Source: an optimization exercise on an open RTL-to-GDS flow (aim: small area, a short achievable clock period and few clock cycles). Production flows keep margins and buffers that such runs may drop.
The RTL was checked by simulation tests, not by an equivalence proof against the original design.
The series may have gaps, and a smaller design here may also do less where the tests do not look.
Power is estimated from default activity; no workload was simulated.

===== design.v =====
module Reg_param #(
parameter width=32,
parameter reset_value = 0
) 
(
input rst, clk, enable,
input [width-1:0]D,
output reg [width-1:0]Q);
always@(posedge rst, posedge clk) begin
	 if(rst==1)
		    Q  <= reset_value;
	 else if(enable==1)
		      Q <= D;
			else
			   Q <= Q;
	end
endmodule
module Register #(parameter DATA_WIDTH=32)(
  input [(DATA_WIDTH-1):0] D,
  input [(DATA_WIDTH-1):0] RST_D,
  input rst,
  input en,
  input clk,
  output reg [(DATA_WIDTH-1):0]Q
);
always @ (posedge clk, posedge rst)
begin
  if(rst==1)begin
    Q<=RST_D;
  end
  else if (en == 1) begin
    Q<=D;
  end
end
endmodule
module Mux #(parameter WIDTH = 32)(
input [4:0]       Sel,
input [WIDTH-1:0] Din0, 
input [WIDTH-1:0] Din1,
input [WIDTH-1:0] Din2,
input [WIDTH-1:0] Din3,
input [WIDTH-1:0] Din4,
input [WIDTH-1:0] Din5,
input [WIDTH-1:0] Din6,
input [WIDTH-1:0] Din7,
input [WIDTH-1:0] Din8,
input [WIDTH-1:0] Din9,
input [WIDTH-1:0] Din10,
input [WIDTH-1:0] Din11,
input [WIDTH-1:0] Din12,
input [WIDTH-1:0] Din13,
input [WIDTH-1:0] Din14,
input [WIDTH-1:0] Din15,
input [WIDTH-1:0] Din16,
input [WIDTH-1:0] Din17,
input [WIDTH-1:0] Din18,
input [WIDTH-1:0] Din19,
input [WIDTH-1:0] Din20,
input [WIDTH-1:0] Din21,
input [WIDTH-1:0] Din22,
input [WIDTH-1:0] Din23,
input [WIDTH-1:0] Din24,
input [WIDTH-1:0] Din25,
input [WIDTH-1:0] Din26,
input [WIDTH-1:0] Din27,
input [WIDTH-1:0] Din28,
input [WIDTH-1:0] Din29,
input [WIDTH-1:0] Din30,
input [WIDTH-1:0] Din31,
output reg [WIDTH-1:0] Dout );
always @ (*) begin
    case(Sel)
	     5'b00000    : Dout = Din0;
		  5'b00001    : Dout = Din1;
		  5'b00010    : Dout = Din2;
		  5'b00011    : Dout = Din3;
		  5'b00100    : Dout = Din4;
		  5'b00101    : Dout = Din5;
		  5'b00110    : Dout = Din6;
		  5'b00111    : Dout = Din7;
		  5'b01000    : Dout = Din8;
		  5'b01001    : Dout = Din9;
		  5'b01010    : Dout = Din10;
		  5'b01011    : Dout = Din11;
		  5'b01100    : Dout = Din12;
		  5'b01101    : Dout = Din13;
		  5'b01110    : Dout = Din14;
		  5'b01111    : Dout = Din15;
		  5'b10000    : Dout = Din16;
		  5'b10001    : Dout = Din17;
		  5'b10010    : Dout = Din18;
		  5'b10011    : Dout = Din19;
		  5'b10100    : Dout = Din20;
		  5'b10101    : Dout = Din21;
		  5'b10110    : Dout = Din22;
		  5'b10111    : Dout = Din23;
		  5'b11000    : Dout = Din24;
		  5'b11001    : Dout = Din25;
		  5'b11010    : Dout = Din26;
		  5'b11011    : Dout = Din27;
		  5'b11100    : Dout = Din28;
		  5'b11101    : Dout = Din29;
		  5'b11110    : Dout = Din30;
		  5'b11111    : Dout = Din31;
    endcase
end      
endmodule
module Mux2x1 #(parameter DATA_WIDTH = 32)
(
	input		   Selector,
	input			[DATA_WIDTH-1:0]	I_0,
	input			[DATA_WIDTH-1:0]	I_1,
	output reg 	[DATA_WIDTH-1:0]	Mux_Out
);
	always@(*) begin
		case (Selector)
			0	:	Mux_Out = I_0;
			1	:	Mux_Out = I_1;
		endcase	
	end	
endmodule
module Mux4x1 #(parameter DATA_WIDTH = 32)
(
	input			[1:0]					Selector,
	input			[DATA_WIDTH-1:0]	I_0,
	input			[DATA_WIDTH-1:0]	I_1,
	input			[DATA_WIDTH-1:0]	I_2,
	input			[DATA_WIDTH-1:0]	I_3,
	output reg 	[DATA_WIDTH-1:0]	Mux_Out
);
	always@(*) begin
		case (Selector)
			0	:	Mux_Out = I_0;
			1	:	Mux_Out = I_1;
			2	:	Mux_Out = I_2;
			3	:	Mux_Out = I_3;
		endcase	
	end	
endmodule
module Decoder_Onehot
(
	input			[4:0]		Write_Register,
	output reg	[31:0]	one_hot
);
	always@(*) begin
		case (Write_Register)
			0	:	one_hot = 32'b00000000_00000000_00000000_00000001;
			1	:	one_hot = 32'b00000000_00000000_00000000_00000010;
			2	:	one_hot = 32'b00000000_00000000_00000000_00000100;
			3	:	one_hot = 32'b00000000_00000000_00000000_00001000;
			4	:	one_hot = 32'b00000000_00000000_00000000_00010000;
			5	:	one_hot = 32'b00000000_00000000_00000000_00100000;
			6	:	one_hot = 32'b00000000_00000000_00000000_01000000;
			7	:	one_hot = 32'b00000000_00000000_00000000_10000000;
			8	:	one_hot = 32'b00000000_00000000_00000001_00000000;
			9	:	one_hot = 32'b00000000_00000000_00000010_00000000;
			10	:	one_hot = 32'b00000000_00000000_00000100_00000000;
			11	:	one_hot = 32'b00000000_00000000_00001000_00000000;
			12	:	one_hot = 32'b00000000_00000000_00010000_00000000;
			13	:	one_hot = 32'b00000000_00000000_00100000_00000000;
			14	:	one_hot = 32'b00000000_00000000_01000000_00000000;
			15	:	one_hot = 32'b00000000_00000000_10000000_00000000;
			16	:	one_hot = 32'b00000000_00000001_00000000_00000000;
			17	:	one_hot = 32'b00000000_00000010_00000000_00000000;
			18	:	one_hot = 32'b00000000_00000100_00000000_00000000;
			19	:	one_hot = 32'b00000000_00001000_00000000_00000000;
			20	:	one_hot = 32'b00000000_00010000_00000000_00000000;
			21	:	one_hot = 32'b00000000_00100000_00000000_00000000;
			22	:	one_hot = 32'b00000000_01000000_00000000_00000000;
			23	:	one_hot = 32'b00000000_10000000_00000000_00000000;
			24	:	one_hot = 32'b00000001_00000000_00000000_00000000;
			25	:	one_hot = 32'b00000010_00000000_00000000_00000000;
			26	:	one_hot = 32'b00000100_00000000_00000000_00000000;
			27	:	one_hot = 32'b00001000_00000000_00000000_00000000;
			28	:	one_hot = 32'b00010000_00000000_00000000_00000000;
			29	:	one_hot = 32'b00100000_00000000_00000000_00000000;
			30	:	one_hot = 32'b01000000_00000000_00000000_00000000;
			31	:	one_hot = 32'b10000000_00000000_00000000_00000000;
		endcase
	end	
endmodule
module Reg_File # (parameter ADDR_WIDTH=5, parameter DATA_WIDTH=32)
	(
	input [ADDR_WIDTH-1:0] A1, A2, A3,
	input rst, clk,
	input WE3, 
	input [DATA_WIDTH-1:0] WD3, 
	output [DATA_WIDTH-1:0]RD1, RD2
	);
wire [DATA_WIDTH-1:0] q [DATA_WIDTH-1:0];
wire [DATA_WIDTH-1:0] one_hot;
Decoder_Onehot dec (.Write_Register(A3), .one_hot(one_hot) );
Reg_param zero (.rst(rst), .clk(clk), .enable(one_hot[0]  & WE3 ), .D(0),   .Q(q[0]));
Reg_param ra   (.rst(rst), .clk(clk), .enable(one_hot[1]  & WE3 ), .D(WD3), .Q(q[1]));
Reg_param #(.reset_value(32'h7fffeffc)) sp   (.rst(rst), .clk(clk), .enable(one_hot[2]  & WE3),  .D(WD3), .Q(q[2]));
Reg_param gp   (.rst(rst), .clk(clk), .enable(one_hot[3]  & WE3),  .D(WD3), .Q(q[3]));
Reg_param tp   (.rst(rst), .clk(clk), .enable(one_hot[4]  & WE3),  .D(WD3), .Q(q[4]));
Reg_param t0   (.rst(rst), .clk(clk), .enable(one_hot[5]  & WE3),  .D(WD3), .Q(q[5]));
Reg_param t1   (.rst(rst), .clk(clk), .enable(one_hot[6]  & WE3),  .D(WD3), .Q(q[6]));
Reg_param t2   (.rst(rst), .clk(clk), .enable(one_hot[7]  & WE3),  .D(WD3), .Q(q[7]));
Reg_param s0   (.rst(rst), .clk(clk), .enable(one_hot[8]  & WE3),  .D(WD3), .Q(q[8]));
Reg_param s1   (.rst(rst), .clk(clk), .enable(one_hot[9]  & WE3),  .D(WD3), .Q(q[9]));
Reg_param a0   (.rst(rst), .clk(clk), .enable(one_hot[10] & WE3), .D(WD3), .Q(q[10]));
Reg_param a1   (.rst(rst), .clk(clk), .enable(one_hot[11] & WE3), .D(WD3), .Q(q[11]));
Reg_param a2   (.rst(rst), .clk(clk), .enable(one_hot[12] & WE3), .D(WD3), .Q(q[12]));
Reg_param a3   (.rst(rst), .clk(clk), .enable(one_hot[13] & WE3), .D(WD3), .Q(q[13]));
Reg_param a4   (.rst(rst), .clk(clk), .enable(one_hot[14] & WE3), .D(WD3), .Q(q[14]));
Reg_param a5   (.rst(rst), .clk(clk), .enable(one_hot[15] & WE3), .D(WD3), .Q(q[15]));
Reg_param a6   (.rst(rst), .clk(clk), .enable(one_hot[16] & WE3), .D(WD3), .Q(q[16]));
Reg_param a7   (.rst(rst), .clk(clk), .enable(one_hot[17] & WE3), .D(WD3), .Q(q[17]));
Reg_param s2   (.rst(rst), .clk(clk), .enable(one_hot[18] & WE3), .D(WD3), .Q(q[18]));
Reg_param s3   (.rst(rst), .clk(clk), .enable(one_hot[19] & WE3), .D(WD3), .Q(q[19]));
Reg_param s4   (.rst(rst), .clk(clk), .enable(one_hot[20] & WE3), .D(WD3), .Q(q[20]));
Reg_param s5   (.rst(rst), .clk(clk), .enable(one_hot[21] & WE3), .D(WD3), .Q(q[21]));
Reg_param s6   (.rst(rst), .clk(clk), .enable(one_hot[22] & WE3), .D(WD3), .Q(q[22]));
Reg_param s7   (.rst(rst), .clk(clk), .enable(one_hot[23] & WE3), .D(WD3), .Q(q[23]));
Reg_param s8   (.rst(rst), .clk(clk), .enable(one_hot[24] & WE3), .D(WD3), .Q(q[24]));
Reg_param s9   (.rst(rst), .clk(clk), .enable(one_hot[25] & WE3), .D(WD3), .Q(q[25]));
Reg_param s10   (.rst(rst), .clk(clk), .enable(one_hot[26] & WE3), .D(WD3), .Q(q[26]));
Reg_param s11   (.rst(rst), .clk(clk), .enable(one_hot[27] & WE3), .D(WD3), .Q(q[27]));
Reg_param t3   (.rst(rst), .clk(clk), .enable(one_hot[28] & WE3), .D(WD3), .Q(q[28]));
Reg_param t4   (.rst(rst), .clk(clk), .enable(one_hot[29] & WE3), .D(WD3), .Q(q[29]));
Reg_param t5   (.rst(rst), .clk(clk), .enable(one_hot[30] & WE3), .D(WD3), .Q(q[30]));
Reg_param t6   (.rst(rst), .clk(clk), .enable(one_hot[31] & WE3), .D(WD3), .Q(q[31]));
Mux Mux1to32_1 (
						  .Sel(A1),
						  .Din0(q[0]), 
						  .Din1(q[1]),
						  .Din2(q[2]),
						  .Din3(q[3]),
						  .Din4(q[4]),
						  .Din5(q[5]),
						  .Din6(q[6]),
						  .Din7(q[7]),
						  .Din8(q[8]),
						  .Din9(q[9]),
						  .Din10(q[10]),
						  .Din11(q[11]),
						  .Din12(q[12]),
						  .Din13(q[13]),
						  .Din14(q[14]),
						  .Din15(q[15]),
						  .Din16(q[16]),
						  .Din17(q[17]),
						  .Din18(q[18]),
						  .Din19(q[19]),
						  .Din20(q[20]),
						  .Din21(q[21]),
						  .Din22(q[22]),
						  .Din23(q[23]),
						  .Din24(q[24]),
						  .Din25(q[25]),
						  .Din26(q[26]),
						  .Din27(q[27]),
						  .Din28(q[28]),
						  .Din29(q[29]),
						  .Din30(q[30]),
						  .Din31(q[31]),
						  .Dout(RD1) 
					);
Mux Mux1to32_2 (
						  .Sel(A2),
						  .Din0(q[0]), 
						  .Din1(q[1]),
						  .Din2(q[2]),
						  .Din3(q[3]),
						  .Din4(q[4]),
						  .Din5(q[5]),
						  .Din6(q[6]),
						  .Din7(q[7]),
						  .Din8(q[8]),
						  .Din9(q[9]),
						  .Din10(q[10]),
						  .Din11(q[11]),
						  .Din12(q[12]),
						  .Din13(q[13]),
						  .Din14(q[14]),
						  .Din15(q[15]),
						  .Din16(q[16]),
						  .Din17(q[17]),
						  .Din18(q[18]),
						  .Din19(q[19]),
						  .Din20(q[20]),
						  .Din21(q[21]),
						  .Din22(q[22]),
						  .Din23(q[23]),
						  .Din24(q[24]),
						  .Din25(q[25]),
						  .Din26(q[26]),
						  .Din27(q[27]),
						  .Din28(q[28]),
						  .Din29(q[29]),
						  .Din30(q[30]),
						  .Din31(q[31]),
						  .Dout(RD2) 
					);
endmodule
module ALU # (parameter DATA_WIDTH = 32)
(
	input			[3: 0]					Control,
	input			[DATA_WIDTH-1: 0]		A,
	input			[DATA_WIDTH-1: 0]		B,
	output reg 	[DATA_WIDTH-1: 0] 	Result
);
	always @ (*) begin
		Result = 32'b0;
		case (Control)
			4'b0000	:	Result = A + B;
			4'b0001	:	Result = A - B;
			4'b0010	:	Result = A * B;
			4'b0011	:	Result = A & B;
			4'b0100	:	Result = A | B;
			4'b0101	: 	Result = A ^ B;
			4'b0110	: 	Result = A << B;
			4'b0111	: 	Result = A >> B;
		    4'b1000	:	Result = (A < B) ? 32'd1 : 32'd0;
			default:		Result = 32'b0;
		endcase
	end
endmodule
module alu2(
input  [31:0] SrcA, 
input  [31:0] SrcB, 
input  [3:0] ALUControl , 
output reg  [31:0] ALUResult, 
output  Zero, Sign);
wire [31:0] Sum;
wire Overflow;
assign Sum = SrcA + (ALUControl[0] ? ~SrcB : SrcB) + ALUControl[0];   
assign Overflow = ~(ALUControl[0] ^ SrcB[31] ^ SrcA[31]) & (SrcA[31] ^ Sum[31]) & (~ALUControl[1]);
assign Zero = ~(|ALUResult);
assign Sign = ALUResult[31];
always @ (*) begin
		casex (ALUControl)
				4'b000x: ALUResult = Sum;				 
				4'b0010: ALUResult = SrcA & SrcB;	 
				4'b0011: ALUResult = SrcA | SrcB;	 
				4'b0100: ALUResult = SrcA << SrcB;	 
				4'b0101: ALUResult = (SrcA < SrcB) ? 32'd1 : 32'd0;
				4'b0110: ALUResult = SrcA * SrcB;    
				4'b0111: ALUResult = SrcA >> SrcB;   
				4'b1000: ALUResult = ($unsigned(SrcA) < $unsigned(SrcB));  
				4'b1111: ALUResult = SrcA >>> SrcB;  
				default: ALUResult = 32'b0;
		endcase
end
endmodule
module aludec(
input       opb5,
input  [2:0] funct3,
input        funct7b5, funct7b1,
input  [1:0] ALUOp,
output reg [3:0] ALUControl);
wire RtypeSub, RtypeMul;
assign RtypeSub = funct7b5 & opb5;  
assign RtypeMul = funct7b1 & opb5 & (~funct7b5);  
always @ * begin
	case(ALUOp)
		2'b00: ALUControl = 4'b0000;  
		2'b01: ALUControl = 4'b0001;  
		default: case(funct3)  
			3'b000: 
			   if (RtypeSub) begin
				ALUControl = 4'b0001;end   
				else if (RtypeMul) begin
				ALUControl = 4'b0110;end  
			else
				ALUControl = 4'b0000; 
			3'b001: ALUControl = 4'b0100;  
			3'b010: ALUControl = 4'b0101;  
			3'b011: ALUControl = 4'b1000;  
			3'b101: if (~funct7b5)
				ALUControl = 4'b0111;	 
			else
				ALUControl = 4'b1111;   
			3'b110: ALUControl = 4'b0011;  
			3'b111: ALUControl = 4'b0010;  
			default: ALUControl = 4'b0000;  
			endcase
	endcase
end
endmodule
module control_signals(
	input   [6:0] op,
	input 	[2:0] Funct3,
	output  [1:0] ResultSrc,
	output        MemWrite,
	output        Branch, Branchn, ALUSrcA, 
	output  [1:0] ALUSrcB,
	output        RegWrite, Jump,
	output  [2:0] ImmSrc,
	output  [1:0] ALUOp
	);
localparam I_Type_LOAD    	= 7'h3;
localparam S_Type    		= 7'h23;
localparam R_Type    		= 7'h33;
localparam B_Type    		= 7'h63;
localparam I_Type_LOGIC    = 7'h13;
localparam J_JAL_Type    	= 7'h6F;
localparam U_AUIPC_Type    = 7'h17;
localparam U_LUI_type      = 7'h37;
localparam I_JALR_Type    	= 7'h67;
localparam value_reset    	= 7'h00;
reg [14:0] controls;
always@* begin
	case(op)
		I_Type_LOAD: 	controls = 15'b1_000_0_01_0_01_00_00_0;  
		S_Type: 			controls = 15'b0_001_0_01_1_00_00_00_0;  
		R_Type: 			controls = 15'b1_000_0_00_0_00_00_10_0;  
		B_Type:
        case(Funct3)
		       3'b000:		 
					      controls = 15'b0_010_0_00_0_00_10_01_0;  
				 3'b001: 
				         controls = 15'b0_010_0_00_0_00_01_01_0;  
				 default: 
				         controls = 15'b0_000_0_00_0_00_00_00_0;
							endcase
		I_Type_LOGIC:  controls = 15'b1_000_0_01_0_00_00_10_0;  
		J_JAL_Type: 	controls = 15'b1_011_0_00_0_10_00_00_1;  
		U_AUIPC_Type:  controls = 15'b1_100_1_10_0_00_00_00_0;  
		U_LUI_type: 	controls = 15'b1_100_1_01_0_00_00_00_0;  
		I_JALR_Type: 	controls = 15'b1_000_0_01_0_10_00_00_1;  
		value_reset: 	controls = 15'b0_000_0_00_0_00_00_00_0;  
		default: 		controls = 15'b0_000_0_00_0_00_00_00_0;  
	endcase
end
assign RegWrite 	= controls [14];	
assign ImmSrc 		= controls [13:11];
assign ALUSrcA 	= controls [10];
assign ALUSrcB		= controls [9:8];
assign  MemWrite 	= controls [7];
assign ResultSrc 	= controls [6:5];
assign Branch 	   = controls [4];
assign Branchn 	= controls [3];
assign ALUOp 		= controls [2:1];
assign Jump  		= controls [0];
endmodule
module c_ID_IEx (
input clk, reset, clear,
input RegWriteD, MemWriteD, JumpD, BranchD, BranchnD, ALUSrcAD,
input [1:0] ALUSrcBD,
input [1:0] ResultSrcD, 
input [3:0] ALUControlD,
output reg RegWriteE, MemWriteE, JumpE, BranchE, BranchnE,  ALUSrcAE,
output reg [1:0] ALUSrcBE,
output reg [1:0] ResultSrcE,
output reg [3:0] ALUControlE);
always @( negedge clk, posedge reset ) begin
		if (reset) begin
			RegWriteE <= 0;
			MemWriteE <= 0;
			JumpE <= 0;
			BranchE <= 0; 
			BranchnE <= 0; 
			ALUSrcAE <= 0;
			ALUSrcBE <= 0;
			ResultSrcE <= 0;
			ALUControlE <= 0;          
		end
		else if (clear) begin
			RegWriteE <= 0;
			MemWriteE <= 0;
			JumpE <= 0;
			BranchE <= 0;
		   BranchnE <= 0; 	
			ALUSrcAE <= 0;
			ALUSrcBE <= 0;
			ResultSrcE <= 0;
			ALUControlE <= 0;    			
		end
		else begin
			RegWriteE <= RegWriteD;
			MemWriteE <= MemWriteD;
			JumpE <= JumpD;
			BranchE <= BranchD; 
			BranchnE <= BranchnD;
			ALUSrcAE <= ALUSrcAD;
			ALUSrcBE <= ALUSrcBD;
			ResultSrcE <= ResultSrcD;
			ALUControlE <= ALUControlD;   
		end
	 end
endmodule
module c_IEx_IM (
input            clk, reset,
input            RegWriteE, MemWriteE,
input      [1:0] ResultSrcE,  
output reg       RegWriteM, MemWriteM,
output reg [1:0] ResultSrcM);
    always @( negedge clk, posedge reset ) begin
        if (reset) begin
            RegWriteM <= 0;
            MemWriteM <= 0;
            ResultSrcM <= 0;
        end
        else begin
            RegWriteM <= RegWriteE;
            MemWriteM <= MemWriteE;
            ResultSrcM <= ResultSrcE; 
        end
    end
endmodule
module c_IM_IW (
input            clk, reset, 
input            RegWriteM, 
input      [1:0] ResultSrcM, 
output reg       RegWriteW, 
output reg [1:0] ResultSrcW);
    always @( negedge clk, posedge reset ) begin
        if (reset) begin
            RegWriteW <= 0;
            ResultSrcW <= 0;           
        end
        else begin
            RegWriteW <= RegWriteM;
            ResultSrcW <= ResultSrcM;  
        end
    end
endmodule
module controller(
input         clk, reset,
input  [6:0]  op,
input  [6:0]  opE,
input  [2:0]  funct3,
input         funct7b5, funct7b1,
input         ZeroE,
input      	  SignE,
input  		  FlushE,
output  		  ResultSrcE0,
output  [1:0] ResultSrcW,
output  		  MemWriteM,
output  		  PCJalSrcE, PCSrcE, ALUSrcAE, 
output  [1:0] ALUSrcBE,
output  		  RegWriteM, RegWriteW,
output  [2:0] ImmSrcD,
output  [3:0] ALUControlE);
wire 	  [1:0] ALUOpD;
wire 	  [1:0] ResultSrcD, ResultSrcE, ResultSrcM;
wire    [3:0] ALUControlD;
wire          BranchD , BranchE, MemWriteD, MemWriteE, JumpD, JumpE;
wire          BranchnD , BranchnE;
wire          ZeroOp, ALUSrcAD, RegWriteD, RegWriteE;
wire    [1:0] ALUSrcBD;
wire 			  SignOp;
wire 			  BranchOp;
control_signals ctl_sig(
												.op(op),
												.Funct3(funct3),
												.ResultSrc(ResultSrcD),
												.MemWrite(MemWriteD),
												.Branch(BranchD),
											   .Branchn(BranchnD),	
												.ALUSrcA(ALUSrcAD), 
												.ALUSrcB(ALUSrcBD),
												.RegWrite(RegWriteD), 
												.Jump(JumpD),
												.ImmSrc(ImmSrcD),
												.ALUOp(ALUOpD)
							   );
aludec aludec				(
												.opb5(op[5]),
												.funct3(funct3),
												.funct7b5(funct7b5),
												.funct7b1(funct7b1),
												.ALUOp(ALUOpD),
												.ALUControl(ALUControlD)
								 );
c_ID_IEx c_pipreg0      (
												.clk(clk), .reset(reset), .clear(FlushE),
												.RegWriteD(RegWriteD), .MemWriteD(MemWriteD), 
												.JumpD(JumpD), .BranchD(BranchD), .BranchnD(BranchnD), .ALUSrcAD(ALUSrcAD),
												.ALUSrcBD(ALUSrcBD),
												.ResultSrcD(ResultSrcD), 
												.ALUControlD(ALUControlD),
												.RegWriteE(RegWriteE), 
												.MemWriteE(MemWriteE), 
												.JumpE(JumpE), 
												.BranchE(BranchE), 
											   .BranchnE(BranchnE),	
												.ALUSrcAE(ALUSrcAE),
												.ALUSrcBE(ALUSrcBE),
												.ResultSrcE(ResultSrcE),
												.ALUControlE(ALUControlE)
                        );
assign ResultSrcE0 = ResultSrcE[0];
c_IEx_IM c_pipreg1(
												.clk(clk), .reset(reset),
												.RegWriteE(RegWriteE), .MemWriteE(MemWriteE),
												.ResultSrcE(ResultSrcE),  
												.RegWriteM(RegWriteM), .MemWriteM(MemWriteM),
												.ResultSrcM(ResultSrcM)
);
c_IM_IW c_pipreg2(
												.clk(clk), .reset(reset), 
												.RegWriteM(RegWriteM), 
												.ResultSrcM(ResultSrcM), 
												.RegWriteW(RegWriteW), 
												.ResultSrcW(ResultSrcW)
);
wire andbne, andbeq;
assign andbne = BranchnE & ~ZeroE;
assign andbeq = BranchE  & ZeroE;
assign PCSrcE = (andbne | andbeq) | JumpE;
assign PCJalSrcE = (opE == 7'b1100111) ? 1 : 0;  
endmodule
module hazardunit(
input       [4:0] Rs1D, Rs2D, Rs1E, Rs2E,
input       [4:0] RdE, RdM, RdW,
input             RegWriteM, RegWriteW,
input             ResultSrcE0, PCSrcE,
output reg  [1:0] ForwardAE, ForwardBE,
output         StallD, StallF, FlushD, FlushE);
wire lwStall;
    always @ * begin
	    ForwardAE = 2'b00;
		 ForwardBE = 2'b00;
        if ((Rs1E == RdM) & (RegWriteM) & (Rs1E != 0))  
            ForwardAE = 2'b10;  
        else if ((Rs1E == RdW) & (RegWriteW) & (Rs1E != 0))
            ForwardAE = 2'b01;  
        if ((Rs2E == RdM) & (RegWriteM) & (Rs2E != 0))
            ForwardBE = 2'b10;  
        else if ((Rs2E == RdW) & (RegWriteW) & (Rs2E != 0))
            ForwardBE = 2'b01;  
	  end
   assign lwStall = (ResultSrcE0 == 1) & ((RdE == Rs1D) | (RdE == Rs2D));
	assign StallF = lwStall;
	assign StallD = lwStall;
	assign FlushE = lwStall | PCSrcE;
	assign FlushD = PCSrcE;
endmodule
module IF_ID (
  input  clk, reset, clear, enable,
  input      [31:0] InstrF, PCF, PCPlus4F,
  output reg [31:0] InstrD, PCD, PCPlus4D
);
  always @( negedge clk, posedge reset) begin
    if (reset) begin  
      InstrD <= 0;
      PCD <= 0;
      PCPlus4D <= 0;
    end
    else if (enable) begin
      if (clear) begin  
        InstrD <= 0;
        PCD <= 0;
        PCPlus4D <= 0;
      end
      else begin
        InstrD <= InstrF;
        PCD <= PCF;
        PCPlus4D <= PCPlus4F;
      end
    end
  end
endmodule
module ID_IEx  (
    input         clk, reset, clear,
    input  [31:0] RD1D, RD2D, PCD, 
    input  [4:0]  Rs1D, Rs2D, RdD, 
    input  [31:0] ImmExtD, PCPlus4D,
	 input [6:0] OpD,
	 input [6:0] Funct7D,
	 input [2:0] Funct3D,
    output reg [31:0] RD1E, RD2E, PCE, 
    output reg [4:0]  Rs1E, Rs2E, RdE, 
    output reg [31:0] ImmExtE, PCPlus4E,
	 output reg [6:0] OpE,
	 output reg [6:0] Funct7E,
	 output reg [2:0] Funct3E
	 );
    always @( negedge clk, posedge reset ) begin
        if (reset) begin
            RD1E <= 0;
            RD2E <= 0;
            PCE <= 0;
            Rs1E <= 0;
            Rs2E <= 0;
            RdE <= 0;
            ImmExtE <= 0;
            PCPlus4E <= 0;
				OpE <= 0;
				Funct7E <= 0;
				Funct3E <= 0;
        end
        else if (clear) begin
            RD1E <= 0;
            RD2E <= 0;
            PCE <= 0;
            Rs1E <= 0;
            Rs2E <= 0;
            RdE <= 0;
            ImmExtE <= 0;
            PCPlus4E <= 0;
				OpE <= 0;
				Funct7E <= 0;
				Funct3E <= 0;
        end
        else begin
            RD1E <= RD1D;
            RD2E <= RD2D;
            PCE <= PCD;
            Rs1E <= Rs1D;
            Rs2E <= Rs2D;
            RdE <= RdD;
            ImmExtE <= ImmExtD;
            PCPlus4E <= PCPlus4D;
				OpE <= OpD;
				Funct7E <= Funct7D;
				Funct3E <= Funct3D ;
        end
    end
endmodule
module IEx_IMem(
input  clk, reset,
input      [31:0] ALUResultE, WriteDataE, 
input      [4:0]  RdE, 
input      [31:0] PCPlus4E,
output reg [31:0] ALUResultM, WriteDataM,
output reg [4:0]  RdM, 
output reg [31:0] PCPlus4M);
always @( negedge clk, posedge reset ) begin 
    if (reset) begin
        ALUResultM <= 0;
        WriteDataM <= 0;
        RdM <= 0; 
        PCPlus4M <= 0;
    end
    else begin
        ALUResultM <= ALUResultE;
        WriteDataM <= WriteDataE;
        RdM <= RdE; 
        PCPlus4M <= PCPlus4E;
    end
end
endmodule
module IMem_IWB(input             clk, reset,
                input      [31:0] ALUResultM, ReadDataM,  
                input      [4:0]  RdM, 
                input      [31:0] PCPlus4M,
                output reg [31:0] ALUResultW, ReadDataW,
                output reg [4:0]  RdW, 
                output reg [31:0] PCPlus4W);
always @( negedge clk, posedge reset ) begin 
    if (reset) begin
        ALUResultW <= 0;
        ReadDataW <= 0;
        RdW <= 0; 
        PCPlus4W <= 0;
    end
    else begin
        ALUResultW <= ALUResultM;
        ReadDataW <= ReadDataM;
        RdW <= RdM; 
        PCPlus4W <= PCPlus4M;        
    end
end
endmodule
module rv32i_imm_gen (
  input [6:0] opcode,
  input [2:0] funct3,
  input [6:0] funct7,
  input [4:0] rs1,
  input [4:0] rs2,
  input [4:0] rd,
  input [11:0] imm_in,
  output reg [31:0] imm
);
  always @* begin
    case (opcode)
      7'h03:  
        imm = { {20{imm_in[11] }} , {imm_in[11:0]} };
      7'h13:  
        case (funct3)
          3'b000:  
				 imm = { {20{imm_in[11] }} , {imm_in[11:0]} };
          3'b010:  
             imm = { {20{imm_in[11] }} , {imm_in[11:0]} };
          3'b011:  
             imm = { {20{imm_in[11] }} , {imm_in[11:0]} };
          3'b100:  
             imm = { {20{imm_in[11] }} , {imm_in[11:0]} };
          3'b110:  
            imm = { {20{imm_in[11] }} , {imm_in[11:0]} };
          3'b111:  
            imm = { {20{imm_in[11] }} , {imm_in[11:0]} };
          3'b001:  
			   imm = { {27{imm_in[11]}} , {imm_in[4:0]} };
			 3'b101:  
			   imm = { {27{imm_in[11]}} , {imm_in[4:0]} };
			 default:imm = 1;  
		 endcase
      7'h6F:  
		  imm = {  {12{imm_in[11] }},  rs1[4:0]   , funct3[2:0] , imm_in[0], imm_in[10:1], 1'b0};
		7'h63:  
		    imm = {   {20{funct7[6]}} , rd[0], funct7[5:0], rd[4:1], 1'b0};
		7'h23:  
		  imm = {  {20{funct7[6]}} ,funct7[6:0],rd[4:0] };
		7'h67:  
	     imm = { {20{imm_in[11] }} , {imm_in[11:0]} };
		7'h33:  
		  imm = { {16{1'b0}}, rs2[4:0], funct7[6:0] };
		7'h17:   
		  imm = { funct7[6:0], rs2[4:0], rs1[4:0] , funct3[2:0], {12{1'b0}} };
		7'h37:   
		  imm = { funct7[6:0], rs2[4:0], rs1[4:0] , funct3[2:0], {12{1'b0}} };
		default:imm = 1;  
    endcase
  end
 endmodule 
module Memory_Controller
#(parameter DATA_WIDTH = 32, parameter ADDR_WIDTH = 32)(
	input WrtEn, RdEn,
	input [(ADDR_WIDTH-1):0] ADDRIn,
	output RAM_En,
	output RAM_rd_En,
	output GPIO_En,
	output UART_En,
	output reg[1:0] Sel,
	output reg [(ADDR_WIDTH-1):0] ADDROut
);
reg RAMen, GPIOen, ROMen, UARTen;
assign RAM_En = RAMen & WrtEn;
assign RAM_rd_En = RAMen & RdEn ;
assign GPIO_En = GPIOen & WrtEn;
assign UART_En = UARTen & WrtEn;
always @ *
begin
	if(ADDRIn >= 32'h7FFF_EEFC) begin
		RAMen = 1'b1;
		GPIOen = 1'b0;
		UARTen = 1'b0;
		ADDROut = ADDRIn - 32'h7FFF_EEFC;
		Sel = 2'd0;
	end
	else if(ADDRIn >= 32'h1001002C) begin
		RAMen = 1'b0;
		GPIOen = 1'b0;
		UARTen = 1'b1;
		ADDROut = ADDRIn - 32'h1001002C;
		Sel = 2'd1;
	end
	else if(ADDRIn >= 32'h10010024) begin
		RAMen = 0;
		GPIOen = 1;
		UARTen = 1'b0;
		ADDROut = ADDRIn - 32'h10010024;
		Sel = 2'd2;
	end
	else begin
		RAMen = 0;
		GPIOen = 0;
		UARTen = 1'b0;
		ADDROut = 32'h0;
		Sel = 2'd0;
	end
end
endmodule
module Data_Memory
#
(
	parameter	MEMORY_DEPTH = 64,
	parameter 	DATA_WIDTH = 32
)
(
	input 								clk,
	input 								Write_Enable,
	input 								Read_Enable,
	input 	[(DATA_WIDTH-1):0]	Write_Data,
	input		[(DATA_WIDTH-1):0] 	Address,
	output 	[(DATA_WIDTH-1):0] 	Read_Data
);
	reg 	[DATA_WIDTH-1:0] 	ram[MEMORY_DEPTH-1:0];
	reg 	[DATA_WIDTH-1:0] 	Address_reg;
	wire  [(DATA_WIDTH-3):0] CurrAddr;
   assign CurrAddr=Address[(DATA_WIDTH-1):2]; 
	always @ (posedge clk) begin
		if (Write_Enable) begin
			ram[CurrAddr] <= Write_Data;  
		end
	end
assign Read_Data = ram[CurrAddr]; 
endmodule
module GPIO(
	input clk,
	input rst,
	input en,
	input addr,
	input [31:0]DataToOut,
	input [7:0]PORT_IN,
	output [31:0]PORT_OUT,
	output [31:0]DataFromIn
);
wire [31:0]ToOut, FromIn;
assign DataFromIn = (addr == 1'b0)? ToOut:FromIn;
assign PORT_OUT = ToOut;
Register #(.DATA_WIDTH(32)) InReg(
.D({{24{1'b0}},PORT_IN}),
.RST_D(32'h0000_0000),
.rst(rst),
.en(1'b1),
.clk(clk),
.Q(FromIn)
);
Register #(.DATA_WIDTH(32)) OutReg(
.D(DataToOut),
.RST_D(32'h0000_0000),
.rst(rst),
.en(en),
.clk(clk),
.Q(ToOut)
);
endmodule
module Data_Path #(parameter DATA_WIDTH = 32)(
input clk, reset, 
input PCJalSrcE, PCSrcE, ALUSrcAE, 
input [1:0] ALUSrcBE,
input       RegWriteW,   
input [3:0] ALUControlE, 
input       MemWriteM,      
input       MemReadM,          
input [1:0] MemtoRegW, 
input       Branch_sel,
input       Mux_IF_sel,
output            ZeroE, SignE,
output wire [6:0] OpD,
output wire [2:0] Funct3D,
output wire [6:0] Funct7D,
input[1:0] ForwardAE, ForwardBE,
output wire [4:0] Rs1D, Rs2D, Rs1E, Rs2E,
output wire [4:0] RdE, RdM, RdW,
input  StallD, StallF, FlushD, FlushE,
input  [7:0] gpio_port_in,    
output [31:0] gpio_port_out,  
output [31:0] imem_addr,        
input  [31:0] imem_data,
output [6:0]  OpE
);
wire [DATA_WIDTH-1:0] adder_EX_res;
wire [DATA_WIDTH-1:0] pc_next, pcF, pcD, pcE, PCPlus4F, PCPlus4D, PCPlus4E;
wire [DATA_WIDTH-1:0] InstrF, InstrD;
wire [DATA_WIDTH-1:0] rd1D, rd2D, RdD;
wire [DATA_WIDTH-1:0] rd1E, rd2E, SrcAE, SrcBE, ALUResultE, PCTargetE, WriteDataE, SrcAEfor;
wire [DATA_WIDTH-1:0] ALUResultM, ReadDataM, WriteDataM, PCPlus4M; 
wire [DATA_WIDTH-1:0] ALUResultW, ReadDataW, PCPlus4W;
wire [DATA_WIDTH-1:0] ResultW, BranJumpTargetE;
wire [2:0] Funct3E;
wire [6:0] Funct7E;
wire [DATA_WIDTH-1:0] ImmExtD, ImmExtE;
wire [DATA_WIDTH-1:0] Adr;
wire [DATA_WIDTH-1:0] Data;
wire [DATA_WIDTH-1:0] SrcA,SrcB;
wire [DATA_WIDTH-1:0] ALUResult;
wire [DATA_WIDTH-1:0] Sign_Imm;
wire [DATA_WIDTH-1:0] Shifted_Imm;
wire [DATA_WIDTH-1:0] Sign_Imm_shifted;
wire RAMen, RAMen_r, GPIOen, UARTen;
wire [DATA_WIDTH-1:0] NADDR, FromMem, GPIOData, ROMDataOut, ram_out, UARTData;
wire [1:0] DataSel;
Mux2x1 jalr_mux ( 
													.Selector(PCJalSrcE), 
													.I_0(PCTargetE), 
													.I_1(ALUResultE), 
													.Mux_Out(BranJumpTargetE)
							 );
Mux2x1 IF_mux ( 
													.Selector(PCSrcE), 
													.I_0(PCPlus4F), 
													.I_1(BranJumpTargetE), 
													.Mux_Out(pc_next)
							 );
reg [DATA_WIDTH-1:0] pc_reg;
always @(negedge clk, posedge reset) begin
	if (reset)
		pc_reg <= 32'h400000;
	else if (~StallF)
		pc_reg <= pc_next;
end
assign pcF = pc_reg;
assign imem_addr = pcF;
assign InstrF    = imem_data;
ALU Add_IF    (
													.Control(4'b0000),
													.A(pcF),
													.B(32'd4),
													.Result(PCPlus4F)
				  );
IF_ID pip_reg0 (
													.clk(clk),
													.reset(reset),
													.clear(FlushD),
													.enable(~StallD),
													.InstrF(InstrF),
													.PCF(pcF),
													.PCPlus4F(PCPlus4F),
													.InstrD(InstrD),
													.PCD(pcD),
													.PCPlus4D(PCPlus4D)
                );
assign Rs1D = InstrD[19:15];
assign Rs2D = InstrD[24:20];
assign RdD = InstrD[11:7];
assign OpD     = InstrD[6:0];
assign Funct7D = InstrD[31:25];
assign Funct3D = InstrD[14:12];
rv32i_imm_gen imm_gen  (
												  .opcode(InstrD[6:0]),
												  .funct3(InstrD[14:12]),
												  .rs1(InstrD[19:15]),
												  .rs2(InstrD[24:20]),
												  .rd(InstrD[11:7]),
												  .funct7(InstrD[31:25]),
												  .imm_in(InstrD[31:20]),
												  .imm(ImmExtD)
												 );
Reg_File Reg_file      (
													.A1(InstrD[19:15]),  
													.A2(InstrD[24:20]), 
													.A3(RdW),
												   .rst(reset), .clk(clk), 
											   	.WE3(RegWriteW), .WD3(ResultW),
													.RD1(rd1D), .RD2(rd2D)
                       );
ID_IEx pip_reg1       (
													.clk(clk), 
													.reset(reset), 
													.clear(FlushE),
													.RD1D(rd1D), 
													.RD2D(rd2D), 
													.PCD(pcD), 
													.Rs1D(Rs1D), 
													.Rs2D(Rs2D), 
													.RdD(RdD), 
													.ImmExtD(ImmExtD), 
													.PCPlus4D(PCPlus4D),
													.OpD(OpD),
												   .Funct7D(Funct7D),
												   .Funct3D(Funct3D),
													.RD1E(rd1E), 
													.RD2E(rd2E), 
													.PCE(pcE), 
													.Rs1E(Rs1E), 
													.Rs2E(Rs2E), 
													.RdE(RdE), 
													.ImmExtE(ImmExtE), 
													.PCPlus4E(PCPlus4E),
													.OpE(OpE),
											      .Funct7E(Funct7E),
											      .Funct3E(Funct3E)
	                   );
Mux4x1 forwardMuxA (
													.Selector(ForwardAE),
													.I_0(rd1E),
													.I_1(ResultW),
													.I_2(ALUResultM),
													.I_3(32'b0), 
													.Mux_Out(SrcAEfor)
                   );
Mux2x1 srcamux    (
													.Selector(ALUSrcAE),
													.I_0(SrcAEfor),
													.I_1(32'b0),
													.Mux_Out(SrcAE)   
						    );
Mux4x1 forwardMuxB (
													.Selector(ForwardBE),
													.I_0(rd2E),
													.I_1(ResultW),
													.I_2(ALUResultM),
													.I_3(32'b0),  
													.Mux_Out(WriteDataE)
                   );
Mux4x1 srcbmux    (
													.Selector(ALUSrcBE),
													.I_0(WriteDataE),
													.I_1(ImmExtE),
													.I_2(PCTargetE),
													.I_3(32'b0),  
													.Mux_Out(SrcBE)
						    );
ALU Adder_EX         (
													.Control(4'b0000),
													.A(pcE), 
													.B(ImmExtE),
													.Result(PCTargetE)  
							);
alu2 Alu0            (
													.SrcA(SrcAE), 
													.SrcB(SrcBE), 
													.ALUControl(ALUControlE) , 
													.ALUResult(ALUResultE), 
													.Zero(ZeroE), .Sign(SignE)
                     );
IEx_IMem pipreg2     (
													.clk(clk), 
													.reset(reset),
													.ALUResultE(ALUResultE), 
													.WriteDataE(WriteDataE), 
													.RdE(RdE), 
													.PCPlus4E(PCPlus4E),
													.ALUResultM(ALUResultM), 
													.WriteDataM(WriteDataM),
													.RdM(RdM), 
													.PCPlus4M(PCPlus4M)
                    );
Memory_Controller #
					(
								.DATA_WIDTH(32), .ADDR_WIDTH(32)
					) 
					MemCtrl
					(
								.WrtEn(MemWriteM),
								.RdEn(MemReadM),
								.ADDRIn(ALUResultM),
								.RAM_En(RAMen),
								.RAM_rd_En(RAMen_r),
								.GPIO_En(GPIOen),
								.UART_En(UARTen),
								.Sel(DataSel),
								.ADDROut(NADDR)
					);
Mux4x1 peripheral_mux ( 
								.Selector(DataSel), 
								.I_0(ram_out), 
								.I_1(UARTData), 
								.I_2(GPIOData), 
								.I_3(0), 
								.Mux_Out(ReadDataM)
							);
Data_Memory		RAM 	(
								.clk				(clk),
								.Write_Enable	(RAMen),
								.Read_Enable   (RAMen_r),
								.Write_Data		(WriteDataM),  
								.Address       (NADDR),
								.Read_Data		(ram_out)
							);
assign UARTData = 32'b0;
GPIO gpio_0				(
								.clk(clk),
								.rst(reset),
								.en(GPIOen),
								.addr(NADDR[2]), 
								.PORT_IN(gpio_port_in),
								.DataToOut(WriteDataM), 
								.PORT_OUT(gpio_port_out),
								.DataFromIn(GPIOData)
							); 
IMem_IWB pipreg3     (
													.clk(clk), 
													.reset(reset),
													.ALUResultM(ALUResultM), 
													.ReadDataM(ReadDataM),  
													.RdM(RdM), 
													.PCPlus4M(PCPlus4M),
													.ALUResultW(ALUResultW), 
													.ReadDataW(ReadDataW),
													.RdW(RdW), 
													.PCPlus4W(PCPlus4W)
							);
Mux4x1 Write_data_mux ( 
													.Selector(MemtoRegW), 
													.I_0(ALUResultW), 
													.I_1(ReadDataW), 
													.I_2(PCPlus4W),
													.I_3(32'b0),  
													.Mux_Out(ResultW)
							 );
endmodule
module RISC_V_Pipeline
(
	input 			clk,
	input 			reset,
	output	[31:0]	imem_addr,   
	input		[31:0]	imem_data,
	input		[7:0]	GPIO_in,     
	output	[31:0]	GPIO_out
);
	wire	[6:0]	Op_w;
	wire	[2:0] Funct3_w;
	wire	[6:0] Funct7_w;
	wire			Zero_w, Sign_w ;
	wire 			Mem_Write_w;
	wire 			Mem_read_w;
	wire 	[1:0] Mem_to_Reg_w;
	wire 			RegWriteM, RegWriteW;
	wire 	[3:0]	ALUControlE;
	wire        Branch_sel_w;
	wire  [1:0] Jump_sel_w;
	wire         StallD, StallF, FlushD, FlushE, ResultSrcE0;  
	wire        PCJalSrcE, PCSrcE, ALUSrcAE;
	wire  [1:0] ALUSrcBE;
	wire  [4:0] Rs1D, Rs2D, Rs1E, Rs2E;
   wire  [4:0] RdE, RdM, RdW;
	wire [1:0] ForwardAE, ForwardBE;
	wire  [6:0] OpE_w;
	assign Mem_read_w = 1'b0;
	assign Branch_sel_w = 1'b0;
 controller control(
									.clk(clk), .reset(reset),
									.op(Op_w),
									.opE(OpE_w),
									.funct3(Funct3_w),
									.funct7b5(Funct7_w[5]),
									.funct7b1(Funct7_w[0]),
									.ZeroE(Zero_w),
									.SignE(Sign_w),
									.FlushE(FlushE),
									.ResultSrcE0(ResultSrcE0),  
									.ResultSrcW(Mem_to_Reg_w),
									.MemWriteM(Mem_Write_w),
									.PCJalSrcE(PCJalSrcE), .PCSrcE(PCSrcE), .ALUSrcAE(ALUSrcAE), 
									.ALUSrcBE(ALUSrcBE),
									.RegWriteM(RegWriteM), .RegWriteW(RegWriteW),
									.ImmSrcD(),
									.ALUControlE(ALUControlE)
);
   hazardunit h (
									.Rs1D(Rs1D), .Rs2D(Rs2D), .Rs1E(Rs1E), .Rs2E(Rs2E),
									.RdE(RdE), .RdM(RdM), .RdW(RdW),
									.RegWriteM(RegWriteM), .RegWriteW(RegWriteW),
									.ResultSrcE0(ResultSrcE0), .PCSrcE(PCSrcE),
									.ForwardAE(ForwardAE), .ForwardBE(ForwardBE),
									.StallD(StallD), .StallF(StallF), .FlushD(FlushD), .FlushE(FlushE)
	             );
	Data_Path	#
					(
						.DATA_WIDTH(32)
					)
					DataPath	(
									.clk				(clk),
									.reset			(reset),
									.MemWriteM		(Mem_Write_w),
									.MemReadM      (Mem_read_w),
									.MemtoRegW		(Mem_to_Reg_w),
									.Branch_sel    (Branch_sel_w),
									.RegWriteW		(RegWriteW),
									.ALUSrcAE      (ALUSrcAE),
									.ALUSrcBE		(ALUSrcBE),
									.ALUControlE	(ALUControlE),
									.OpD				(Op_w),
									.Funct3D			(Funct3_w),
									.Funct7D			(Funct7_w),
									.ZeroE			(Zero_w),
							      .SignE			(Sign_w),
									.PCJalSrcE		(PCJalSrcE), 
									.PCSrcE			(PCSrcE),
									.ForwardAE(ForwardAE), .ForwardBE(ForwardBE), 
									.Rs1D(Rs1D), .Rs2D(Rs2D), .Rs1E(Rs1E), .Rs2E(Rs2E), .RdE(RdE), .RdM(RdM), .RdW(RdW), 
                           .StallD(StallD), .StallF(StallF) , .FlushD(FlushD), .FlushE(FlushE),
									.gpio_port_in  (GPIO_in),
									.gpio_port_out (GPIO_out),
									.imem_addr     (imem_addr),
									.imem_data     (imem_data),
									.OpE           (OpE_w)
								);
endmodule

===== run.sh =====
#!/bin/bash
# synth_recipe.tcl (not shown) runs the flow's synth.tcl, then flattens the netlist and writes it again
# the make line also repeats each setting of config.mk as NAME=value (left out here)
make -C /OpenROAD-flow-scripts/flow DESIGN_CONFIG=/design/flow/config.mk WORK_HOME=/design/flow/orfs CLKGATE_MAP_FILE= SYNTH_SCRIPT=/design/flow/synth_recipe.tcl finish

===== constraint.sdc =====
create_clock -name core_clock -period 14.0 [get_ports {clk}]
set_input_delay 2.8000 -clock core_clock [delete_from_list [all_inputs] [get_ports {clk}]]
set_output_delay 2.8000 -clock core_clock [all_outputs]
set_load 0.01 [all_outputs]

===== config.mk =====
export PLATFORM = sky130hd
export DESIGN_NAME = RISC_V_Pipeline
export DESIGN_NICKNAME = RISC_V_Pipeline
export VERILOG_FILES = /design/flow/design.v
export SDC_FILE = /design/flow/constraint.sdc
export NUM_CORES = 4
export LEC_CHECK = 0
export CAP_MARGIN = 20
export CELL_PAD_IN_SITES_DETAIL_PLACEMENT = 1
export CELL_PAD_IN_SITES_GLOBAL_PLACEMENT = 2
export CORE_MARGIN = 2
export CORE_UTILIZATION = 30
export SLEW_MARGIN = 20

run_1/final_congestion.png
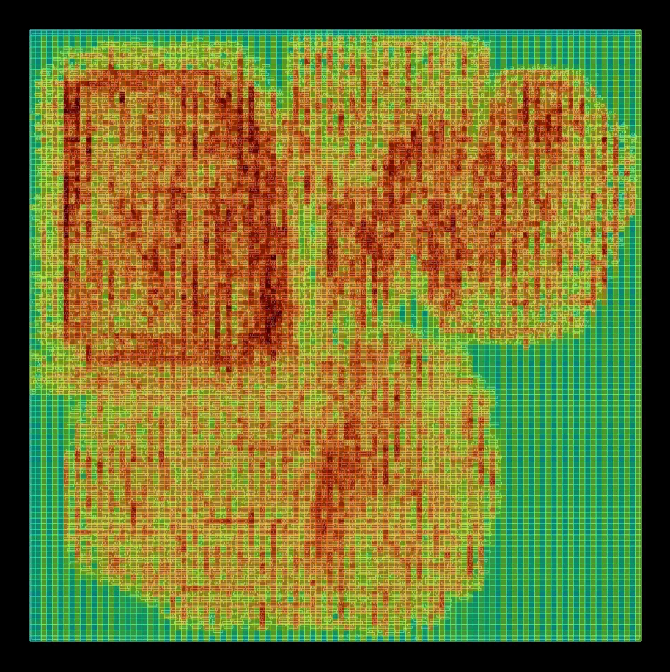
Overall Global Routing Usage: 0.285
final core utilization: 0.349
GRT Max-Usage Layer: met2

run_1/clock_map.png
(1 px per um)
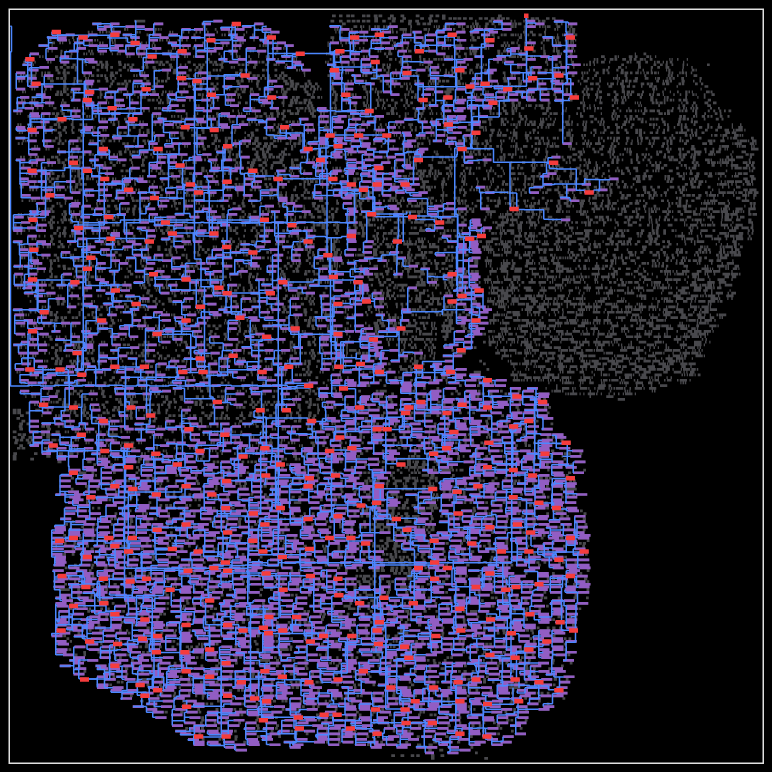
[purple] flip-flops | count: 3608
[blue] clock wires | length: 49.4 mm
[red] cells driving clock nets | count: 383
routed clock nets: 384
clk_skew: 0.153 ns
P_clk: 0.0104 W
clk latency of the worst-skew pair: 1.05 ns

==> metrics.md, run 1 <==
| Metric | Value |
|---|---|
| Run status | `finished clean` |
| Synth top area share | `0.366` |
| Period utilisation layout | `0.972` |
| Reg area | `between 100000 and 150000 um2` |
| Num ports | `between 100 and 150` |
| Seq pwr share | `0.401` |
| Hold_buf cts | `0` |
| Peak Freq | `around 73 MHz` |
| Sw Pwr | `between 0.01 and 0.015 W` |
| Post-synthesis register bit count | `roughly 3600` |
| Starting DRT DRC Count | `15900` |
| Ys async rst share | `0.432` |
| Crit path max fanout | `81` |
| First-pass iteration count of the detailed router | `9` |
| Mux share of post-synthesis cell area | `0.00956` |
| Via count | `about 130k` |
| Final setup violation count | `0` |
| Root Buffer | `clkbuf_16` |
| Share of layout cells above drive strength 1 | `0.118` |
| Worst hold path class | `reg2reg` |
| Setup CP Type | `reg2reg` |
| Final TNS setup | `0 ns` |
| Synth area leader | `edfxtp_1` |
| WL per Instance | `between 30 and 40 um` |
| DRC Markers | `0` |
| Mean Syn Cell Area | `between 10 and 15 um2` |
| Slew @ Worst Pin | `1.35 ns` |
| XOR/XNOR share of the synthesized area | `0.0122` |
| Ys Warns | `26` |
| Crit path top cell by count | `fa_1` |
| Number of enable flip-flop cells after synthesis | `just over 2000` |
| Largest Register | `DataPath.RAM.ram` |
| Die width | `752 um` |
| WP data arrival | `21.40 ns` |
| Max-slew violation count | `0` |
| # fillers | `slightly below 60000` |
| CP startpoint kind | `register` |
| H-tree depth | `5` |
| Origin of the critical flop-to-flop path | `DataPath.pipreg3.RdW[4]` |
| Crit end category | `register` |
| DP Worst Slack | `a little over 0.4 ns` |
| Int Power | `around 0.02 W` |
| Pin count of the biggest net entering global routing | `roughly 170` |
| Hold Fails Final Rpt | `0` |
| Grt total ovfl | `0` |
| Routed wire length | `833000 um` |
| Post-Synth Adder-Cell Area | `0.0698` |
| Hold path startpoint | `DataPath.pipreg2.PCPlus4M[30]` |
Testbench counts for the RTL of run 1, summed over its fixed seeds: cycles 103,960.
run_1/cell_classes.png
(1 px per um)
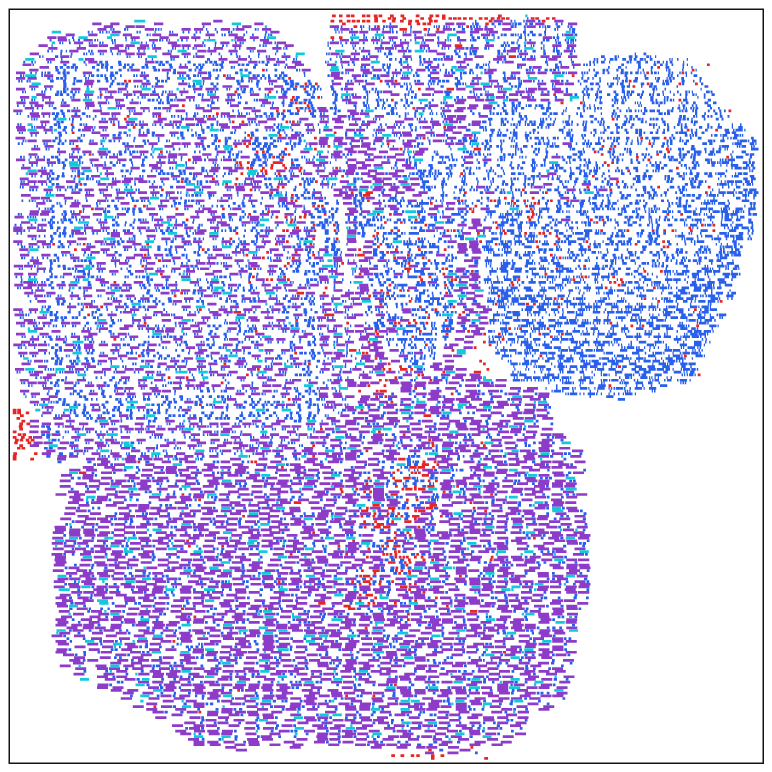
| color | class | cells |
|---|---|---|
| blue | all other logic | 9418 |
| purple | flops | 3608 |
| cyan | clock drivers and dummy loads | 715 |
| red | other buffers and delay cells | 768 |
fin area: 195000 um2
# rows: 274

run 1: cell type report:
cell class	instances	area share
antenna	43	0.000553
clock buffer	532	0.0551
clock inverter	183	0.00939
inverter	591	0.0114
multi-input combinational	8827	0.325
sequential	3608	0.516
tap	7452	0.0479
timing repair buffer	768	0.0345
run 1: cell usage in the layout (no fill, tap or decap), types with 97 or more instances in the layout:
cell type / netlist / layout
clkbuf_16: 0 / 389
nor2_4: 0 / 155
and3_1: 158 / 158
clkdlybuf4s50_1: 0 / 105
edfxtp_1: 2048 / 2048
a41oi_1: 173 / 173
xnor2_1: 168 / 168
nor3_1: 160 / 144
nand3_1: 267 / 267
nand2_1: 1162 / 1139
ha_1: 281 / 281
a22o_1: 360 / 360
a22oi_1: 1286 / 1255
buf_4: 6 / 609
dfrtp_1: 1004 / 1004
o21ai_0: 664 / 659
dfrtn_1: 527 / 527
clkbuf_1: 880 / 97
fa_1: 410 / 410
a21oi_1: 851 / 846
nand4_1: 144 / 144
inv_1: 578 / 574
nor2_1: 1197 / 1039
a221oi_1: 376 / 376
run 1: layer usage:
| layer | share of wire | track usage | vias up | wire, um |
|---|---|---|---|---|
| met2 | 0.44 | 0.440 | 6285 | 370000 |
| met5 | 0.00018 | 0 | - | 149 |
| met1 | 0.43 | 0.399 | 70200 | 359000 |
| met3 | 0.079 | 0.0511 | 1542 | 65600 |
| li1 | - | - | 53200 | - |
| met4 | 0.047 | 0.111 | 20 | 38900 |
run 1: power by group through the flow:
| stage | clock, W | combinational (W) | sequential, W |
|---|---|---|---|
| after floorplan | 0.000000894 | 0.00386 | 0.0121 |
| after global routing | 0.0109 | 0.00807 | 0.0121 |
| final | 0.0104 | 0.00772 | 0.0121 |
| after global placement | 0.000000894 | 0.00765 | 0.0123 |
| after detailed placement | 0.000000894 | 0.00766 | 0.0123 |
| after CTS | 0.0105 | 0.00769 | 0.0121 |
run 1: path summary, 6_finish.rpt:
check                                                 to  slack, ns  depth (start not counted)
max reg2reg                          DataPath.pc_reg[28]       0.39                         37
max                                  DataPath.pc_reg[28]       0.39                         37
min in group asynchronous   DataPath.gpio_0.OutReg.Q[23]       2.54                          3
max in group asynchronous            DataPath.pc_reg[22]       3.41                          4
min                        DataPath.pipreg3.PCPlus4W[30]       0.24                          0
min reg2reg                DataPath.pipreg3.PCPlus4W[30]       0.24                          0
run 1: critical path, delay by kind of cell, from the launching register on:
family          cells  cell delay (ns)
fa+ha+maj           9             3.89
flops               1             0.57
simple gates        5             1.93
compound gates     14             5.24
xor+xnor            1             0.21
mux                 1             0.38
buf+inv             7             1.16
run 1: kinds of logic after synthesis:
family	after synthesis
flops	3608
compound gates	4432
simple gates	3333
buf+inv	1676
mux	149
xor+xnor	220
fa+ha+maj	692
run 1: through the flow:
step | hold slack [ns] | instance area, um2 | instances
2_1_floorplan | 0.292 | 168000 | 14100
3_3_place_gp | 0.293 | 182000 | 21200
3_5_place_dp | 0.296 | 182000 | 21200
4_1_cts | 0.242 | 194000 | 22000
5_1_grt | 0.255 | 195000 | 22000
6_report | 0.243 | 195000 | 22000
run 1: repair_timing:
item,4_1_cts,5_1_grt
setup endpoints to repair,0,151
gates resized for setup,0,2
buffers inserted,0,6
==> run 2: too many edits to list; what changed since run 1 <==
design.v: 1258 -> 1097 lines; modules unchanged: 0
  mul_csa: new, 693 lines
  mul_fin: new, 138 lines
  Reg_File: edited, 116 -> 28 lines
  Data_Memory: edited, 25 -> 29 lines
  RISC_V_Pipeline: edited, 88 -> 209 lines
  removed: Reg_param, Register, Mux, Mux2x1, Mux4x1, Decoder_Onehot, ALU, alu2, aludec, control_signals, c_ID_IEx, c_IEx_IM, c_IM_IW, controller, hazardunit, IF_ID, ID_IEx, IEx_IMem, IMem_IWB, rv32i_imm_gen, Memory_Controller, GPIO, Data_Path
==> module Reg_File as of run 2 <==
module Reg_File (
	input         clk, reset,
	input  [4:0]  ra1, ra2,
	output [31:0] rd1, rd2,
	input         we,
	input  [4:0]  wa,
	input  [31:0] wd
);
reg [31:0] q [1:31];
reg [31:1] v;
integer i;
always @(posedge clk) begin
	for (i = 1; i < 32; i = i + 1)
		if (we && wa == i)
			q[i] <= wd;
end
always @(posedge clk or posedge reset) begin
	if (reset)
		v <= 31'b0;
	else if (we && wa != 5'd0)
		v[wa] <= 1'b1;
end
wire [31:0] vx = {v, 1'b0};
wire [31:0] q1 = (ra1 == 5'd0) ? 32'b0 : q[ra1];
wire [31:0] q2 = (ra2 == 5'd0) ? 32'b0 : q[ra2];
assign rd1 = vx[ra1] ? q1 : ((ra1 == 5'd2) ? 32'h7FFF_EFFC : 32'b0);
assign rd2 = vx[ra2] ? q2 : ((ra2 == 5'd2) ? 32'h7FFF_EFFC : 32'b0);
endmodule
==> module mul_fin as of run 2 <==
module mul_fin(input [127:0] rows, output [31:0] p);
wire [31:0] rr0 = rows[31:0];
wire [31:0] rr1 = rows[63:32];
wire [31:0] rr2 = rows[95:64];
wire [31:0] rr3 = rows[127:96];
wire [31:0] f0, f1;
wire s365 = rr0[0] ^ rr1[0];
wire c366 = rr0[0] & rr1[0];
wire s367 = rr0[1] ^ rr1[1] ^ rr2[1];
wire c368 = (rr0[1] & rr1[1]) | (rr0[1] & rr2[1]) | (rr1[1] & rr2[1]);
wire s369 = rr0[2] ^ rr1[2] ^ rr2[2];
wire c370 = (rr0[2] & rr1[2]) | (rr0[2] & rr2[2]) | (rr1[2] & rr2[2]);
wire s371 = rr0[3] ^ rr1[3] ^ rr2[3];
wire c372 = (rr0[3] & rr1[3]) | (rr0[3] & rr2[3]) | (rr1[3] & rr2[3]);
wire s373 = rr0[4] ^ rr1[4] ^ rr2[4];
wire c374 = (rr0[4] & rr1[4]) | (rr0[4] & rr2[4]) | (rr1[4] & rr2[4]);
wire s375 = rr0[5] ^ rr1[5] ^ rr2[5];
wire c376 = (rr0[5] & rr1[5]) | (rr0[5] & rr2[5]) | (rr1[5] & rr2[5]);
wire s377 = rr0[6] ^ rr1[6] ^ rr2[6];
wire c378 = (rr0[6] & rr1[6]) | (rr0[6] & rr2[6]) | (rr1[6] & rr2[6]);
wire s379 = rr0[7] ^ rr1[7] ^ rr2[7];
wire c380 = (rr0[7] & rr1[7]) | (rr0[7] & rr2[7]) | (rr1[7] & rr2[7]);
wire s381 = rr0[8] ^ rr1[8] ^ rr2[8];
wire c382 = (rr0[8] & rr1[8]) | (rr0[8] & rr2[8]) | (rr1[8] & rr2[8]);
wire s383 = rr0[9] ^ rr1[9] ^ rr2[9];
wire c384 = (rr0[9] & rr1[9]) | (rr0[9] & rr2[9]) | (rr1[9] & rr2[9]);
wire s385 = rr0[10] ^ rr1[10] ^ rr2[10];
wire c386 = (rr0[10] & rr1[10]) | (rr0[10] & rr2[10]) | (rr1[10] & rr2[10]);
wire s387 = rr0[11] ^ rr1[11] ^ rr2[11];
wire c388 = (rr0[11] & rr1[11]) | (rr0[11] & rr2[11]) | (rr1[11] & rr2[11]);
wire s389 = rr0[12] ^ rr1[12] ^ rr2[12];
wire c390 = (rr0[12] & rr1[12]) | (rr0[12] & rr2[12]) | (rr1[12] & rr2[12]);
wire s391 = rr0[13] ^ rr1[13] ^ rr2[13];
wire c392 = (rr0[13] & rr1[13]) | (rr0[13] & rr2[13]) | (rr1[13] & rr2[13]);
wire s393 = rr0[14] ^ rr1[14] ^ rr2[14];
wire c394 = (rr0[14] & rr1[14]) | (rr0[14] & rr2[14]) | (rr1[14] & rr2[14]);
wire s395 = rr0[15] ^ rr1[15] ^ rr2[15];
wire c396 = (rr0[15] & rr1[15]) | (rr0[15] & rr2[15]) | (rr1[15] & rr2[15]);
wire s397 = rr0[16] ^ rr1[16] ^ rr2[16];
wire c398 = (rr0[16] & rr1[16]) | (rr0[16] & rr2[16]) | (rr1[16] & rr2[16]);
wire s399 = rr0[17] ^ rr1[17] ^ rr2[17];
wire c400 = (rr0[17] & rr1[17]) | (rr0[17] & rr2[17]) | (rr1[17] & rr2[17]);
wire s401 = rr0[18] ^ rr1[18] ^ rr2[18];
wire c402 = (rr0[18] & rr1[18]) | (rr0[18] & rr2[18]) | (rr1[18] & rr2[18]);
wire s403 = rr0[19] ^ rr1[19] ^ rr2[19];
wire c404 = (rr0[19] & rr1[19]) | (rr0[19] & rr2[19]) | (rr1[19] & rr2[19]);
wire s405 = rr0[20] ^ rr1[20] ^ rr2[20];
wire c406 = (rr0[20] & rr1[20]) | (rr0[20] & rr2[20]) | (rr1[20] & rr2[20]);
wire s407 = rr0[21] ^ rr1[21] ^ rr2[21];
wire c408 = (rr0[21] & rr1[21]) | (rr0[21] & rr2[21]) | (rr1[21] & rr2[21]);
wire s409 = rr0[22] ^ rr1[22] ^ rr2[22];
wire c410 = (rr0[22] & rr1[22]) | (rr0[22] & rr2[22]) | (rr1[22] & rr2[22]);
wire s411 = rr0[23] ^ rr1[23] ^ rr2[23];
wire c412 = (rr0[23] & rr1[23]) | (rr0[23] & rr2[23]) | (rr1[23] & rr2[23]);
wire s413 = rr0[24] ^ rr1[24] ^ rr2[24];
wire c414 = (rr0[24] & rr1[24]) | (rr0[24] & rr2[24]) | (rr1[24] & rr2[24]);
wire s415 = rr0[25] ^ rr1[25] ^ rr2[25];
wire c416 = (rr0[25] & rr1[25]) | (rr0[25] & rr2[25]) | (rr1[25] & rr2[25]);
wire s417 = rr0[26] ^ rr1[26] ^ rr2[26];
wire c418 = (rr0[26] & rr1[26]) | (rr0[26] & rr2[26]) | (rr1[26] & rr2[26]);
wire s419 = rr0[27] ^ rr1[27] ^ rr2[27];
wire c420 = (rr0[27] & rr1[27]) | (rr0[27] & rr2[27]) | (rr1[27] & rr2[27]);
wire s421 = rr0[28] ^ rr1[28] ^ rr2[28];
wire c422 = (rr0[28] & rr1[28]) | (rr0[28] & rr2[28]) | (rr1[28] & rr2[28]);
wire s423 = rr0[29] ^ rr1[29] ^ rr2[29];
wire c424 = (rr0[29] & rr1[29]) | (rr0[29] & rr2[29]) | (rr1[29] & rr2[29]);
wire s425 = rr0[30] ^ rr1[30] ^ rr2[30];
wire c426 = (rr0[30] & rr1[30]) | (rr0[30] & rr2[30]) | (rr1[30] & rr2[30]);
wire s427 = rr0[31] ^ rr1[31] ^ rr2[31];
wire c428 = (rr0[31] & rr1[31]) | (rr0[31] & rr2[31]) | (rr1[31] & rr2[31]);
wire s429 = s365 ^ rr2[0];
wire c430 = s365 & rr2[0];
wire s431 = s367 ^ rr3[1] ^ c366;
wire c432 = (s367 & rr3[1]) | (s367 & c366) | (rr3[1] & c366);
wire s433 = s369 ^ rr3[2] ^ c368;
wire c434 = (s369 & rr3[2]) | (s369 & c368) | (rr3[2] & c368);
wire s435 = s371 ^ rr3[3] ^ c370;
wire c436 = (s371 & rr3[3]) | (s371 & c370) | (rr3[3] & c370);
wire s437 = s373 ^ rr3[4] ^ c372;
wire c438 = (s373 & rr3[4]) | (s373 & c372) | (rr3[4] & c372);
wire s439 = s375 ^ rr3[5] ^ c374;
wire c440 = (s375 & rr3[5]) | (s375 & c374) | (rr3[5] & c374);
wire s441 = s377 ^ rr3[6] ^ c376;
wire c442 = (s377 & rr3[6]) | (s377 & c376) | (rr3[6] & c376);
wire s443 = s379 ^ rr3[7] ^ c378;
wire c444 = (s379 & rr3[7]) | (s379 & c378) | (rr3[7] & c378);
wire s445 = s381 ^ rr3[8] ^ c380;
wire c446 = (s381 & rr3[8]) | (s381 & c380) | (rr3[8] & c380);
wire s447 = s383 ^ rr3[9] ^ c382;
wire c448 = (s383 & rr3[9]) | (s383 & c382) | (rr3[9] & c382);
wire s449 = s385 ^ rr3[10] ^ c384;
wire c450 = (s385 & rr3[10]) | (s385 & c384) | (rr3[10] & c384);
wire s451 = s387 ^ rr3[11] ^ c386;
wire c452 = (s387 & rr3[11]) | (s387 & c386) | (rr3[11] & c386);
wire s453 = s389 ^ rr3[12] ^ c388;
wire c454 = (s389 & rr3[12]) | (s389 & c388) | (rr3[12] & c388);
wire s455 = s391 ^ rr3[13] ^ c390;
wire c456 = (s391 & rr3[13]) | (s391 & c390) | (rr3[13] & c390);
wire s457 = s393 ^ rr3[14] ^ c392;
wire c458 = (s393 & rr3[14]) | (s393 & c392) | (rr3[14] & c392);
wire s459 = s395 ^ rr3[15] ^ c394;
wire c460 = (s395 & rr3[15]) | (s395 & c394) | (rr3[15] & c394);
wire s461 = s397 ^ rr3[16] ^ c396;
wire c462 = (s397 & rr3[16]) | (s397 & c396) | (rr3[16] & c396);
wire s463 = s399 ^ rr3[17] ^ c398;
wire c464 = (s399 & rr3[17]) | (s399 & c398) | (rr3[17] & c398);
wire s465 = s401 ^ rr3[18] ^ c400;
wire c466 = (s401 & rr3[18]) | (s401 & c400) | (rr3[18] & c400);
wire s467 = s403 ^ rr3[19] ^ c402;
wire c468 = (s403 & rr3[19]) | (s403 & c402) | (rr3[19] & c402);
wire s469 = s405 ^ rr3[20] ^ c404;
wire c470 = (s405 & rr3[20]) | (s405 & c404) | (rr3[20] & c404);
wire s471 = s407 ^ rr3[21] ^ c406;
wire c472 = (s407 & rr3[21]) | (s407 & c406) | (rr3[21] & c406);
wire s473 = s409 ^ rr3[22] ^ c408;
wire c474 = (s409 & rr3[22]) | (s409 & c408) | (rr3[22] & c408);
wire s475 = s411 ^ rr3[23] ^ c410;
wire c476 = (s411 & rr3[23]) | (s411 & c410) | (rr3[23] & c410);
wire s477 = s413 ^ rr3[24] ^ c412;
wire c478 = (s413 & rr3[24]) | (s413 & c412) | (rr3[24] & c412);
wire s479 = s415 ^ rr3[25] ^ c414;
wire c480 = (s415 & rr3[25]) | (s415 & c414) | (rr3[25] & c414);
wire s481 = s417 ^ rr3[26] ^ c416;
wire c482 = (s417 & rr3[26]) | (s417 & c416) | (rr3[26] & c416);
wire s483 = s419 ^ rr3[27] ^ c418;
wire c484 = (s419 & rr3[27]) | (s419 & c418) | (rr3[27] & c418);
wire s485 = s421 ^ rr3[28] ^ c420;
wire c486 = (s421 & rr3[28]) | (s421 & c420) | (rr3[28] & c420);
wire s487 = s423 ^ rr3[29] ^ c422;
wire c488 = (s423 & rr3[29]) | (s423 & c422) | (rr3[29] & c422);
wire s489 = s425 ^ rr3[30] ^ c424;
wire c490 = (s425 & rr3[30]) | (s425 & c424) | (rr3[30] & c424);
wire s491 = s427 ^ rr3[31] ^ c426;
wire c492 = (s427 & rr3[31]) | (s427 & c426) | (rr3[31] & c426);
assign f0 = {s491, s489, s487, s485, s483, s481, s479, s477, s475, s473, s471, s469, s467, s465, s463, s461, s459, s457, s455, s453, s451, s449, s447, s445, s443, s441, s439, s437, s435, s433, s431, s429};
assign f1 = {c490, c488, c486, c484, c482, c480, c478, c476, c474, c472, c470, c468, c466, c464, c462, c460, c458, c456, c454, c452, c450, c448, c446, c444, c442, c440, c438, c436, c434, c432, c430, rr3[0]};
assign p = f0 + f1;
endmodule
==> module Data_Memory as of run 2 <==
module Data_Memory (
	input         clk, reset,
	input  [31:0] addr,
	input         we,
	input  [31:0] wd,
	input  [7:0]  gpio_in,
	output [31:0] gpio_out,
	output [31:0] rdata
);
reg [31:0] ram [0:63];
reg [31:0] gout;
reg [7:0]  gin;
wire isRam = addr[30];
wire [5:0] idx = addr[7:2];
always @(posedge clk) begin
	if (we && isRam)
		ram[idx] <= wd;
end
always @(posedge clk or posedge reset) begin
	if (reset)
		gout <= 32'b0;
	else if (we && !isRam)
		gout <= wd;
end
always @(posedge clk)
	gin <= gpio_in;
assign gpio_out = gout;
assign rdata = isRam ? ram[idx] : (addr[3] ? {24'b0, gin} : gout);
endmodule
run_2/clock_map.png
(1 px per um)
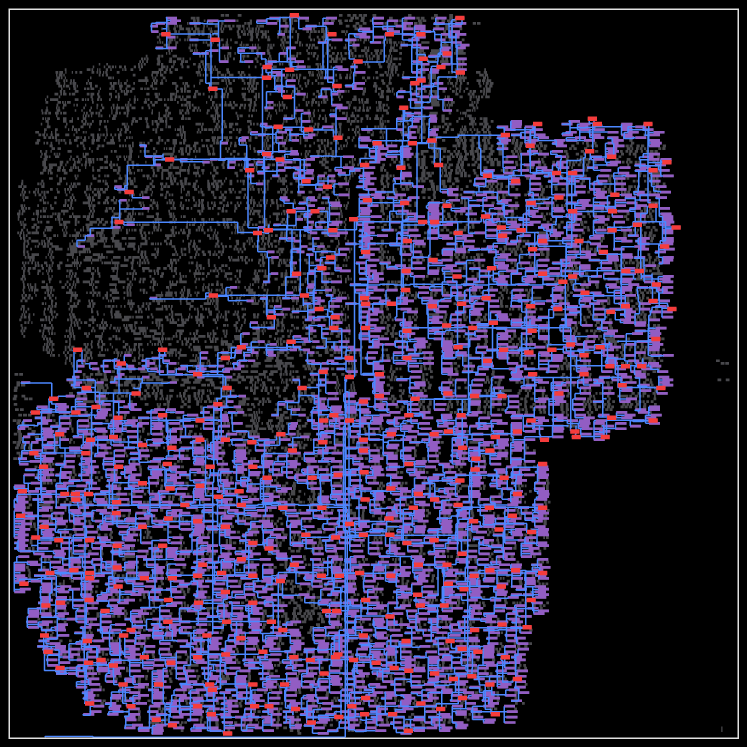
[red] cells driving clock nets | count: 385
[purple] flip-flops | count: 3502
[blue] clock wires | length: 46.1 mm
routed clock nets: 386
flops lie: spread over the die
clk_skew: 0.117 ns
Clock Power Share: 0.386

run_2/zoom.png
Window x 169 to 194, y 533 to 558 um. Cells in gray, sequential cells in the stronger gray; small squares are vias.
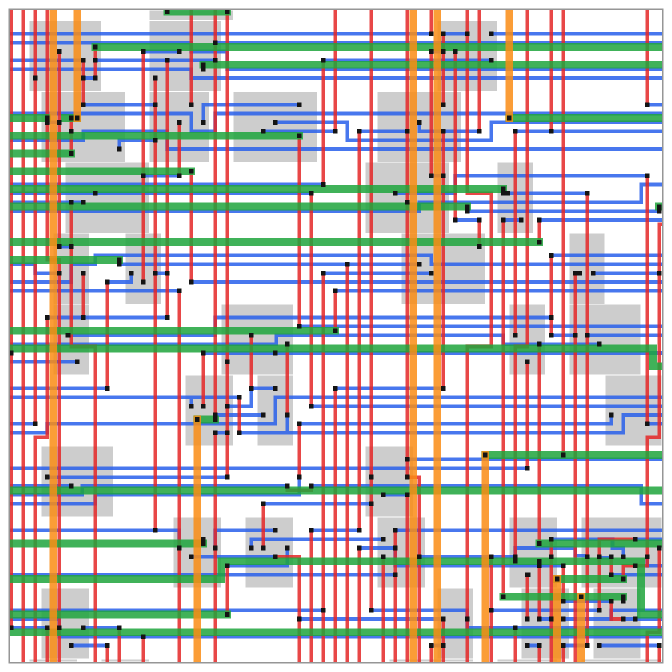
| color | layer |
|---|---|
| blue | met1 |
| green | met3 |
| orange | met4 |
| red | met2 |
most frequent: xnor2_1 (5), o21ai_0 (4)
sequential cells in the window: 0
cells with their middle in the window: 32

==> run 2 against run 1 <==
Clock power barely moved. Clock-buffer cell count fell by 44. Critical path depth fell by 17. Power fell by 12%. Combinational power fell by 45%. Maximum frequency rose by 75%. Critical path type unchanged. Still clean.
==> metrics.md, run 2 <==
| Metric | Value |
|---|---|
| Largest cells by area after synthesis | `edfxtp_1 59%, a22oi_1 5.4%, dfxtp_1 3.8%` |
| Routed wire length | `754000 um (-9.6%)` |
| CTS Buf Count | `slightly below 400` |
| Total power | `0.0267 W` |
| Mux share of post-synthesis cell area | `0.0194 (+0.00988)` |
| Multi-input gate area | `~52000 um2` |
| Finished Layout Cells | `19100 (-13%)` |
| Post-Synth Adder-Cell Area | `0.0360 (-0.0338)` |
| Most frequent cells in the layout | `3100 x edfxtp_1, 1135 x a22oi_1, 701 x a21oi_1, 511 x o21ai_0, 494 x buf_4` |
| Crit end category | `register` |
| Crit path max fanout | `47 (-42%)` |
| Pleak | `about 60 nW` |
| Largest register FFs | `a little over 2000` |
| CP max stage delay | `between 0.8 and 0.9 ns` |
| Post-Synth Simple-Gate Area | `0.0581` |
| Overall Global Routing Usage | `0.274 (-0.0112)` |
| Number of enable flip-flop cells after synthesis | `3100 (+51%)` |
| Initial core utilization | `0.301` |
| Critical path data required time | `between 10 and 15 ns` |
| Dpl cells | `18400 (-14%)` |
| Ys Warns | `36 (+38%)` |
| Period utilisation layout | `0.556 (-0.416)` |
| CP startpoint kind | `register` |
| Die area | `approximately 530000 um2` |
| Pin count of the biggest net entering global routing | `97 (-41%)` |
| Initial antenna violation count | `between 50 and 60` |
| IO Port Bufs | `approximately 100` |
| Final setup violation count | `0 (unchanged)` |
| Max-slew violation count | `0 (unchanged)` |
| Synth top area share | `0.593 (+0.227)` |
| Num ports | `106 (unchanged)` |
| Fin area | `181000 um2 (-7.0%)` |
| Worst hold path class | `reg2reg` |
| Smallest hold slack | `0.355 ns (+0.112 ns)` |
| Largest regs | `dmem.ram (2048), rf.q (992), mrowsX (56)` |
| Hold Fails Final Rpt | `0 (unchanged)` |
| Max-Cap Viols | `0` |
| Nets@finish | `12200` |
| CTS max path bufs | `4` |
| Compound-cell area share of the yosys netlist | `0.194` |
| Via count | `120000 (-8.6%)` |
| Synth area leader | `edfxtp_1` |
| Seq/Total Area, Yosys | `0.647` |
| Peak supply drop | `0.110 mV` |
| Placed inst area | `168000 um2 (-7.4%)` |
| # fillers | `54400 (-8.7%)` |
| Tmin final | `7.79 ns` |
| CTS tree | `done` |
| DRT antenna net count | `0` |
| Die width | `727 um (-3.3%)` |
| Setup CP Type | `reg2reg` |
| Final TNS setup | `0 ns (unchanged)` |
| XOR/XNOR share of the synthesized area | `0.0162 (+0.00400)` |
| Hpwl dp | `between 400000 and 500000 um` |
| Max_slew headroom | `0.127` |
| Critical Path Start | `fB_W` |
| Reg area | `102000 um2 (+1.2%)` |
| Hold_buf cts | `0 (unchanged)` |
| Vias in the first global route | `roughly 120k` |
| Mean Syn Cell Area | `13.3 um2 (+12%)` |
| # rows | `265 (-3.3%)` |
| Largest Register | `dmem.ram` |
| First-pass GRT wire length | `slightly above 1000000 um` |
| Clock transition at path regs | `around 0.060 ns` |
| Most frequent cell after synthesis | `edfxtp_1` |
| Clock tree sinks | `about 3500` |
| Setup Fix Bufs, Post-CTS | `0 (unchanged)` |
| Commonest cells post-synth | `3100 x edfxtp_1, 1135 x a22oi_1, 729 x clkbuf_1, 703 x a21oi_1, 524 x nor2_1` |
| H-tree depth | `5 (unchanged)` |
| Grt total ovfl | `0 (unchanged)` |
| Slew @ Worst Pin | `1.30 ns (-0.0555 ns)` |
| Post-Syn Area | `157000 um2` |
| Core ar. | `~520000 um2` |
| WL per Instance | `39.5 um (+4.2%)` |
| Root Buffer | `clkbuf_16` |
| RSZ-0062 raised after global routing | `false` |
| Origin of the critical flop-to-flop path | `fB_W` |
| RD Place Congestion | `~0.9` |
| Hold path startpoint | `stE` |
| Starting DRT DRC Count | `18400 (+16%)` |
| Clk latency of the worst-skew pair | `1.04 ns (about the same)` |
| Share of layout cells above drive strength 1 | `0.122 (+0.00363)` |
| DRC Markers | `0 (unchanged)` |
| Run status | `finished clean` |
| Commonest non-fill, non-tap cell in the layout | `edfxtp_1` |
| Post-synthesis register bit count | `3502 (-2.9%)` |
| WP data arrival | `8.62 ns (-12.78 ns)` |
| Unique masters post-synth | `between 90 and 100` |
| Pwr/cell area | `between 100 and 150 nW/um2` |
| Mapped Cells | `11800` |
| Ys async rst share | `0.0303 (-0.402)` |
| DIE HEIGHT | `between 700 and 800 um` |
| Peak Freq | `128 MHz (+75%)` |
| Post-DR vias/cell | `~6.3` |
| First-pass iteration count of the detailed router | `9 (unchanged)` |
| Largest family of logic cells by synthesized area | `compound AO/OA/AOI/OAI gates` |
| CTS resizes | `0 (unchanged)` |
| CP max stage cell | `clkinv_1` |
Testbench counts for the RTL of run 2, summed over its fixed seeds: cycles 102,793.
-- run 2: logic make-up (layout without fill, tap and decap cells) --
kind of cell | Yosys count | in the layout
fa+ha+maj | 336 | 336
other cells | 1 | 22
compound gates | 4292 | 4292
flops | 3502 | 3502
buf+inv | 1174 | 1514
xor+xnor | 289 | 289
simple gates | 1922 | 1922
mux | 270 | 270
-- run 2: final cells by class --
class                      count  area share
sequential                  3502       0.561
multi-input combinational   7111       0.289
clock buffer                 488      0.0565
tap                         6942      0.0479
timing repair buffer         607      0.0273
clock inverter               226      0.0133
inverter                     193     0.00403
antenna                       20    0.000276
-- run 2: final timing paths --
path | endpoint | slack [ns] | cells past startpoint
worst max-delay path | resM[29] | 6.21 | 20
worst min-delay path | stM | 0.36 | 0
worst max register to register | resM[29] | 6.21 | 20
worst min register to register | stM | 0.36 | 0
max in group asynchronous | mulM | 10.22 | 3
min in group asynchronous | rf.v[28] | 2.36 | 2
-- run 2: stage by stage --
stage | setup WS (ns) | utilization
2_1_floorplan | 8.41 | -
3_3_place_gp | 6.56 | 0.323
3_5_place_dp | 6.41 | 0.323
4_1_cts | 6.38 | 0.347
5_1_grt | 6.01 | 0.348
6_report | 6.21 | 0.348
-- run 2: where the power goes --
| group | internal [W] | switching, W |
|---|---|---|
| sequential | 0.0117 | 0.000416 |
| combinational | 0.00130 | 0.00298 |
| clock | 0.00588 | 0.00444 |
-- run 2: routing by layer --
layer	GRT usage	routed length [um]	vias to the layer above
li1	-	-	47600
met1	0.380	314000	63200
met2	0.411	326000	7491
met3	0.0668	77200	1607
met4	0.110	35700	20
met5	0	107	-
-- run 2: worst max-delay path: cells and delay by family (launching register included) --
kind                       cells  cell delay (ns)
AOI/OAI and AO/OA             12             3.39
buffers and inverters          4             2.34
xor gates and xnor gates       2             0.81
adders and majority gates      1             0.40
DFF                            1             0.31
muxes                          1             0.25
## Run 3: what changed since run 2
--- a/design.v
+++ b/design.v
@@ -833,3 +833,3 @@
 	input         clk, reset,
-	input  [4:0]  ra1, ra2,
+	input  [31:0] sel1, sel2,
 	output [31:0] rd1, rd2,
@@ -839,11 +839,7 @@
 );
-reg [31:0] q [1:31];
 reg [31:1] v;
-integer i;
+wire [31:0] vx = {v, 1'b0};
+wire [31:0] s1 = sel1 & vx;
+wire [31:0] s2 = sel2 & vx;
 always @(posedge clk) begin
-	for (i = 1; i < 32; i = i + 1)
-		if (we && wa == i)
-			q[i] <= wd;
-end
-always @(posedge clk or posedge reset) begin
 	if (reset)
@@ -853,11 +849,24 @@
 end
-wire [31:0] vx = {v, 1'b0};
-wire [31:0] q1 = (ra1 == 5'd0) ? 32'b0 : q[ra1];
-wire [31:0] q2 = (ra2 == 5'd0) ? 32'b0 : q[ra2];
-assign rd1 = vx[ra1] ? q1 : ((ra1 == 5'd2) ? 32'h7FFF_EFFC : 32'b0);
-assign rd2 = vx[ra2] ? q2 : ((ra2 == 5'd2) ? 32'h7FFF_EFFC : 32'b0);
+wire [31:0] r1 [0:31];
+wire [31:0] r2 [0:31];
+assign r1[0] = ((sel1[2] & ~v[2]) ? 32'h7FFF_EFFC : 32'b0);
+assign r2[0] = ((sel2[2] & ~v[2]) ? 32'h7FFF_EFFC : 32'b0);
+genvar k;
+generate
+	for (k = 1; k < 32; k = k + 1) begin : x
+		reg [31:0] q;
+		always @(posedge clk)
+			if (we && wa == k)
+				q <= wd;
+		assign r1[k] = r1[k-1] | ({32{s1[k]}} & q);
+		assign r2[k] = r2[k-1] | ({32{s2[k]}} & q);
+	end
+endgenerate
+assign rd1 = r1[31];
+assign rd2 = r2[31];
 endmodule
 module Data_Memory (
-	input         clk, reset,
+	input         clk, reset, hold,
 	input  [31:0] addr,
+	input  [63:0] sel,
 	input         we,
@@ -868,3 +877,2 @@
 );
-reg [31:0] ram [0:63];
 reg [31:0] gout;
@@ -872,7 +880,14 @@
 wire isRam = addr[30];
-wire [5:0] idx = addr[7:2];
-always @(posedge clk) begin
-	if (we && isRam)
-		ram[idx] <= wd;
-end
+wire [31:0] r [0:64];
+assign r[0] = 32'b0;
+genvar k;
+generate
+	for (k = 0; k < 64; k = k + 1) begin : w
+		reg [31:0] q;
+		always @(posedge clk)
+			if (we && isRam && sel[k])
+				q <= wd;
+		assign r[k+1] = r[k] | ({32{sel[k]}} & q);
+	end
+endgenerate
 always @(posedge clk or posedge reset) begin
@@ -880,3 +895,3 @@
 		gout <= 32'b0;
-	else if (we && !isRam)
+	else if (we && !isRam && !hold)
 		gout <= wd;
@@ -886,3 +901,3 @@
 assign gpio_out = gout;
-assign rdata = isRam ? ram[idx] : (addr[3] ? {24'b0, gin} : gout);
+assign rdata = isRam ? r[64] : (addr[3] ? {24'b0, gin} : gout);
 endmodule
@@ -898,9 +913,13 @@
 localparam MROWS = 4;
+reg rq;
+always @(posedge clk) rq <= reset;
 reg  [31:2] pcF;
-wire        redirE, redirD, stallD;
+wire        redirE, redirD, stallD, redirF;
 wire [31:2] redirE_pc, redirD_pc;
 assign imem_addr = {pcF, 2'b00};
-always @(posedge clk or posedge reset) begin
-	if (reset)
+always @(posedge clk) begin
+	if (rq)
 		pcF <= 30'h0010_0000;            
+	else if (redirF & ~redirE & ~stallD & ~redirD)
+		pcF <= redirF_pc;
 	else if (redirE)
@@ -914,4 +933,16 @@
 end
+wire [31:0] iF     = imem_data;
+wire        jalF   = (iF[6:2] == 5'b11011) & (iF[19:12] == {8{iF[31]}});
+wire        brF    = (iF[6:2] == 5'b11000) &
+                     (iF[31] | ((iF[19:15] == iF[24:20]) ? ~iF[12] : iF[12]));
+assign      redirF = jalF | brF;
+wire [9:0]  offF   = iF[3] ? {iF[20], iF[30:22]} : {iF[7], iF[30:25], iF[11:9]};
+wire [10:0] loF    = {1'b0, pcF[11:2]} + {1'b0, offF};
+wire        crossF = loF[10] ^ iF[31];
+wire [31:2] redirF_pc = {pcF[31:12], loF[9:0]};
 reg  [31:0] instrD;
 reg  [31:2] pcD;
+reg  [31:0] sel1D, sel2D;    
+reg         fredD;           
+reg         crossD;          
 reg         vD;
@@ -921,6 +952,10 @@
 		pcD    <= pcF;
+		sel1D  <= 32'b1 << imem_data[19:15];
+		sel2D  <= 32'b1 << imem_data[24:20];
+		fredD  <= redirF;
+		crossD <= crossF;
 	end
 end
-always @(posedge clk or posedge reset) begin
-	if (reset)
+always @(posedge clk) begin
+	if (rq)
 		vD <= 1'b0;
@@ -961,22 +996,20 @@
 wire [31:2] pcp4D  = pcD + 30'd1;
-wire        predT  = isJAL | (isBR & instrD[31]);
-assign redirD    = vD & predT;
-assign redirD_pc = addD;
+wire        sameRs = (rs1D == rs2D);
+wire        predBr = instrD[31] | (sameRs ? ~f3D[0] : f3D[0]);
+wire        predT  = isJAL | (isBR & predBr);
 wire [31:0] auxD = isLUI   ? immU :
                    isAUIPC ? {addD, 2'b00} :
-                   isBR    ? (instrD[31] ? {pcp4D, 2'b00} : {addD, 2'b00}) :
+                   isBR    ? (predBr ? {pcp4D, 2'b00} : {addD, 2'b00}) :
                              {pcp4D, 2'b00};
 wire [31:0] rf1, rf2;
-wire [31:0] resW;
-wire [4:0]  rdW;
-wire        wrW;
+wire [31:0] resMfinal;
+reg  [4:0]  rdE, rdM;
+reg         wrE, wrM, lmE;   
 Reg_File rf (
-	.clk(clk), .reset(reset),
-	.ra1(rs1D), .ra2(rs2D), .rd1(rf1), .rd2(rf2),
-	.we(wrW), .wa(rdW), .wd(resW)
+	.clk(clk), .reset(rq),
+	.sel1(sel1D), .sel2(sel2D), .rd1(rf1), .rd2(rf2),
+	.we(wrM), .wa(rdM), .wd(resMfinal)
 );
-wire [31:0] rv1D = (wrW && rdW == rs1D) ? resW : rf1;
-wire [31:0] rv2D = (wrW && rdW == rs2D) ? resW : rf2;
-reg  [4:0] rdE, rdM;
-reg        wrE, wrM, lmE;   
+wire [31:0] rv1D = rf1;
+wire [31:0] rv2D = rf2;
 wire hit1E = wrE & (rdE == rs1D);
@@ -993,5 +1026,4 @@
 wire selAux = isLUI | isAUIPC | isJAL | isJALR;
-reg [31:0] rv1E, rv2E, immE, auxE;
-reg        useImmE, subE;
-reg        fA_M, fA_W, fB_M, fB_W;
+reg [31:0] rv1E, rv2E, auxE;    
+reg        subE;
 reg        sAddE, sOrE, sAndE, sSllE, sSrlE, sLtE, sAuxE;
@@ -999,14 +1031,16 @@
 wire bubbleE = stallD | redirE | ~vD;
+wire        jalrD    = isJALR & hit1E & sAuxE;
+wire [31:2] jalrD_pc = auxE[31:2] + immI[31:2];
+assign redirD    = vD & ((predT & (~fredD | crossD)) | jalrD);
+assign redirD_pc = jalrD ? jalrD_pc : addD;
+wire [31:0] resE;
+wire        useImm = ~(isOP | isBR);
+wire [31:0] fwd1D = hit1E ? resE : hit1M ? resMfinal : rv1D;
+wire [31:0] fwd2D = hit2E ? resE : hit2M ? resMfinal : rv2D;
 always @(posedge clk) begin
-	rv1E    <= rv1D;
-	rv2E    <= rv2D;
-	immE    <= immE_d;
-	auxE    <= auxD;
+	rv1E    <= fwd1D;
+	rv2E    <= useImm ? immE_d : fwd2D;
+	auxE    <= isST ? fwd2D : auxD;
 	rdE     <= rdD;
-	useImmE <= ~(isOP | isBR);
 	subE    <= isSUB | selLt;
-	fA_M    <= hit1E;
-	fA_W    <= ~hit1E & hit1M;
-	fB_M    <= hit2E;
-	fB_W    <= ~hit2E & hit2M;
 	sAddE   <= selAdd;
@@ -1019,6 +1053,6 @@
 	bneE    <= f3D[0];
-	predE   <= instrD[31];
+	predE   <= predBr;
 end
-always @(posedge clk or posedge reset) begin
-	if (reset) begin
+always @(posedge clk) begin
+	if (rq) begin
 		wrE <= 1'b0; lmE <= 1'b0; ldE <= 1'b0; stE <= 1'b0; mulE <= 1'b0;
@@ -1030,3 +1064,3 @@
 		wrE <= wrD; lmE <= isLD | isMUL; ldE <= isLD; stE <= isST; mulE <= isMUL;
-		brE <= isBR; jalrE <= isJALR;
+		brE <= isBR; jalrE <= isJALR & ~jalrD;
 	end
@@ -1034,5 +1068,4 @@
 reg  [31:0] resM;
-wire [31:0] opA  = fA_M ? resM : fA_W ? resW : rv1E;
-wire [31:0] opB2 = fB_M ? resM : fB_W ? resW : rv2E;
-wire [31:0] opB  = useImmE ? immE : opB2;
+wire [31:0] opA  = rv1E;
+wire [31:0] opB  = rv2E;
 wire [32:0] sum33 = {1'b0, opA} + {1'b0, opB ^ {32{subE}}} + {32'b0, subE};
@@ -1043,3 +1076,3 @@
 wire [31:0] srl   = big ? 32'b0 : (opA >> opB[4:0]);
-wire [31:0] resE = ({32{sAddE}} & sum)
+assign resE = ({32{sAddE}} & sum)
                  | ({32{sOrE}}  & (opA | opB))
@@ -1050,3 +1083,3 @@
                  | ({32{sAuxE}} & auxE);
-wire eq      = (opA == opB2);
+wire eq      = (opA == opB);
 wire takenE  = brE & (eq ^ bneE);
@@ -1055,14 +1088,16 @@
 wire [32*MROWS-1:0] mrowsE;
-mul_csa mul0 (.a(opA), .b(opB2), .rows(mrowsE));
+mul_csa mul0 (.a(opA), .b(opB), .rows(mrowsE));
 reg [31:0] stdM;
-reg [32*MROWS-1:64] mrowsX;
+reg [32*MROWS-1:64] mrowsX;     
+reg [63:0] selM;            
 reg        ldM, stM, mulM;
 always @(posedge clk) begin
-	resM   <= mulE ? mrowsE[31:0] : resE;
-	stdM   <= mulE ? mrowsE[63:32] : opB2;
+	resM   <= mulE ? mrowsE[31:0]  : resE;
+	stdM   <= mulE ? mrowsE[63:32] : auxE;
 	mrowsX <= mrowsE[32*MROWS-1:64];
+	selM   <= 64'b1 << sum[7:2];
 	rdM    <= rdE;
 end
-always @(posedge clk or posedge reset) begin
-	if (reset) begin
+always @(posedge clk) begin
+	if (rq) begin
 		wrM <= 1'b0; ldM <= 1'b0; stM <= 1'b0; mulM <= 1'b0;
@@ -1076,4 +1111,4 @@
 Data_Memory dmem (
-	.clk(clk), .reset(reset),
-	.addr(resM), .we(stM), .wd(stdM),
+	.clk(clk), .reset(reset), .hold(rq),
+	.addr(resM), .sel(selM), .we(stM), .wd(stdM),
 	.gpio_in(GPIO_in), .gpio_out(GPIO_out),
@@ -1081,17 +1116,3 @@
 );
-wire [31:0] resMfinal = mulM ? mulP : ldM ? ldData : resM;
-reg [31:0] resW_r;
-reg [4:0]  rdW_r;
-reg        wrW_r;
-always @(posedge clk) begin
-	resW_r <= resMfinal;
-	rdW_r  <= rdM;
-end
-always @(posedge clk or posedge reset) begin
-	if (reset) wrW_r <= 1'b0;
-	else       wrW_r <= wrM;
-end
-assign resW = resW_r;
-assign rdW  = rdW_r;
-assign wrW  = wrW_r;
+assign resMfinal = mulM ? mulP : ldM ? ldData : resM;
 endmodule
==> flow/run.sh (new file) <==
#!/bin/bash
# Layout flow: the standard synthesis and ORFS layout (standard.sh), with
# ORFS's repair_timing asked to keep a 10 ns setup margin, so that it sizes
# and buffers paths well inside the 14 ns clock.  The constraints (clock,
# I/O delays, loads) are the standard flow's constraint.sdc, unchanged.
set -euo pipefail
bash standard.sh synth > synth.log 2>&1
SETUP_SLACK_MARGIN=10 bash standard.sh finish > layout.log 2>&1
==> standard.sh (new file) <==
#!/bin/bash
# synth_recipe.tcl (not shown) runs the flow's synth.tcl, then flattens the netlist and writes it again
# the make line also repeats each setting of config.mk as NAME=value (left out here)
make -C /OpenROAD-flow-scripts/flow DESIGN_CONFIG=/design/flow/config.mk WORK_HOME=/design/flow/orfs CLKGATE_MAP_FILE= SYNTH_SCRIPT=/design/flow/synth_recipe.tcl "${@:-finish}"
--- a/config.mk
+++ b/config.mk
@@ -11,3 +11,5 @@
 export CORE_MARGIN = 2
-export CORE_UTILIZATION = 30
+export CORE_UTILIZATION = 50
+export CTS_CLUSTER_DIAMETER = 90
+export CTS_CLUSTER_SIZE = 24
 export SLEW_MARGIN = 20
removed: run.sh
run_3/clock_map.png
(1 px per um)
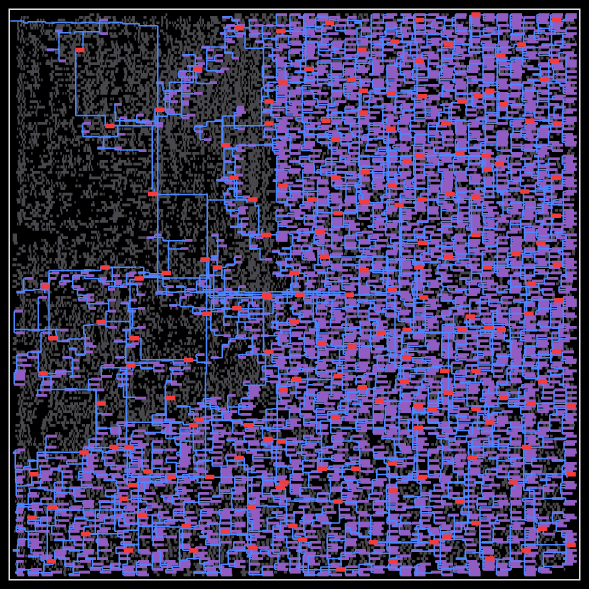
[red] cells driving clock nets | count: 181
[blue] clock wires | length: 38.3 mm
[purple] flip-flops | count: 3578
routed clock nets: 182
flops lie: spread over the die
clk_skew: 0.109 ns
P_clk: 0.00620 W
Clock Power Share: 0.261

run_3/zoom.png
Window x 130 to 155, y 414 to 439 um. Cells in gray, sequential cells in the stronger gray; small squares are vias.
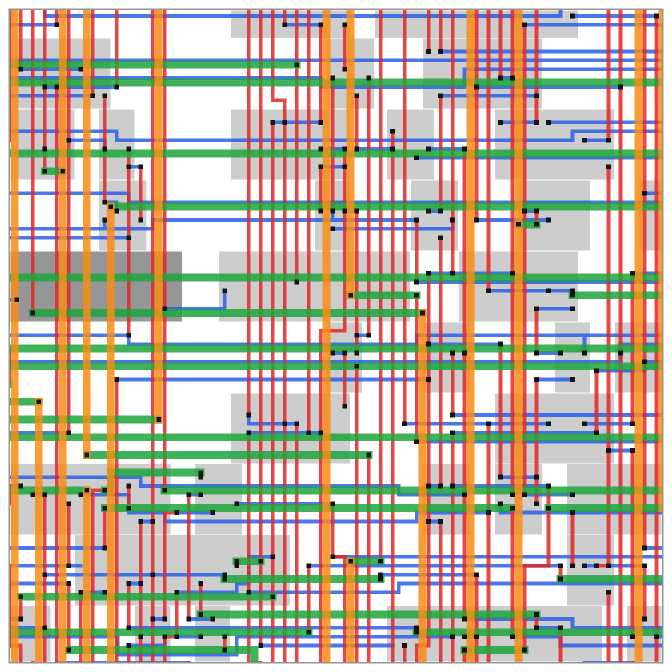
| color | layer |
|---|---|
| blue | met1 |
| red | met2 |
| orange | met4 |
| green | met3 |
sequential cells in the window: 1
most frequent: ha_1 (8), nand2_1 (5), o21ai_0 (5)
netlist names of flops here include: stdM (1)
cells with their middle in the window: 31

==> run 3 against run 2 <==
Critical endpoint is now rv1E[18]. Worst hold slack gained 0.061 ns. Core utilization up 23 points. Critical path type unchanged. Largest cell class unchanged. Clock-buffer cell count shrank 244. Sequential power is essentially flat.
==> metrics.md, run 3 <==
| Metric | Value |
|---|---|
| Max-slew violation count | `0 (unchanged)` |
| Initial antenna violation count | `105 (+110%)` |
| Routed wire length | `899000 um (+19%)` |
| # rows | `207 (-22%)` |
| Largest regs | `dmem.w.q (2048), rf.x.q (992), selM (64)` |
| Post-Syn Area | `160000 um2 (+1.6%)` |
| First-pass iteration count of the detailed router | `10 (+1)` |
| Run status | `finished clean` |
| Root Buffer | `clkbuf_16` |
| Mapped Cells | `11500 (-2.4%)` |
| Sw Pwr | `0.00739 W (-5.7%)` |
| Commonest cells post-synth | `3164 x edfxtp_1, 769 x a221oi_1, 730 x clkbuf_1, 715 x a22o_1, 685 x a22oi_1` |
| Max-Cap Viols | `0 (unchanged)` |
| Int Power | `0.0163 W (-14%)` |
| Seq/Total Area, Yosys | `0.648 (+0.000747)` |
| Synth top area share | `0.595 (+0.00245)` |
| RD Place Congestion | `0.980 (+5.9%)` |
| Period utilisation layout | `0.334 (-0.222)` |
| DRT antenna net count | `0 (unchanged)` |
| Clk latency of the worst-skew pair | `1.00 ns (-0.04 ns)` |
| Most frequent cell after synthesis | `edfxtp_1` |
| Most frequent cells in the layout | `3164 x edfxtp_1, 735 x a221oi_1, 715 x a22o_1, 709 x buf_4, 665 x a22oi_1` |
| Tmin final | `4.67 ns (-3.11 ns)` |
| Largest cells by area after synthesis | `edfxtp_1 60%, dfxtp_1 4.8%, a221oi_1 4.2%` |
| Ys async rst share | `0.00894 (-0.0213)` |
| Num ports | `106 (unchanged)` |
| Final setup violation count | `0 (unchanged)` |
| Initial core utilization | `0.502 (+0.201)` |
| Setup CP Type | `reg2reg` |
| Pleak | `62.2 nW (+4.1%)` |
| Starting DRT DRC Count | `30400 (+65%)` |
| Final core utilization | `0.582 (+0.234)` |
| Number of enable flip-flop cells after synthesis | `3164 (+2.1%)` |
| DRC Markers | `0 (unchanged)` |
| First-pass GRT wire length | `1160000 um (+14%)` |
| WP data arrival | `5.48 ns (-3.14 ns)` |
| Peak supply drop | `0.172 mV (+57%)` |
| Die area | `324000 um2 (-39%)` |
| Pwr/cell area | `128 nW/um2 (-13%)` |
| Pin count of the biggest net entering global routing | `67 (-31%)` |
| CTS Buf Count | `181 (-53%)` |
| Clock tree sinks | `3578 (+2.2%)` |
| CP max stage cell | `o22ai_4` |
| CP startpoint kind | `register` |
| Nets@finish | `12500 (+2.4%)` |
| Commonest non-fill, non-tap cell in the layout | `edfxtp_1` |
Testbench counts for the RTL of run 3, summed over its fixed seeds: cycles 93,482.
==> run 3: kinds of logic after synthesis <==
family | count (synthesis) | share of synthesized area
other cells | 1 | 0.0000235
mux | 241 | 0.0193
buf+inv | 1123 | 0.0267
simple gates | 2007 | 0.0627
compound gates | 3656 | 0.174
xor+xnor | 442 | 0.0243
fa+ha+maj | 453 | 0.0447
flops | 3578 | 0.648
==> run 3: cell type report <==
class / instances / area, um2
fillers: 29400 / 133000
repair buffers: 1152 / 12500
multi-input cells: 6815 / 56700
clock inverters: 30 / 479
inverters: 239 / 1000
flip-flops and latches: 3578 / 104000
diodes: 89 / 223
repair inverters: 9 / 67.6
clock buffers: 244 / 4870
well taps: 4180 / 5230
==> run 3: final timing paths <==
check                      depth (start not counted)     start  slack [ns]             to
min in group asynchronous                          3     reset        2.30  dmem.gout[15]
min reg2reg                                        0    rdE[2]        0.42         rdM[2]
max                                               15  resM[11]        9.33       rv1E[18]
min                                                0    rdE[2]        0.42         rdM[2]
max reg2reg                                       15  resM[11]        9.33       rv1E[18]
max in group asynchronous                          3     reset       11.18  dmem.gout[11]
==> run 3: per-stage QoR <==
stage	hold slack, ns	setup WS, ns	std cells	power, W	instance area, um2
6_report	0.416	9.33	16300	0.0237	185000
5_1_grt	0.413	9.40	16300	0.0239	185000
4_1_cts	0.409	9.51	16100	0.0227	181000
3_5_place_dp	0.391	7.23	15500	0.0155	168000
3_3_place_gp	0.387	7.26	15500	0.0154	168000
2_1_floorplan	0.354	9.06	11500	0.0140	160000
==> run 3: what timing repair did <==
action	4_1_cts	5_1_grt
setup buffers	326	129
endpoints found under the setup margin	1301	642
gates resized for setup	1281	453
gates cloned	45	15
pin swaps	163	203
==> run 3: critical path: cells and delay by family (launching register included) <==
| kind | cells | cell delay [ns] |
|---|---|---|
| AO/OA/AOI/OAI | 6 | 1.68 |
| AND/OR/NAND/NOR | 2 | 0.32 |
| flip-flops | 1 | 0.42 |
| buffers and inverters | 3 | 0.63 |
| XOR/XNOR | 1 | 0.14 |
| adder cells (fa/ha/maj) | 3 | 1.31 |
==> run 3: routing by layer <==
layer | up-vias | track usage | wire length [um]
met2 | 15400 | 0.720 | 350000
met4 | 72 | 0.418 | 92700
met5 | - | 0.00387 | 1050
met3 | 4316 | 0.250 | 163000
met1 | 68200 | 0.663 | 292000
li1 | 47400 | - | -
==> run 3: power by group through the flow <==
stage               Sequential [W]  Combinational (W)  Clock (W)
CTS                         0.0119            0.00478    0.00607
global route                0.0119            0.00570    0.00637
finish                      0.0119            0.00568    0.00620
global placement            0.0122            0.00318          0
detailed placement          0.0122            0.00324          0
floorplan                   0.0121            0.00186          0
## Run 4: what changed since run 3
--- a/design.v
+++ b/design.v
@@ -1007,2 +1007,3 @@
 reg         wrE, wrM, lmE;   
+reg         ldM, stM, mulM;
 Reg_File rf (
@@ -1018,3 +1019,4 @@
 wire hit2M = wrM & (rdM == rs2D);
-assign stallD = vD & lmE & ((useRs1 & hit1E) | (useRs2 & hit2E));
+assign stallD = vD & ((lmE  & ((useRs1 & hit1E) | (useRs2 & hit2E))) |
+                      (mulM & ((useRs1 & hit1M) | (useRs2 & hit2M))));
 wire selAdd = isLD | isST | (isALU & (f3D == 3'b000) & ~isMUL);
@@ -1037,4 +1039,5 @@
 wire        useImm = ~(isOP | isBR);
-wire [31:0] fwd1D = hit1E ? resE : hit1M ? resMfinal : rv1D;
-wire [31:0] fwd2D = hit2E ? resE : hit2M ? resMfinal : rv2D;
+wire [31:0] resMfwd;
+wire [31:0] fwd1D = hit1E ? resE : hit1M ? resMfwd : rv1D;
+wire [31:0] fwd2D = hit2E ? resE : hit2M ? resMfwd : rv2D;
 always @(posedge clk) begin
@@ -1092,3 +1095,2 @@
 reg [63:0] selM;            
-reg        ldM, stM, mulM;
 always @(posedge clk) begin
@@ -1116,3 +1118,4 @@
 );
-assign resMfinal = mulM ? mulP : ldM ? ldData : resM;
+assign resMfwd   = ldM ? ldData : resM;
+assign resMfinal = mulM ? mulP : resMfwd;
 endmodule
--- a/config.mk
+++ b/config.mk
@@ -11,3 +11,3 @@
 export CORE_MARGIN = 2
-export CORE_UTILIZATION = 50
+export CORE_UTILIZATION = 40
 export CTS_CLUSTER_DIAMETER = 90
run_4/cell_classes.png
(1 px per um)
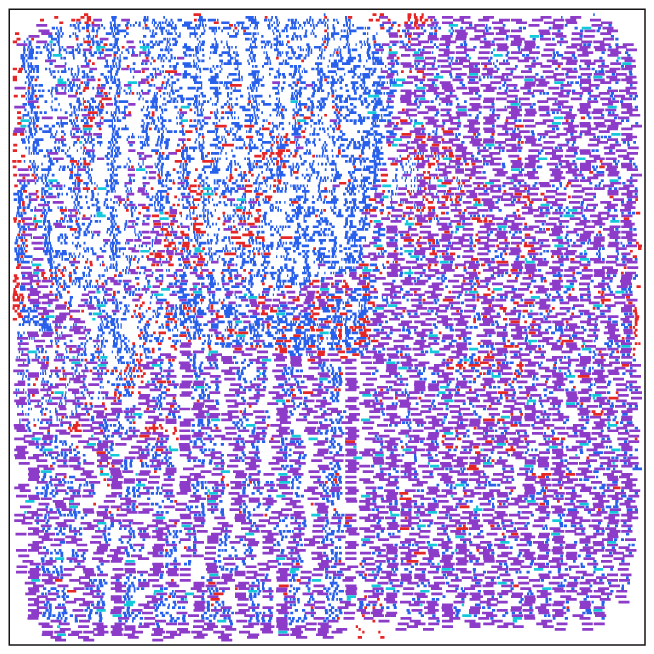
| color | class | cells |
|---|---|---|
| purple | flops | 3578 |
| cyan | clock drivers and dummy loads | 314 |
| blue | all other logic | 6916 |
| red | other buffers and delay cells | 1165 |
# rows: 231
fin area: 186000 um2

run_4/zoom.png
Window x 146 to 171, y 463 to 488 um. Cells in gray, sequential cells in the stronger gray; small squares are vias.
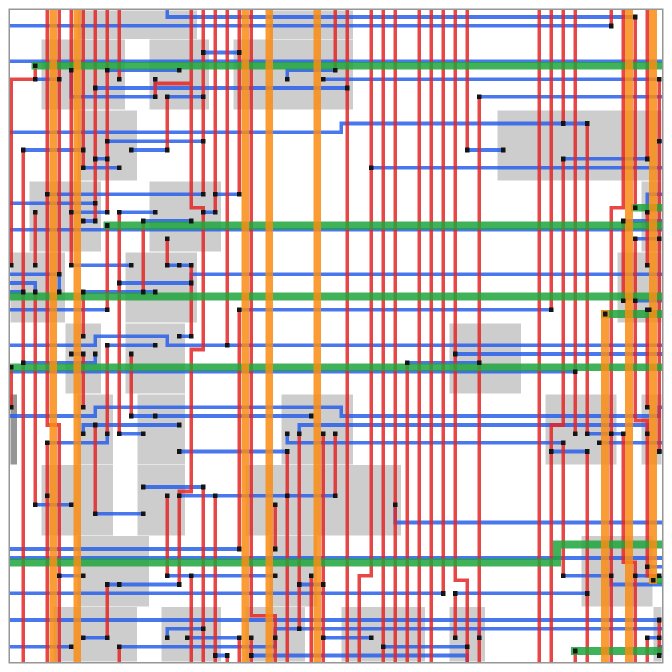
| color | layer |
|---|---|
| orange | met4 |
| red | met2 |
| green | met3 |
| blue | met1 |
cells with their middle in the window: 30
sequential cells in the window: 0
most frequent: nor2_1 (4), buf_4 (3)

==> run 4 against run 3 <==
Still clean on timing, DRC and antenna. Sequential cell count is the same. Clock-buffer cell count rose by 13. Register-to-register slack better by 0.26 ns. Sequential power about the same. First-iteration DRC count fell by 22%. Final area is 0.47% higher. Sequential share of layout area fell by 0.24 points. Combinational power down 3.9%. Area after synthesis decreased by 0.44%. Maximum frequency up 3.0%.
==> metrics.md, run 4 <==
| Metric | Value |
|---|---|
| Run status | `finished clean` |
| DRC Markers | `0 (unchanged)` |
| Starting DRT DRC Count | `23800 (-22%)` |
| Largest regs | `dmem.w.q (2048), rf.x.q (992), selM (64)` |
| Post-Syn Area | `159000 um2 (-0.44%)` |
| Largest Register | `dmem.w.q` |
| Most common flop cell mapped by yosys | `edfxtp_1` |
| Largest cells by area after synthesis | `edfxtp_1 60%, dfxtp_1 4.8%, a221oi_1 4.2%` |
| Ys Warns | `3` |
| First-pass GRT wire length | `1170000 um (+1.1%)` |
| DIE HEIGHT | `634 um` |
| Core ar. | `about 400000 um2` |
| First-pass iteration count of the detailed router | `9 (-1)` |
| Mean Syn Cell Area | `roughly 14 um2` |
| Share of layout cells above drive strength 1 | `0.202` |
| CP max stage cell | `dfrtp_2` |
| Pleak | `63.0 nW (+1.2%)` |
| RD Place Congestion | `0.938 (-4.3%)` |
| Hold Fails Final Rpt | `0` |
| Largest register FFs | `roughly 2000` |
| Commonest non-fill, non-tap cell in the layout | `edfxtp_1` |
| Cell Chain, Critical Path | `buf_6` |
| Most frequent cell after synthesis | `edfxtp_1` |
| Final TNS setup | `0 ns` |
| H-tree depth | `4` |
| CP startpoint kind | `register` |
| Die area | `402000 um2 (+24%)` |
| Pin count of the biggest net entering global routing | `82 (+22%)` |
| Number of enable flip-flop cells after synthesis | `3164 (unchanged)` |
| WL per Instance | `roughly 53 um` |
| Initial core utilization | `0.402 (-0.101)` |
| WP data arrival | `1.74 ns (-3.74 ns)` |
| Ys async rst share | `0.00894 (unchanged)` |
| CP delay by family, top | `flip-flops` |
| Max_slew headroom | `0.158` |
| Grt total ovfl | `0` |
| Final setup violation count | `0 (unchanged)` |
| Critical Path Start | `dmem.gout[30]` |
| Nets@finish | `12300 (-0.99%)` |
| Initial antenna violation count | `76 (-28%)` |
| Most frequent cells in the layout | `3164 x edfxtp_1, 742 x a22o_1, 719 x a221oi_1, 710 x buf_4, 661 x a22oi_1` |
| Clk_skew | `0.0968 ns (-0.0126 ns)` |
| CP Buf/Inv Count | `1 (-2)` |
| Clock tree sinks | `3578 (unchanged)` |
| Clock transition at path regs | `between 0.1 and 0.15 ns` |
| Num ports | `106 (unchanged)` |
| Smallest hold slack | `0.398 ns (-0.0179 ns)` |
| Root Buffer | `clkbuf_16` |
| Pwr/cell area | `129 nW/um2 (+0.32%)` |
| Setup CP Type | `reg2out` |
| Clk latency of the worst-skew pair | `1.03 ns (+0.03 ns)` |
| Synth top area share | `0.598 (+0.00262)` |
| Crit end category | `output port` |
| CTS tree | `done` |
| DRT antenna net count | `0 (unchanged)` |
| Critical path data required time | `approximately 11 ns` |
| Via count | `roughly 130k` |
| Overall Global Routing Usage | `0.439` |
| Total power | `0.0239 W (+0.80%)` |
| Hold path startpoint | `rdE[0]` |
| Tmin final | `4.54 ns (-0.137 ns)` |
| Worst hold path class | `reg2reg` |
| Vias in the first global route | `around 120k` |
| Origin of the critical flop-to-flop path | `stdM[7]` |
| Period utilisation layout | `0.324 (-0.00980)` |
| Synth area leader | `edfxtp_1` |
| Peak supply drop | `0.159 mV (-7.4%)` |
| Routed wire length | `910000 um (+1.2%)` |
| Max-slew violation count | `0 (unchanged)` |
| RSZ-0062 raised after global routing | `true` |
| Commonest cells post-synth | `3164 x edfxtp_1, 764 x a221oi_1, 742 x a22o_1, 719 x clkbuf_1, 678 x a22oi_1` |
| Hold_buf cts | `0` |
| Hpwl dp | `519000 um` |
| CTS Buf Count | `192 (+6.1%)` |
| Seq/Total Area, Yosys | `0.651 (+0.00285)` |
| Max-Cap Viols | `0 (unchanged)` |
| Mapped Cells | `11400 (-1.3%)` |
| Syn-to-layout area delta | `17.0%` |
Testbench counts for the RTL of run 4, summed over its fixed seeds: cycles 94,897.
## run 4: kinds of logic (layout without fill, tap and decap cells)
group,count (synthesis),after routing,synth area share
AOI/OAI and AO/OA,3550,3559,0.169
adders and majority gates,469,469,0.0459
other,1,34,0.0000236
xor gates and xnor gates,457,457,0.0252
buffers and inverters,1126,1718,0.0273
muxes,238,254,0.0204
and+or+nand+nor,1934,1936,0.0608
DFF,3578,3578,0.651
## run 4: final cells by class
| class | count | area (um2) |
|---|---|---|
| Fill cell | 38500 | 210000 |
| Antenna cell | 32 | 80.1 |
| Clock buffer | 257 | 5160 |
| Timing Repair inverter | 1 | 8.76 |
| Tap cell | 5242 | 6560 |
| Inverter | 238 | 988 |
| Multi-Input combinational cell | 6677 | 55500 |
| Timing Repair Buffer | 1165 | 12800 |
| Clock inverter | 57 | 772 |
| Sequential cell | 3578 | 104000 |
## run 4: through the flow
stage          instance area, um2  utilization  cells  worst slack (ns)
2_1_floorplan              160000            -  11400              9.13
3_3_place_gp               168000        0.425  16300              7.46
3_5_place_dp               168000        0.425  16300              7.49
4_1_cts                    183000        0.462  17100              9.44
5_1_grt                    186000        0.470  17200              9.48
6_report                   186000        0.470  17200              9.46
## run 4: path summary, 6_finish.rpt
path                                      end  slack (ns)  cells after the start
worst max-delay path             GPIO_out[30]        9.46                      1
worst min-delay path                   rdM[0]        0.40                      0
worst max register to register  rf.x[1].q[29]        9.59                     17
worst min register to register         rdM[0]        0.40                      0
max in group asynchronous       dmem.gout[17]       10.58                      3
min in group asynchronous       dmem.gout[26]        2.76                      3
## run 4: repair_timing
action,4_1_cts,5_1_grt
resized for setup,1251,331
gates cloned,54,20
setup buffers,374,127
pin swaps,168,130
setup endpoints to repair,1291,799
endpoints found under the hold margin,0,0
## run 4: metal layers
metal / vias up / wire length, um / track usage
met4: 34 / 86900 / 0.320
met3: 3006 / 109000 / 0.0999
met2: 10700 / 394000 / 0.666
met5: - / 239 / 0
met1: 66500 / 320000 / 0.551
li1: 46700 / - / -
## run 4: power by group
| part | internal [W] | switching, W |
|---|---|---|
| combinational | 0.00218 | 0.00329 |
| sequential | 0.0117 | 0.000147 |
| clock | 0.00275 | 0.00387 |
| total | 0.0166 | 0.00730 |
## Run 5: what changed since run 4
==> flow/run.sh (replaced) <==
#!/bin/bash
# Layout flow: the standard synthesis and ORFS layout (standard.sh), with
# ORFS's repair_timing asked to keep a 9.75 ns setup margin, so that it sizes
# and buffers paths well inside the 14 ns clock.  The constraints (clock,
# I/O delays, loads) are the standard flow's constraint.sdc, unchanged.
set -euo pipefail
bash standard.sh synth > synth.log 2>&1
SETUP_SLACK_MARGIN=9.75 bash standard.sh finish > layout.log 2>&1
run_5/final_congestion.png
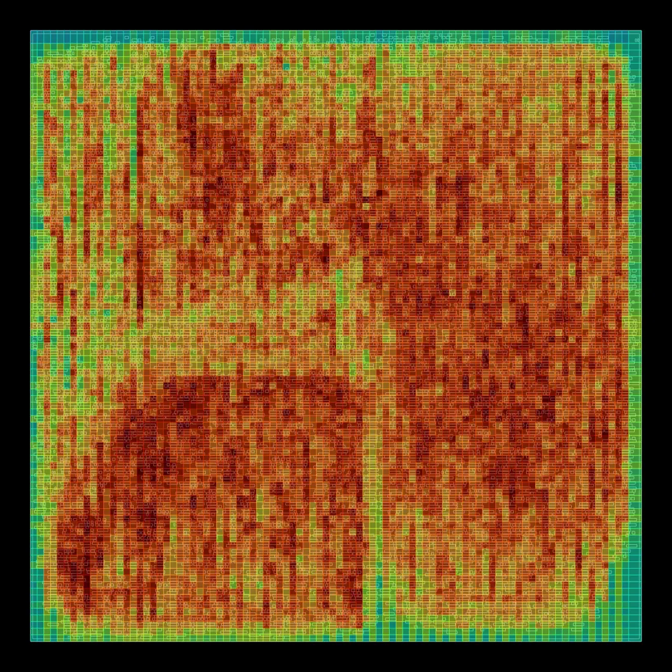
WL per Instance: 52.6 um
final core utilization: 0.458

run_5/cell_classes.png
(1 px per um)
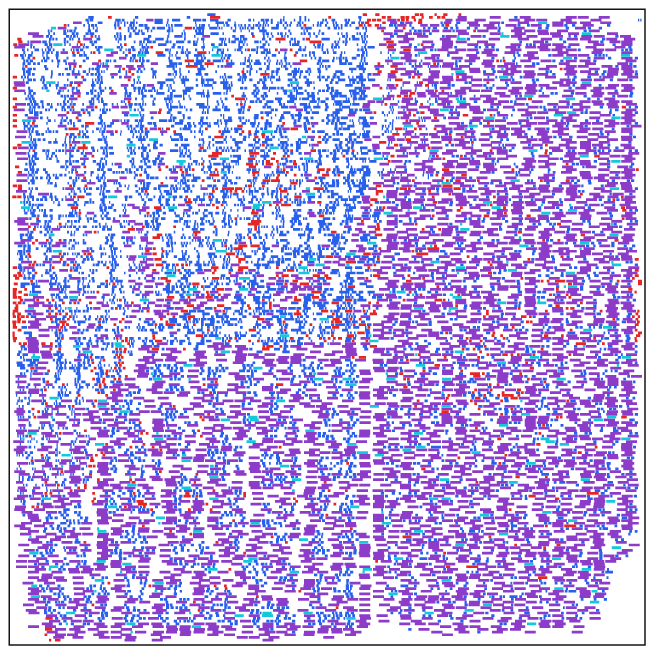
| color | class | cells |
|---|---|---|
| blue | all other logic | 6907 |
| red | other buffers and delay cells | 934 |
| cyan | clock drivers and dummy loads | 306 |
| purple | flops | 3578 |
fraction of area in registers: 0.573
Core ar.: 396000 um2
fin area: 181000 um2

==> run 5 against run 4 <==
Still clean. Power is 3.4% lower. Setup slack worse by 0.017 ns. Combinational power is 16% lower. Sequential cell count stayed put. Global-route usage is 0.62 points lower. First-iteration DRC count is 9.3% lower. Clock power hardly changed. Non-clock buffer count is 231 lower. Clock skew is 0.0042 ns higher. Via count is 1.3% lower. Critical endpoint is now GPIO_out[15]. Largest power group unchanged. Highest routed layer unchanged.
==> metrics.md, run 5 <==
| Metric | Value |
|---|---|
| Critical path data required time | `11.20 ns (about the same)` |
| Hpwl dp | `529000 um (+2.0%)` |
| Pin count of the biggest net entering global routing | `72 (-12%)` |
| Final TNS setup | `0 ns (unchanged)` |
| Initial core utilization | `0.402 (unchanged)` |
| First-pass GRT wire length | `1160000 um (-1.2%)` |
| Nets@finish | `12100 (-1.9%)` |
| Largest register FFs | `2048 (unchanged)` |
| R2r setup slk | `9.55 ns (-0.04 ns)` |
| Cell Chain, Critical Path | `buf_6` |
| # rows | `231 (unchanged)` |
| Mapped Cells | `11400 (unchanged)` |
| Hold path cells | `0 (unchanged)` |
| Crit end category | `output port` |
| Ys async rst share | `0.00894 (unchanged)` |
| Overall Global Routing Usage | `0.432 (-0.00623)` |
| Max_slew headroom | `0.153 (-0.00517)` |
| Largest regs | `dmem.w.q (2048), rf.x.q (992), selM (64)` |
| Clk latency of the worst-skew pair | `1.07 ns (+0.04 ns)` |
| Crit path max fanout | `2` |
| Peak Freq | `roughly 220 MHz` |
| Run status | `finished clean` |
| RSZ-0062 raised after global routing | `true` |
| Clk_skew | `0.101 ns (+0.00419 ns)` |
| CP delay by family, top | `flip-flops` |
| Multi-input gate area | `53900 um2 (-2.8%)` |
| Clock tree sinks | `3578 (unchanged)` |
| Pleak | `61.0 nW (-3.1%)` |
| Most frequent cell after synthesis | `edfxtp_1` |
| Peak supply drop | `0.221 mV (+39%)` |
| Hold path startpoint | `rdE[4]` |
| Commonest non-fill, non-tap cell in the layout | `edfxtp_1` |
| # fillers | `38700 (+0.52%)` |
| CTS tree | `done` |
| IO Port Bufs | `just over 100` |
| DRC Markers | `0 (unchanged)` |
| Die area | `402000 um2 (unchanged)` |
| Via count | `125000 (-1.3%)` |
| Slew @ Worst Pin | `approximately 1.3 ns` |
| First-pass iteration count of the detailed router | `7 (-2)` |
| Ys Warns | `3 (unchanged)` |
| CP startpoint kind | `register` |
| Synth area leader | `edfxtp_1` |
| Post-DR vias/cell | `7.37` |
| Largest Register | `dmem.w.q` |
| Root Buffer | `clkbuf_16` |
| Hold Fails Final Rpt | `0 (unchanged)` |
| Origin of the critical flop-to-flop path | `selM[16]` |
| CP max stage cell | `dfrtp_2` |
| Number of enable flip-flop cells after synthesis | `3164 (unchanged)` |
| Period utilisation layout | `0.325 (+0.00120)` |
| Syn-to-layout area delta | `14.0%` |
| Commonest cells post-synth | `3164 x edfxtp_1, 764 x a221oi_1, 742 x a22o_1, 719 x clkbuf_1, 678 x a22oi_1` |
| Pwr/cell area | `128 nW/um2 (-0.95%)` |
| Num ports | `106 (unchanged)` |
| CTS Buf Count | `194 (+1.0%)` |
| H-tree depth | `4 (unchanged)` |
| Seq/Total Area, Yosys | `0.651 (unchanged)` |
| WP data arrival | `1.75 ns (about the same)` |
| Smallest hold slack | `0.381 ns (-0.0168 ns)` |
| Max-Cap Viols | `0 (unchanged)` |
| Vias in the first global route | `120000 (-1.0%)` |
| CP Buf/Inv Count | `1 (unchanged)` |
| Placed inst area | `168000 um2 (+0.12%)` |
| Die width | `634 um` |
| Synth top area share | `0.598 (unchanged)` |
| Starting DRT DRC Count | `21600 (-9.3%)` |
| Clock transition at path regs | `0.10 ns (about the same)` |
| DRT antenna net count | `0 (unchanged)` |
| Most frequent cells in the layout | `3164 x edfxtp_1, 748 x a221oi_1, 742 x a22o_1, 669 x a22oi_1, 611 x buf_4` |
| Share of layout cells above drive strength 1 | `0.172 (-0.0301)` |
| Post-Syn Area | `159000 um2 (unchanged)` |
| Grt total ovfl | `0 (unchanged)` |
| Most common flop cell mapped by yosys | `edfxtp_1` |
| Critical Path Start | `dmem.gout[15]` |
| Initial antenna violation count | `55 (-28%)` |
| R2r worst-path depth | `12 (-5)` |
| Routed wire length | `895000 um (-1.7%)` |
| Largest cells by area after synthesis | `edfxtp_1 60%, dfxtp_1 4.8%, a221oi_1 4.2%` |
| Tmin final | `4.55 ns (+0.0168 ns)` |
| Mean Syn Cell Area | `14.0 um2 (unchanged)` |
| DIE HEIGHT | `634 um (unchanged)` |
| Final setup violation count | `0 (unchanged)` |
| Endpoint, Worst Hold | `rdM[4]` |
| Worst hold path class | `reg2reg` |
| RD Place Congestion | `0.938 (about the same)` |
| Setup CP Type | `reg2out` |
| Reg area | `104000 um2 (about the same)` |
| Worst reg2reg path endpoint | `auxE[20]` |
| CTS max path bufs | `4` |
| Max-slew violation count | `0 (unchanged)` |
[run 5: cell families after synthesis]
| family | share of synthesized area |
|---|---|
| other cells | 0.0000236 |
| flops | 0.651 |
| mux | 0.0204 |
| buf+inv | 0.0273 |
| xor+xnor | 0.0252 |
| simple gates | 0.0608 |
| compound gates | 0.169 |
| fa+ha+maj | 0.0459 |
[run 5: worst max path at each step]
stage | slack, ns | endpoint | depth (start not counted)
2_1_floorplan | 9.13 | crossD | 15
3_3_place_gp | 7.35 | pcF[31] | 11
3_5_place_dp | 7.34 | pcF[31] | 11
4_1_cts | 9.45 | GPIO_out[15] | 1
5_1_grt | 9.44 | GPIO_out[15] | 1
6_report | 9.45 | GPIO_out[15] | 1
[run 5: area by class of cell]
cell class,instances,share of cell area
Antenna cell,41,0.000566
Clock buffer,252,0.0289
Clock inverter,54,0.00387
Inverter,238,0.00537
Multi-Input combinational cell,6668,0.298
Sequential cell,3578,0.573
Tap cell,5242,0.0362
Timing Repair Buffer,934,0.0540
Timing Repair inverter,1,0.0000483
[run 5: timing repair]
action | 4_1_cts | 5_1_grt
gates cloned | 27 | 19
setup endpoints to repair | 1041 | 683
hold buffers | 0 | 0
pin swaps | 82 | 78
resized for setup | 898 | 240
setup buffers | 182 | 79
[run 5: through the flow]
| stage | worst slack, ns | util | total power [W] | instances |
|---|---|---|---|---|
| floorplan | 9.13 | - | 0.0138 | 11400 |
| global placement | 7.35 | 0.426 | 0.0153 | 16400 |
| detailed placement | 7.34 | 0.426 | 0.0153 | 16400 |
| CTS | 9.45 | 0.452 | 0.0226 | 16900 |
| global route | 9.44 | 0.458 | 0.0235 | 17000 |
| finish | 9.45 | 0.458 | 0.0231 | 17000 |
[run 5: where the power goes]
part | switching (W) | total [W] | internal [W]
clock | 0.00384 | 0.00664 | 0.00280
sequential | 0.000159 | 0.0119 | 0.0117
combinational | 0.00294 | 0.00460 | 0.00166
[run 5: routing by layer]
metal	routed length [um]	track usage	up-vias
li1	-	-	46200
met5	217	0.00362	-
met4	80400	0.308	28
met2	394000	0.663	10400
met3	103000	0.101	2786
met1	317000	0.539	66000

==> gallery <==
Track usage over the die.
image #1
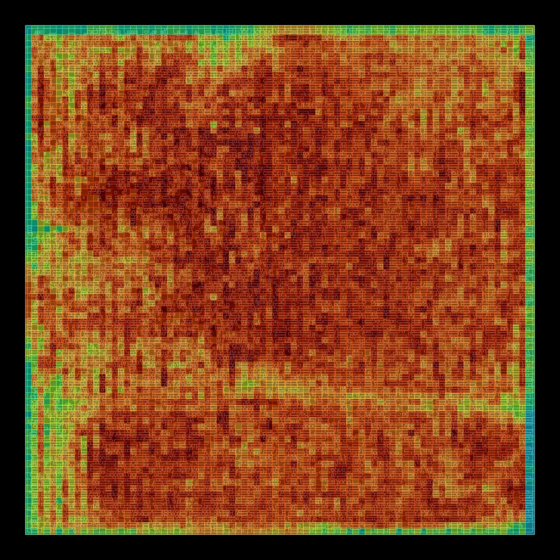
image #2
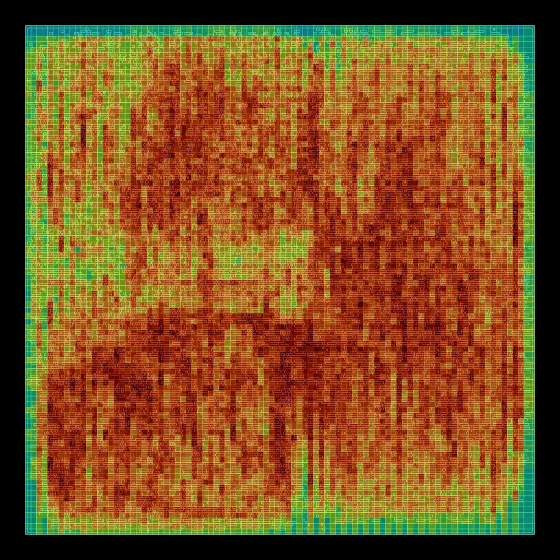
image #3
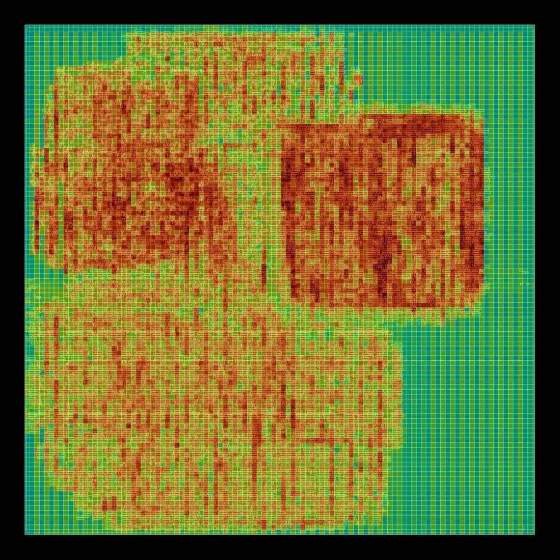
- run 3 = image #1
- run 4 = image #2
- run 2 = image #3
- highest track usage: image #1
- highest utilization: image #1

[static timing again, ports no longer ideal]
The flow's constraints put no driver on any port. The routed layouts listed below were extracted and timed again, unchanged, in two steps. Step 1, drivers: a clkbuf_16 drives clk and a buf_2 each remaining input, both assumed. Step 2 adds t to the input delays and takes it off the output delays; t is the mean of the earliest and latest rising clock arrival at the registers after step 1. Input paths then give back, and output paths get back, about the clock's delay inside the block. Slacks: no drivers / after step 1 / after step 2; pairs: no drivers / after step 1.
run | shift t [ns] | setup slack, ns | worst register clock-pin slew, ns
run 2 | 1.086 | 6.212 / 6.212 / 6.212 | 0.07 / 0.07
run 3 | 1.075 | 9.325 / 9.325 / 8.254 | 0.11 / 0.11
run 4 | 1.103 | 9.462 / 9.345 / 8.421 | 0.11 / 0.11
run 5 | 1.113 | 9.446 / 9.353 / 8.427 | 0.11 / 0.11
After both steps every run listed still meets setup and hold. The setup slack of run 3, which loses most, moves by 0.000 ns with the drivers and by -1.071 ns with both steps.
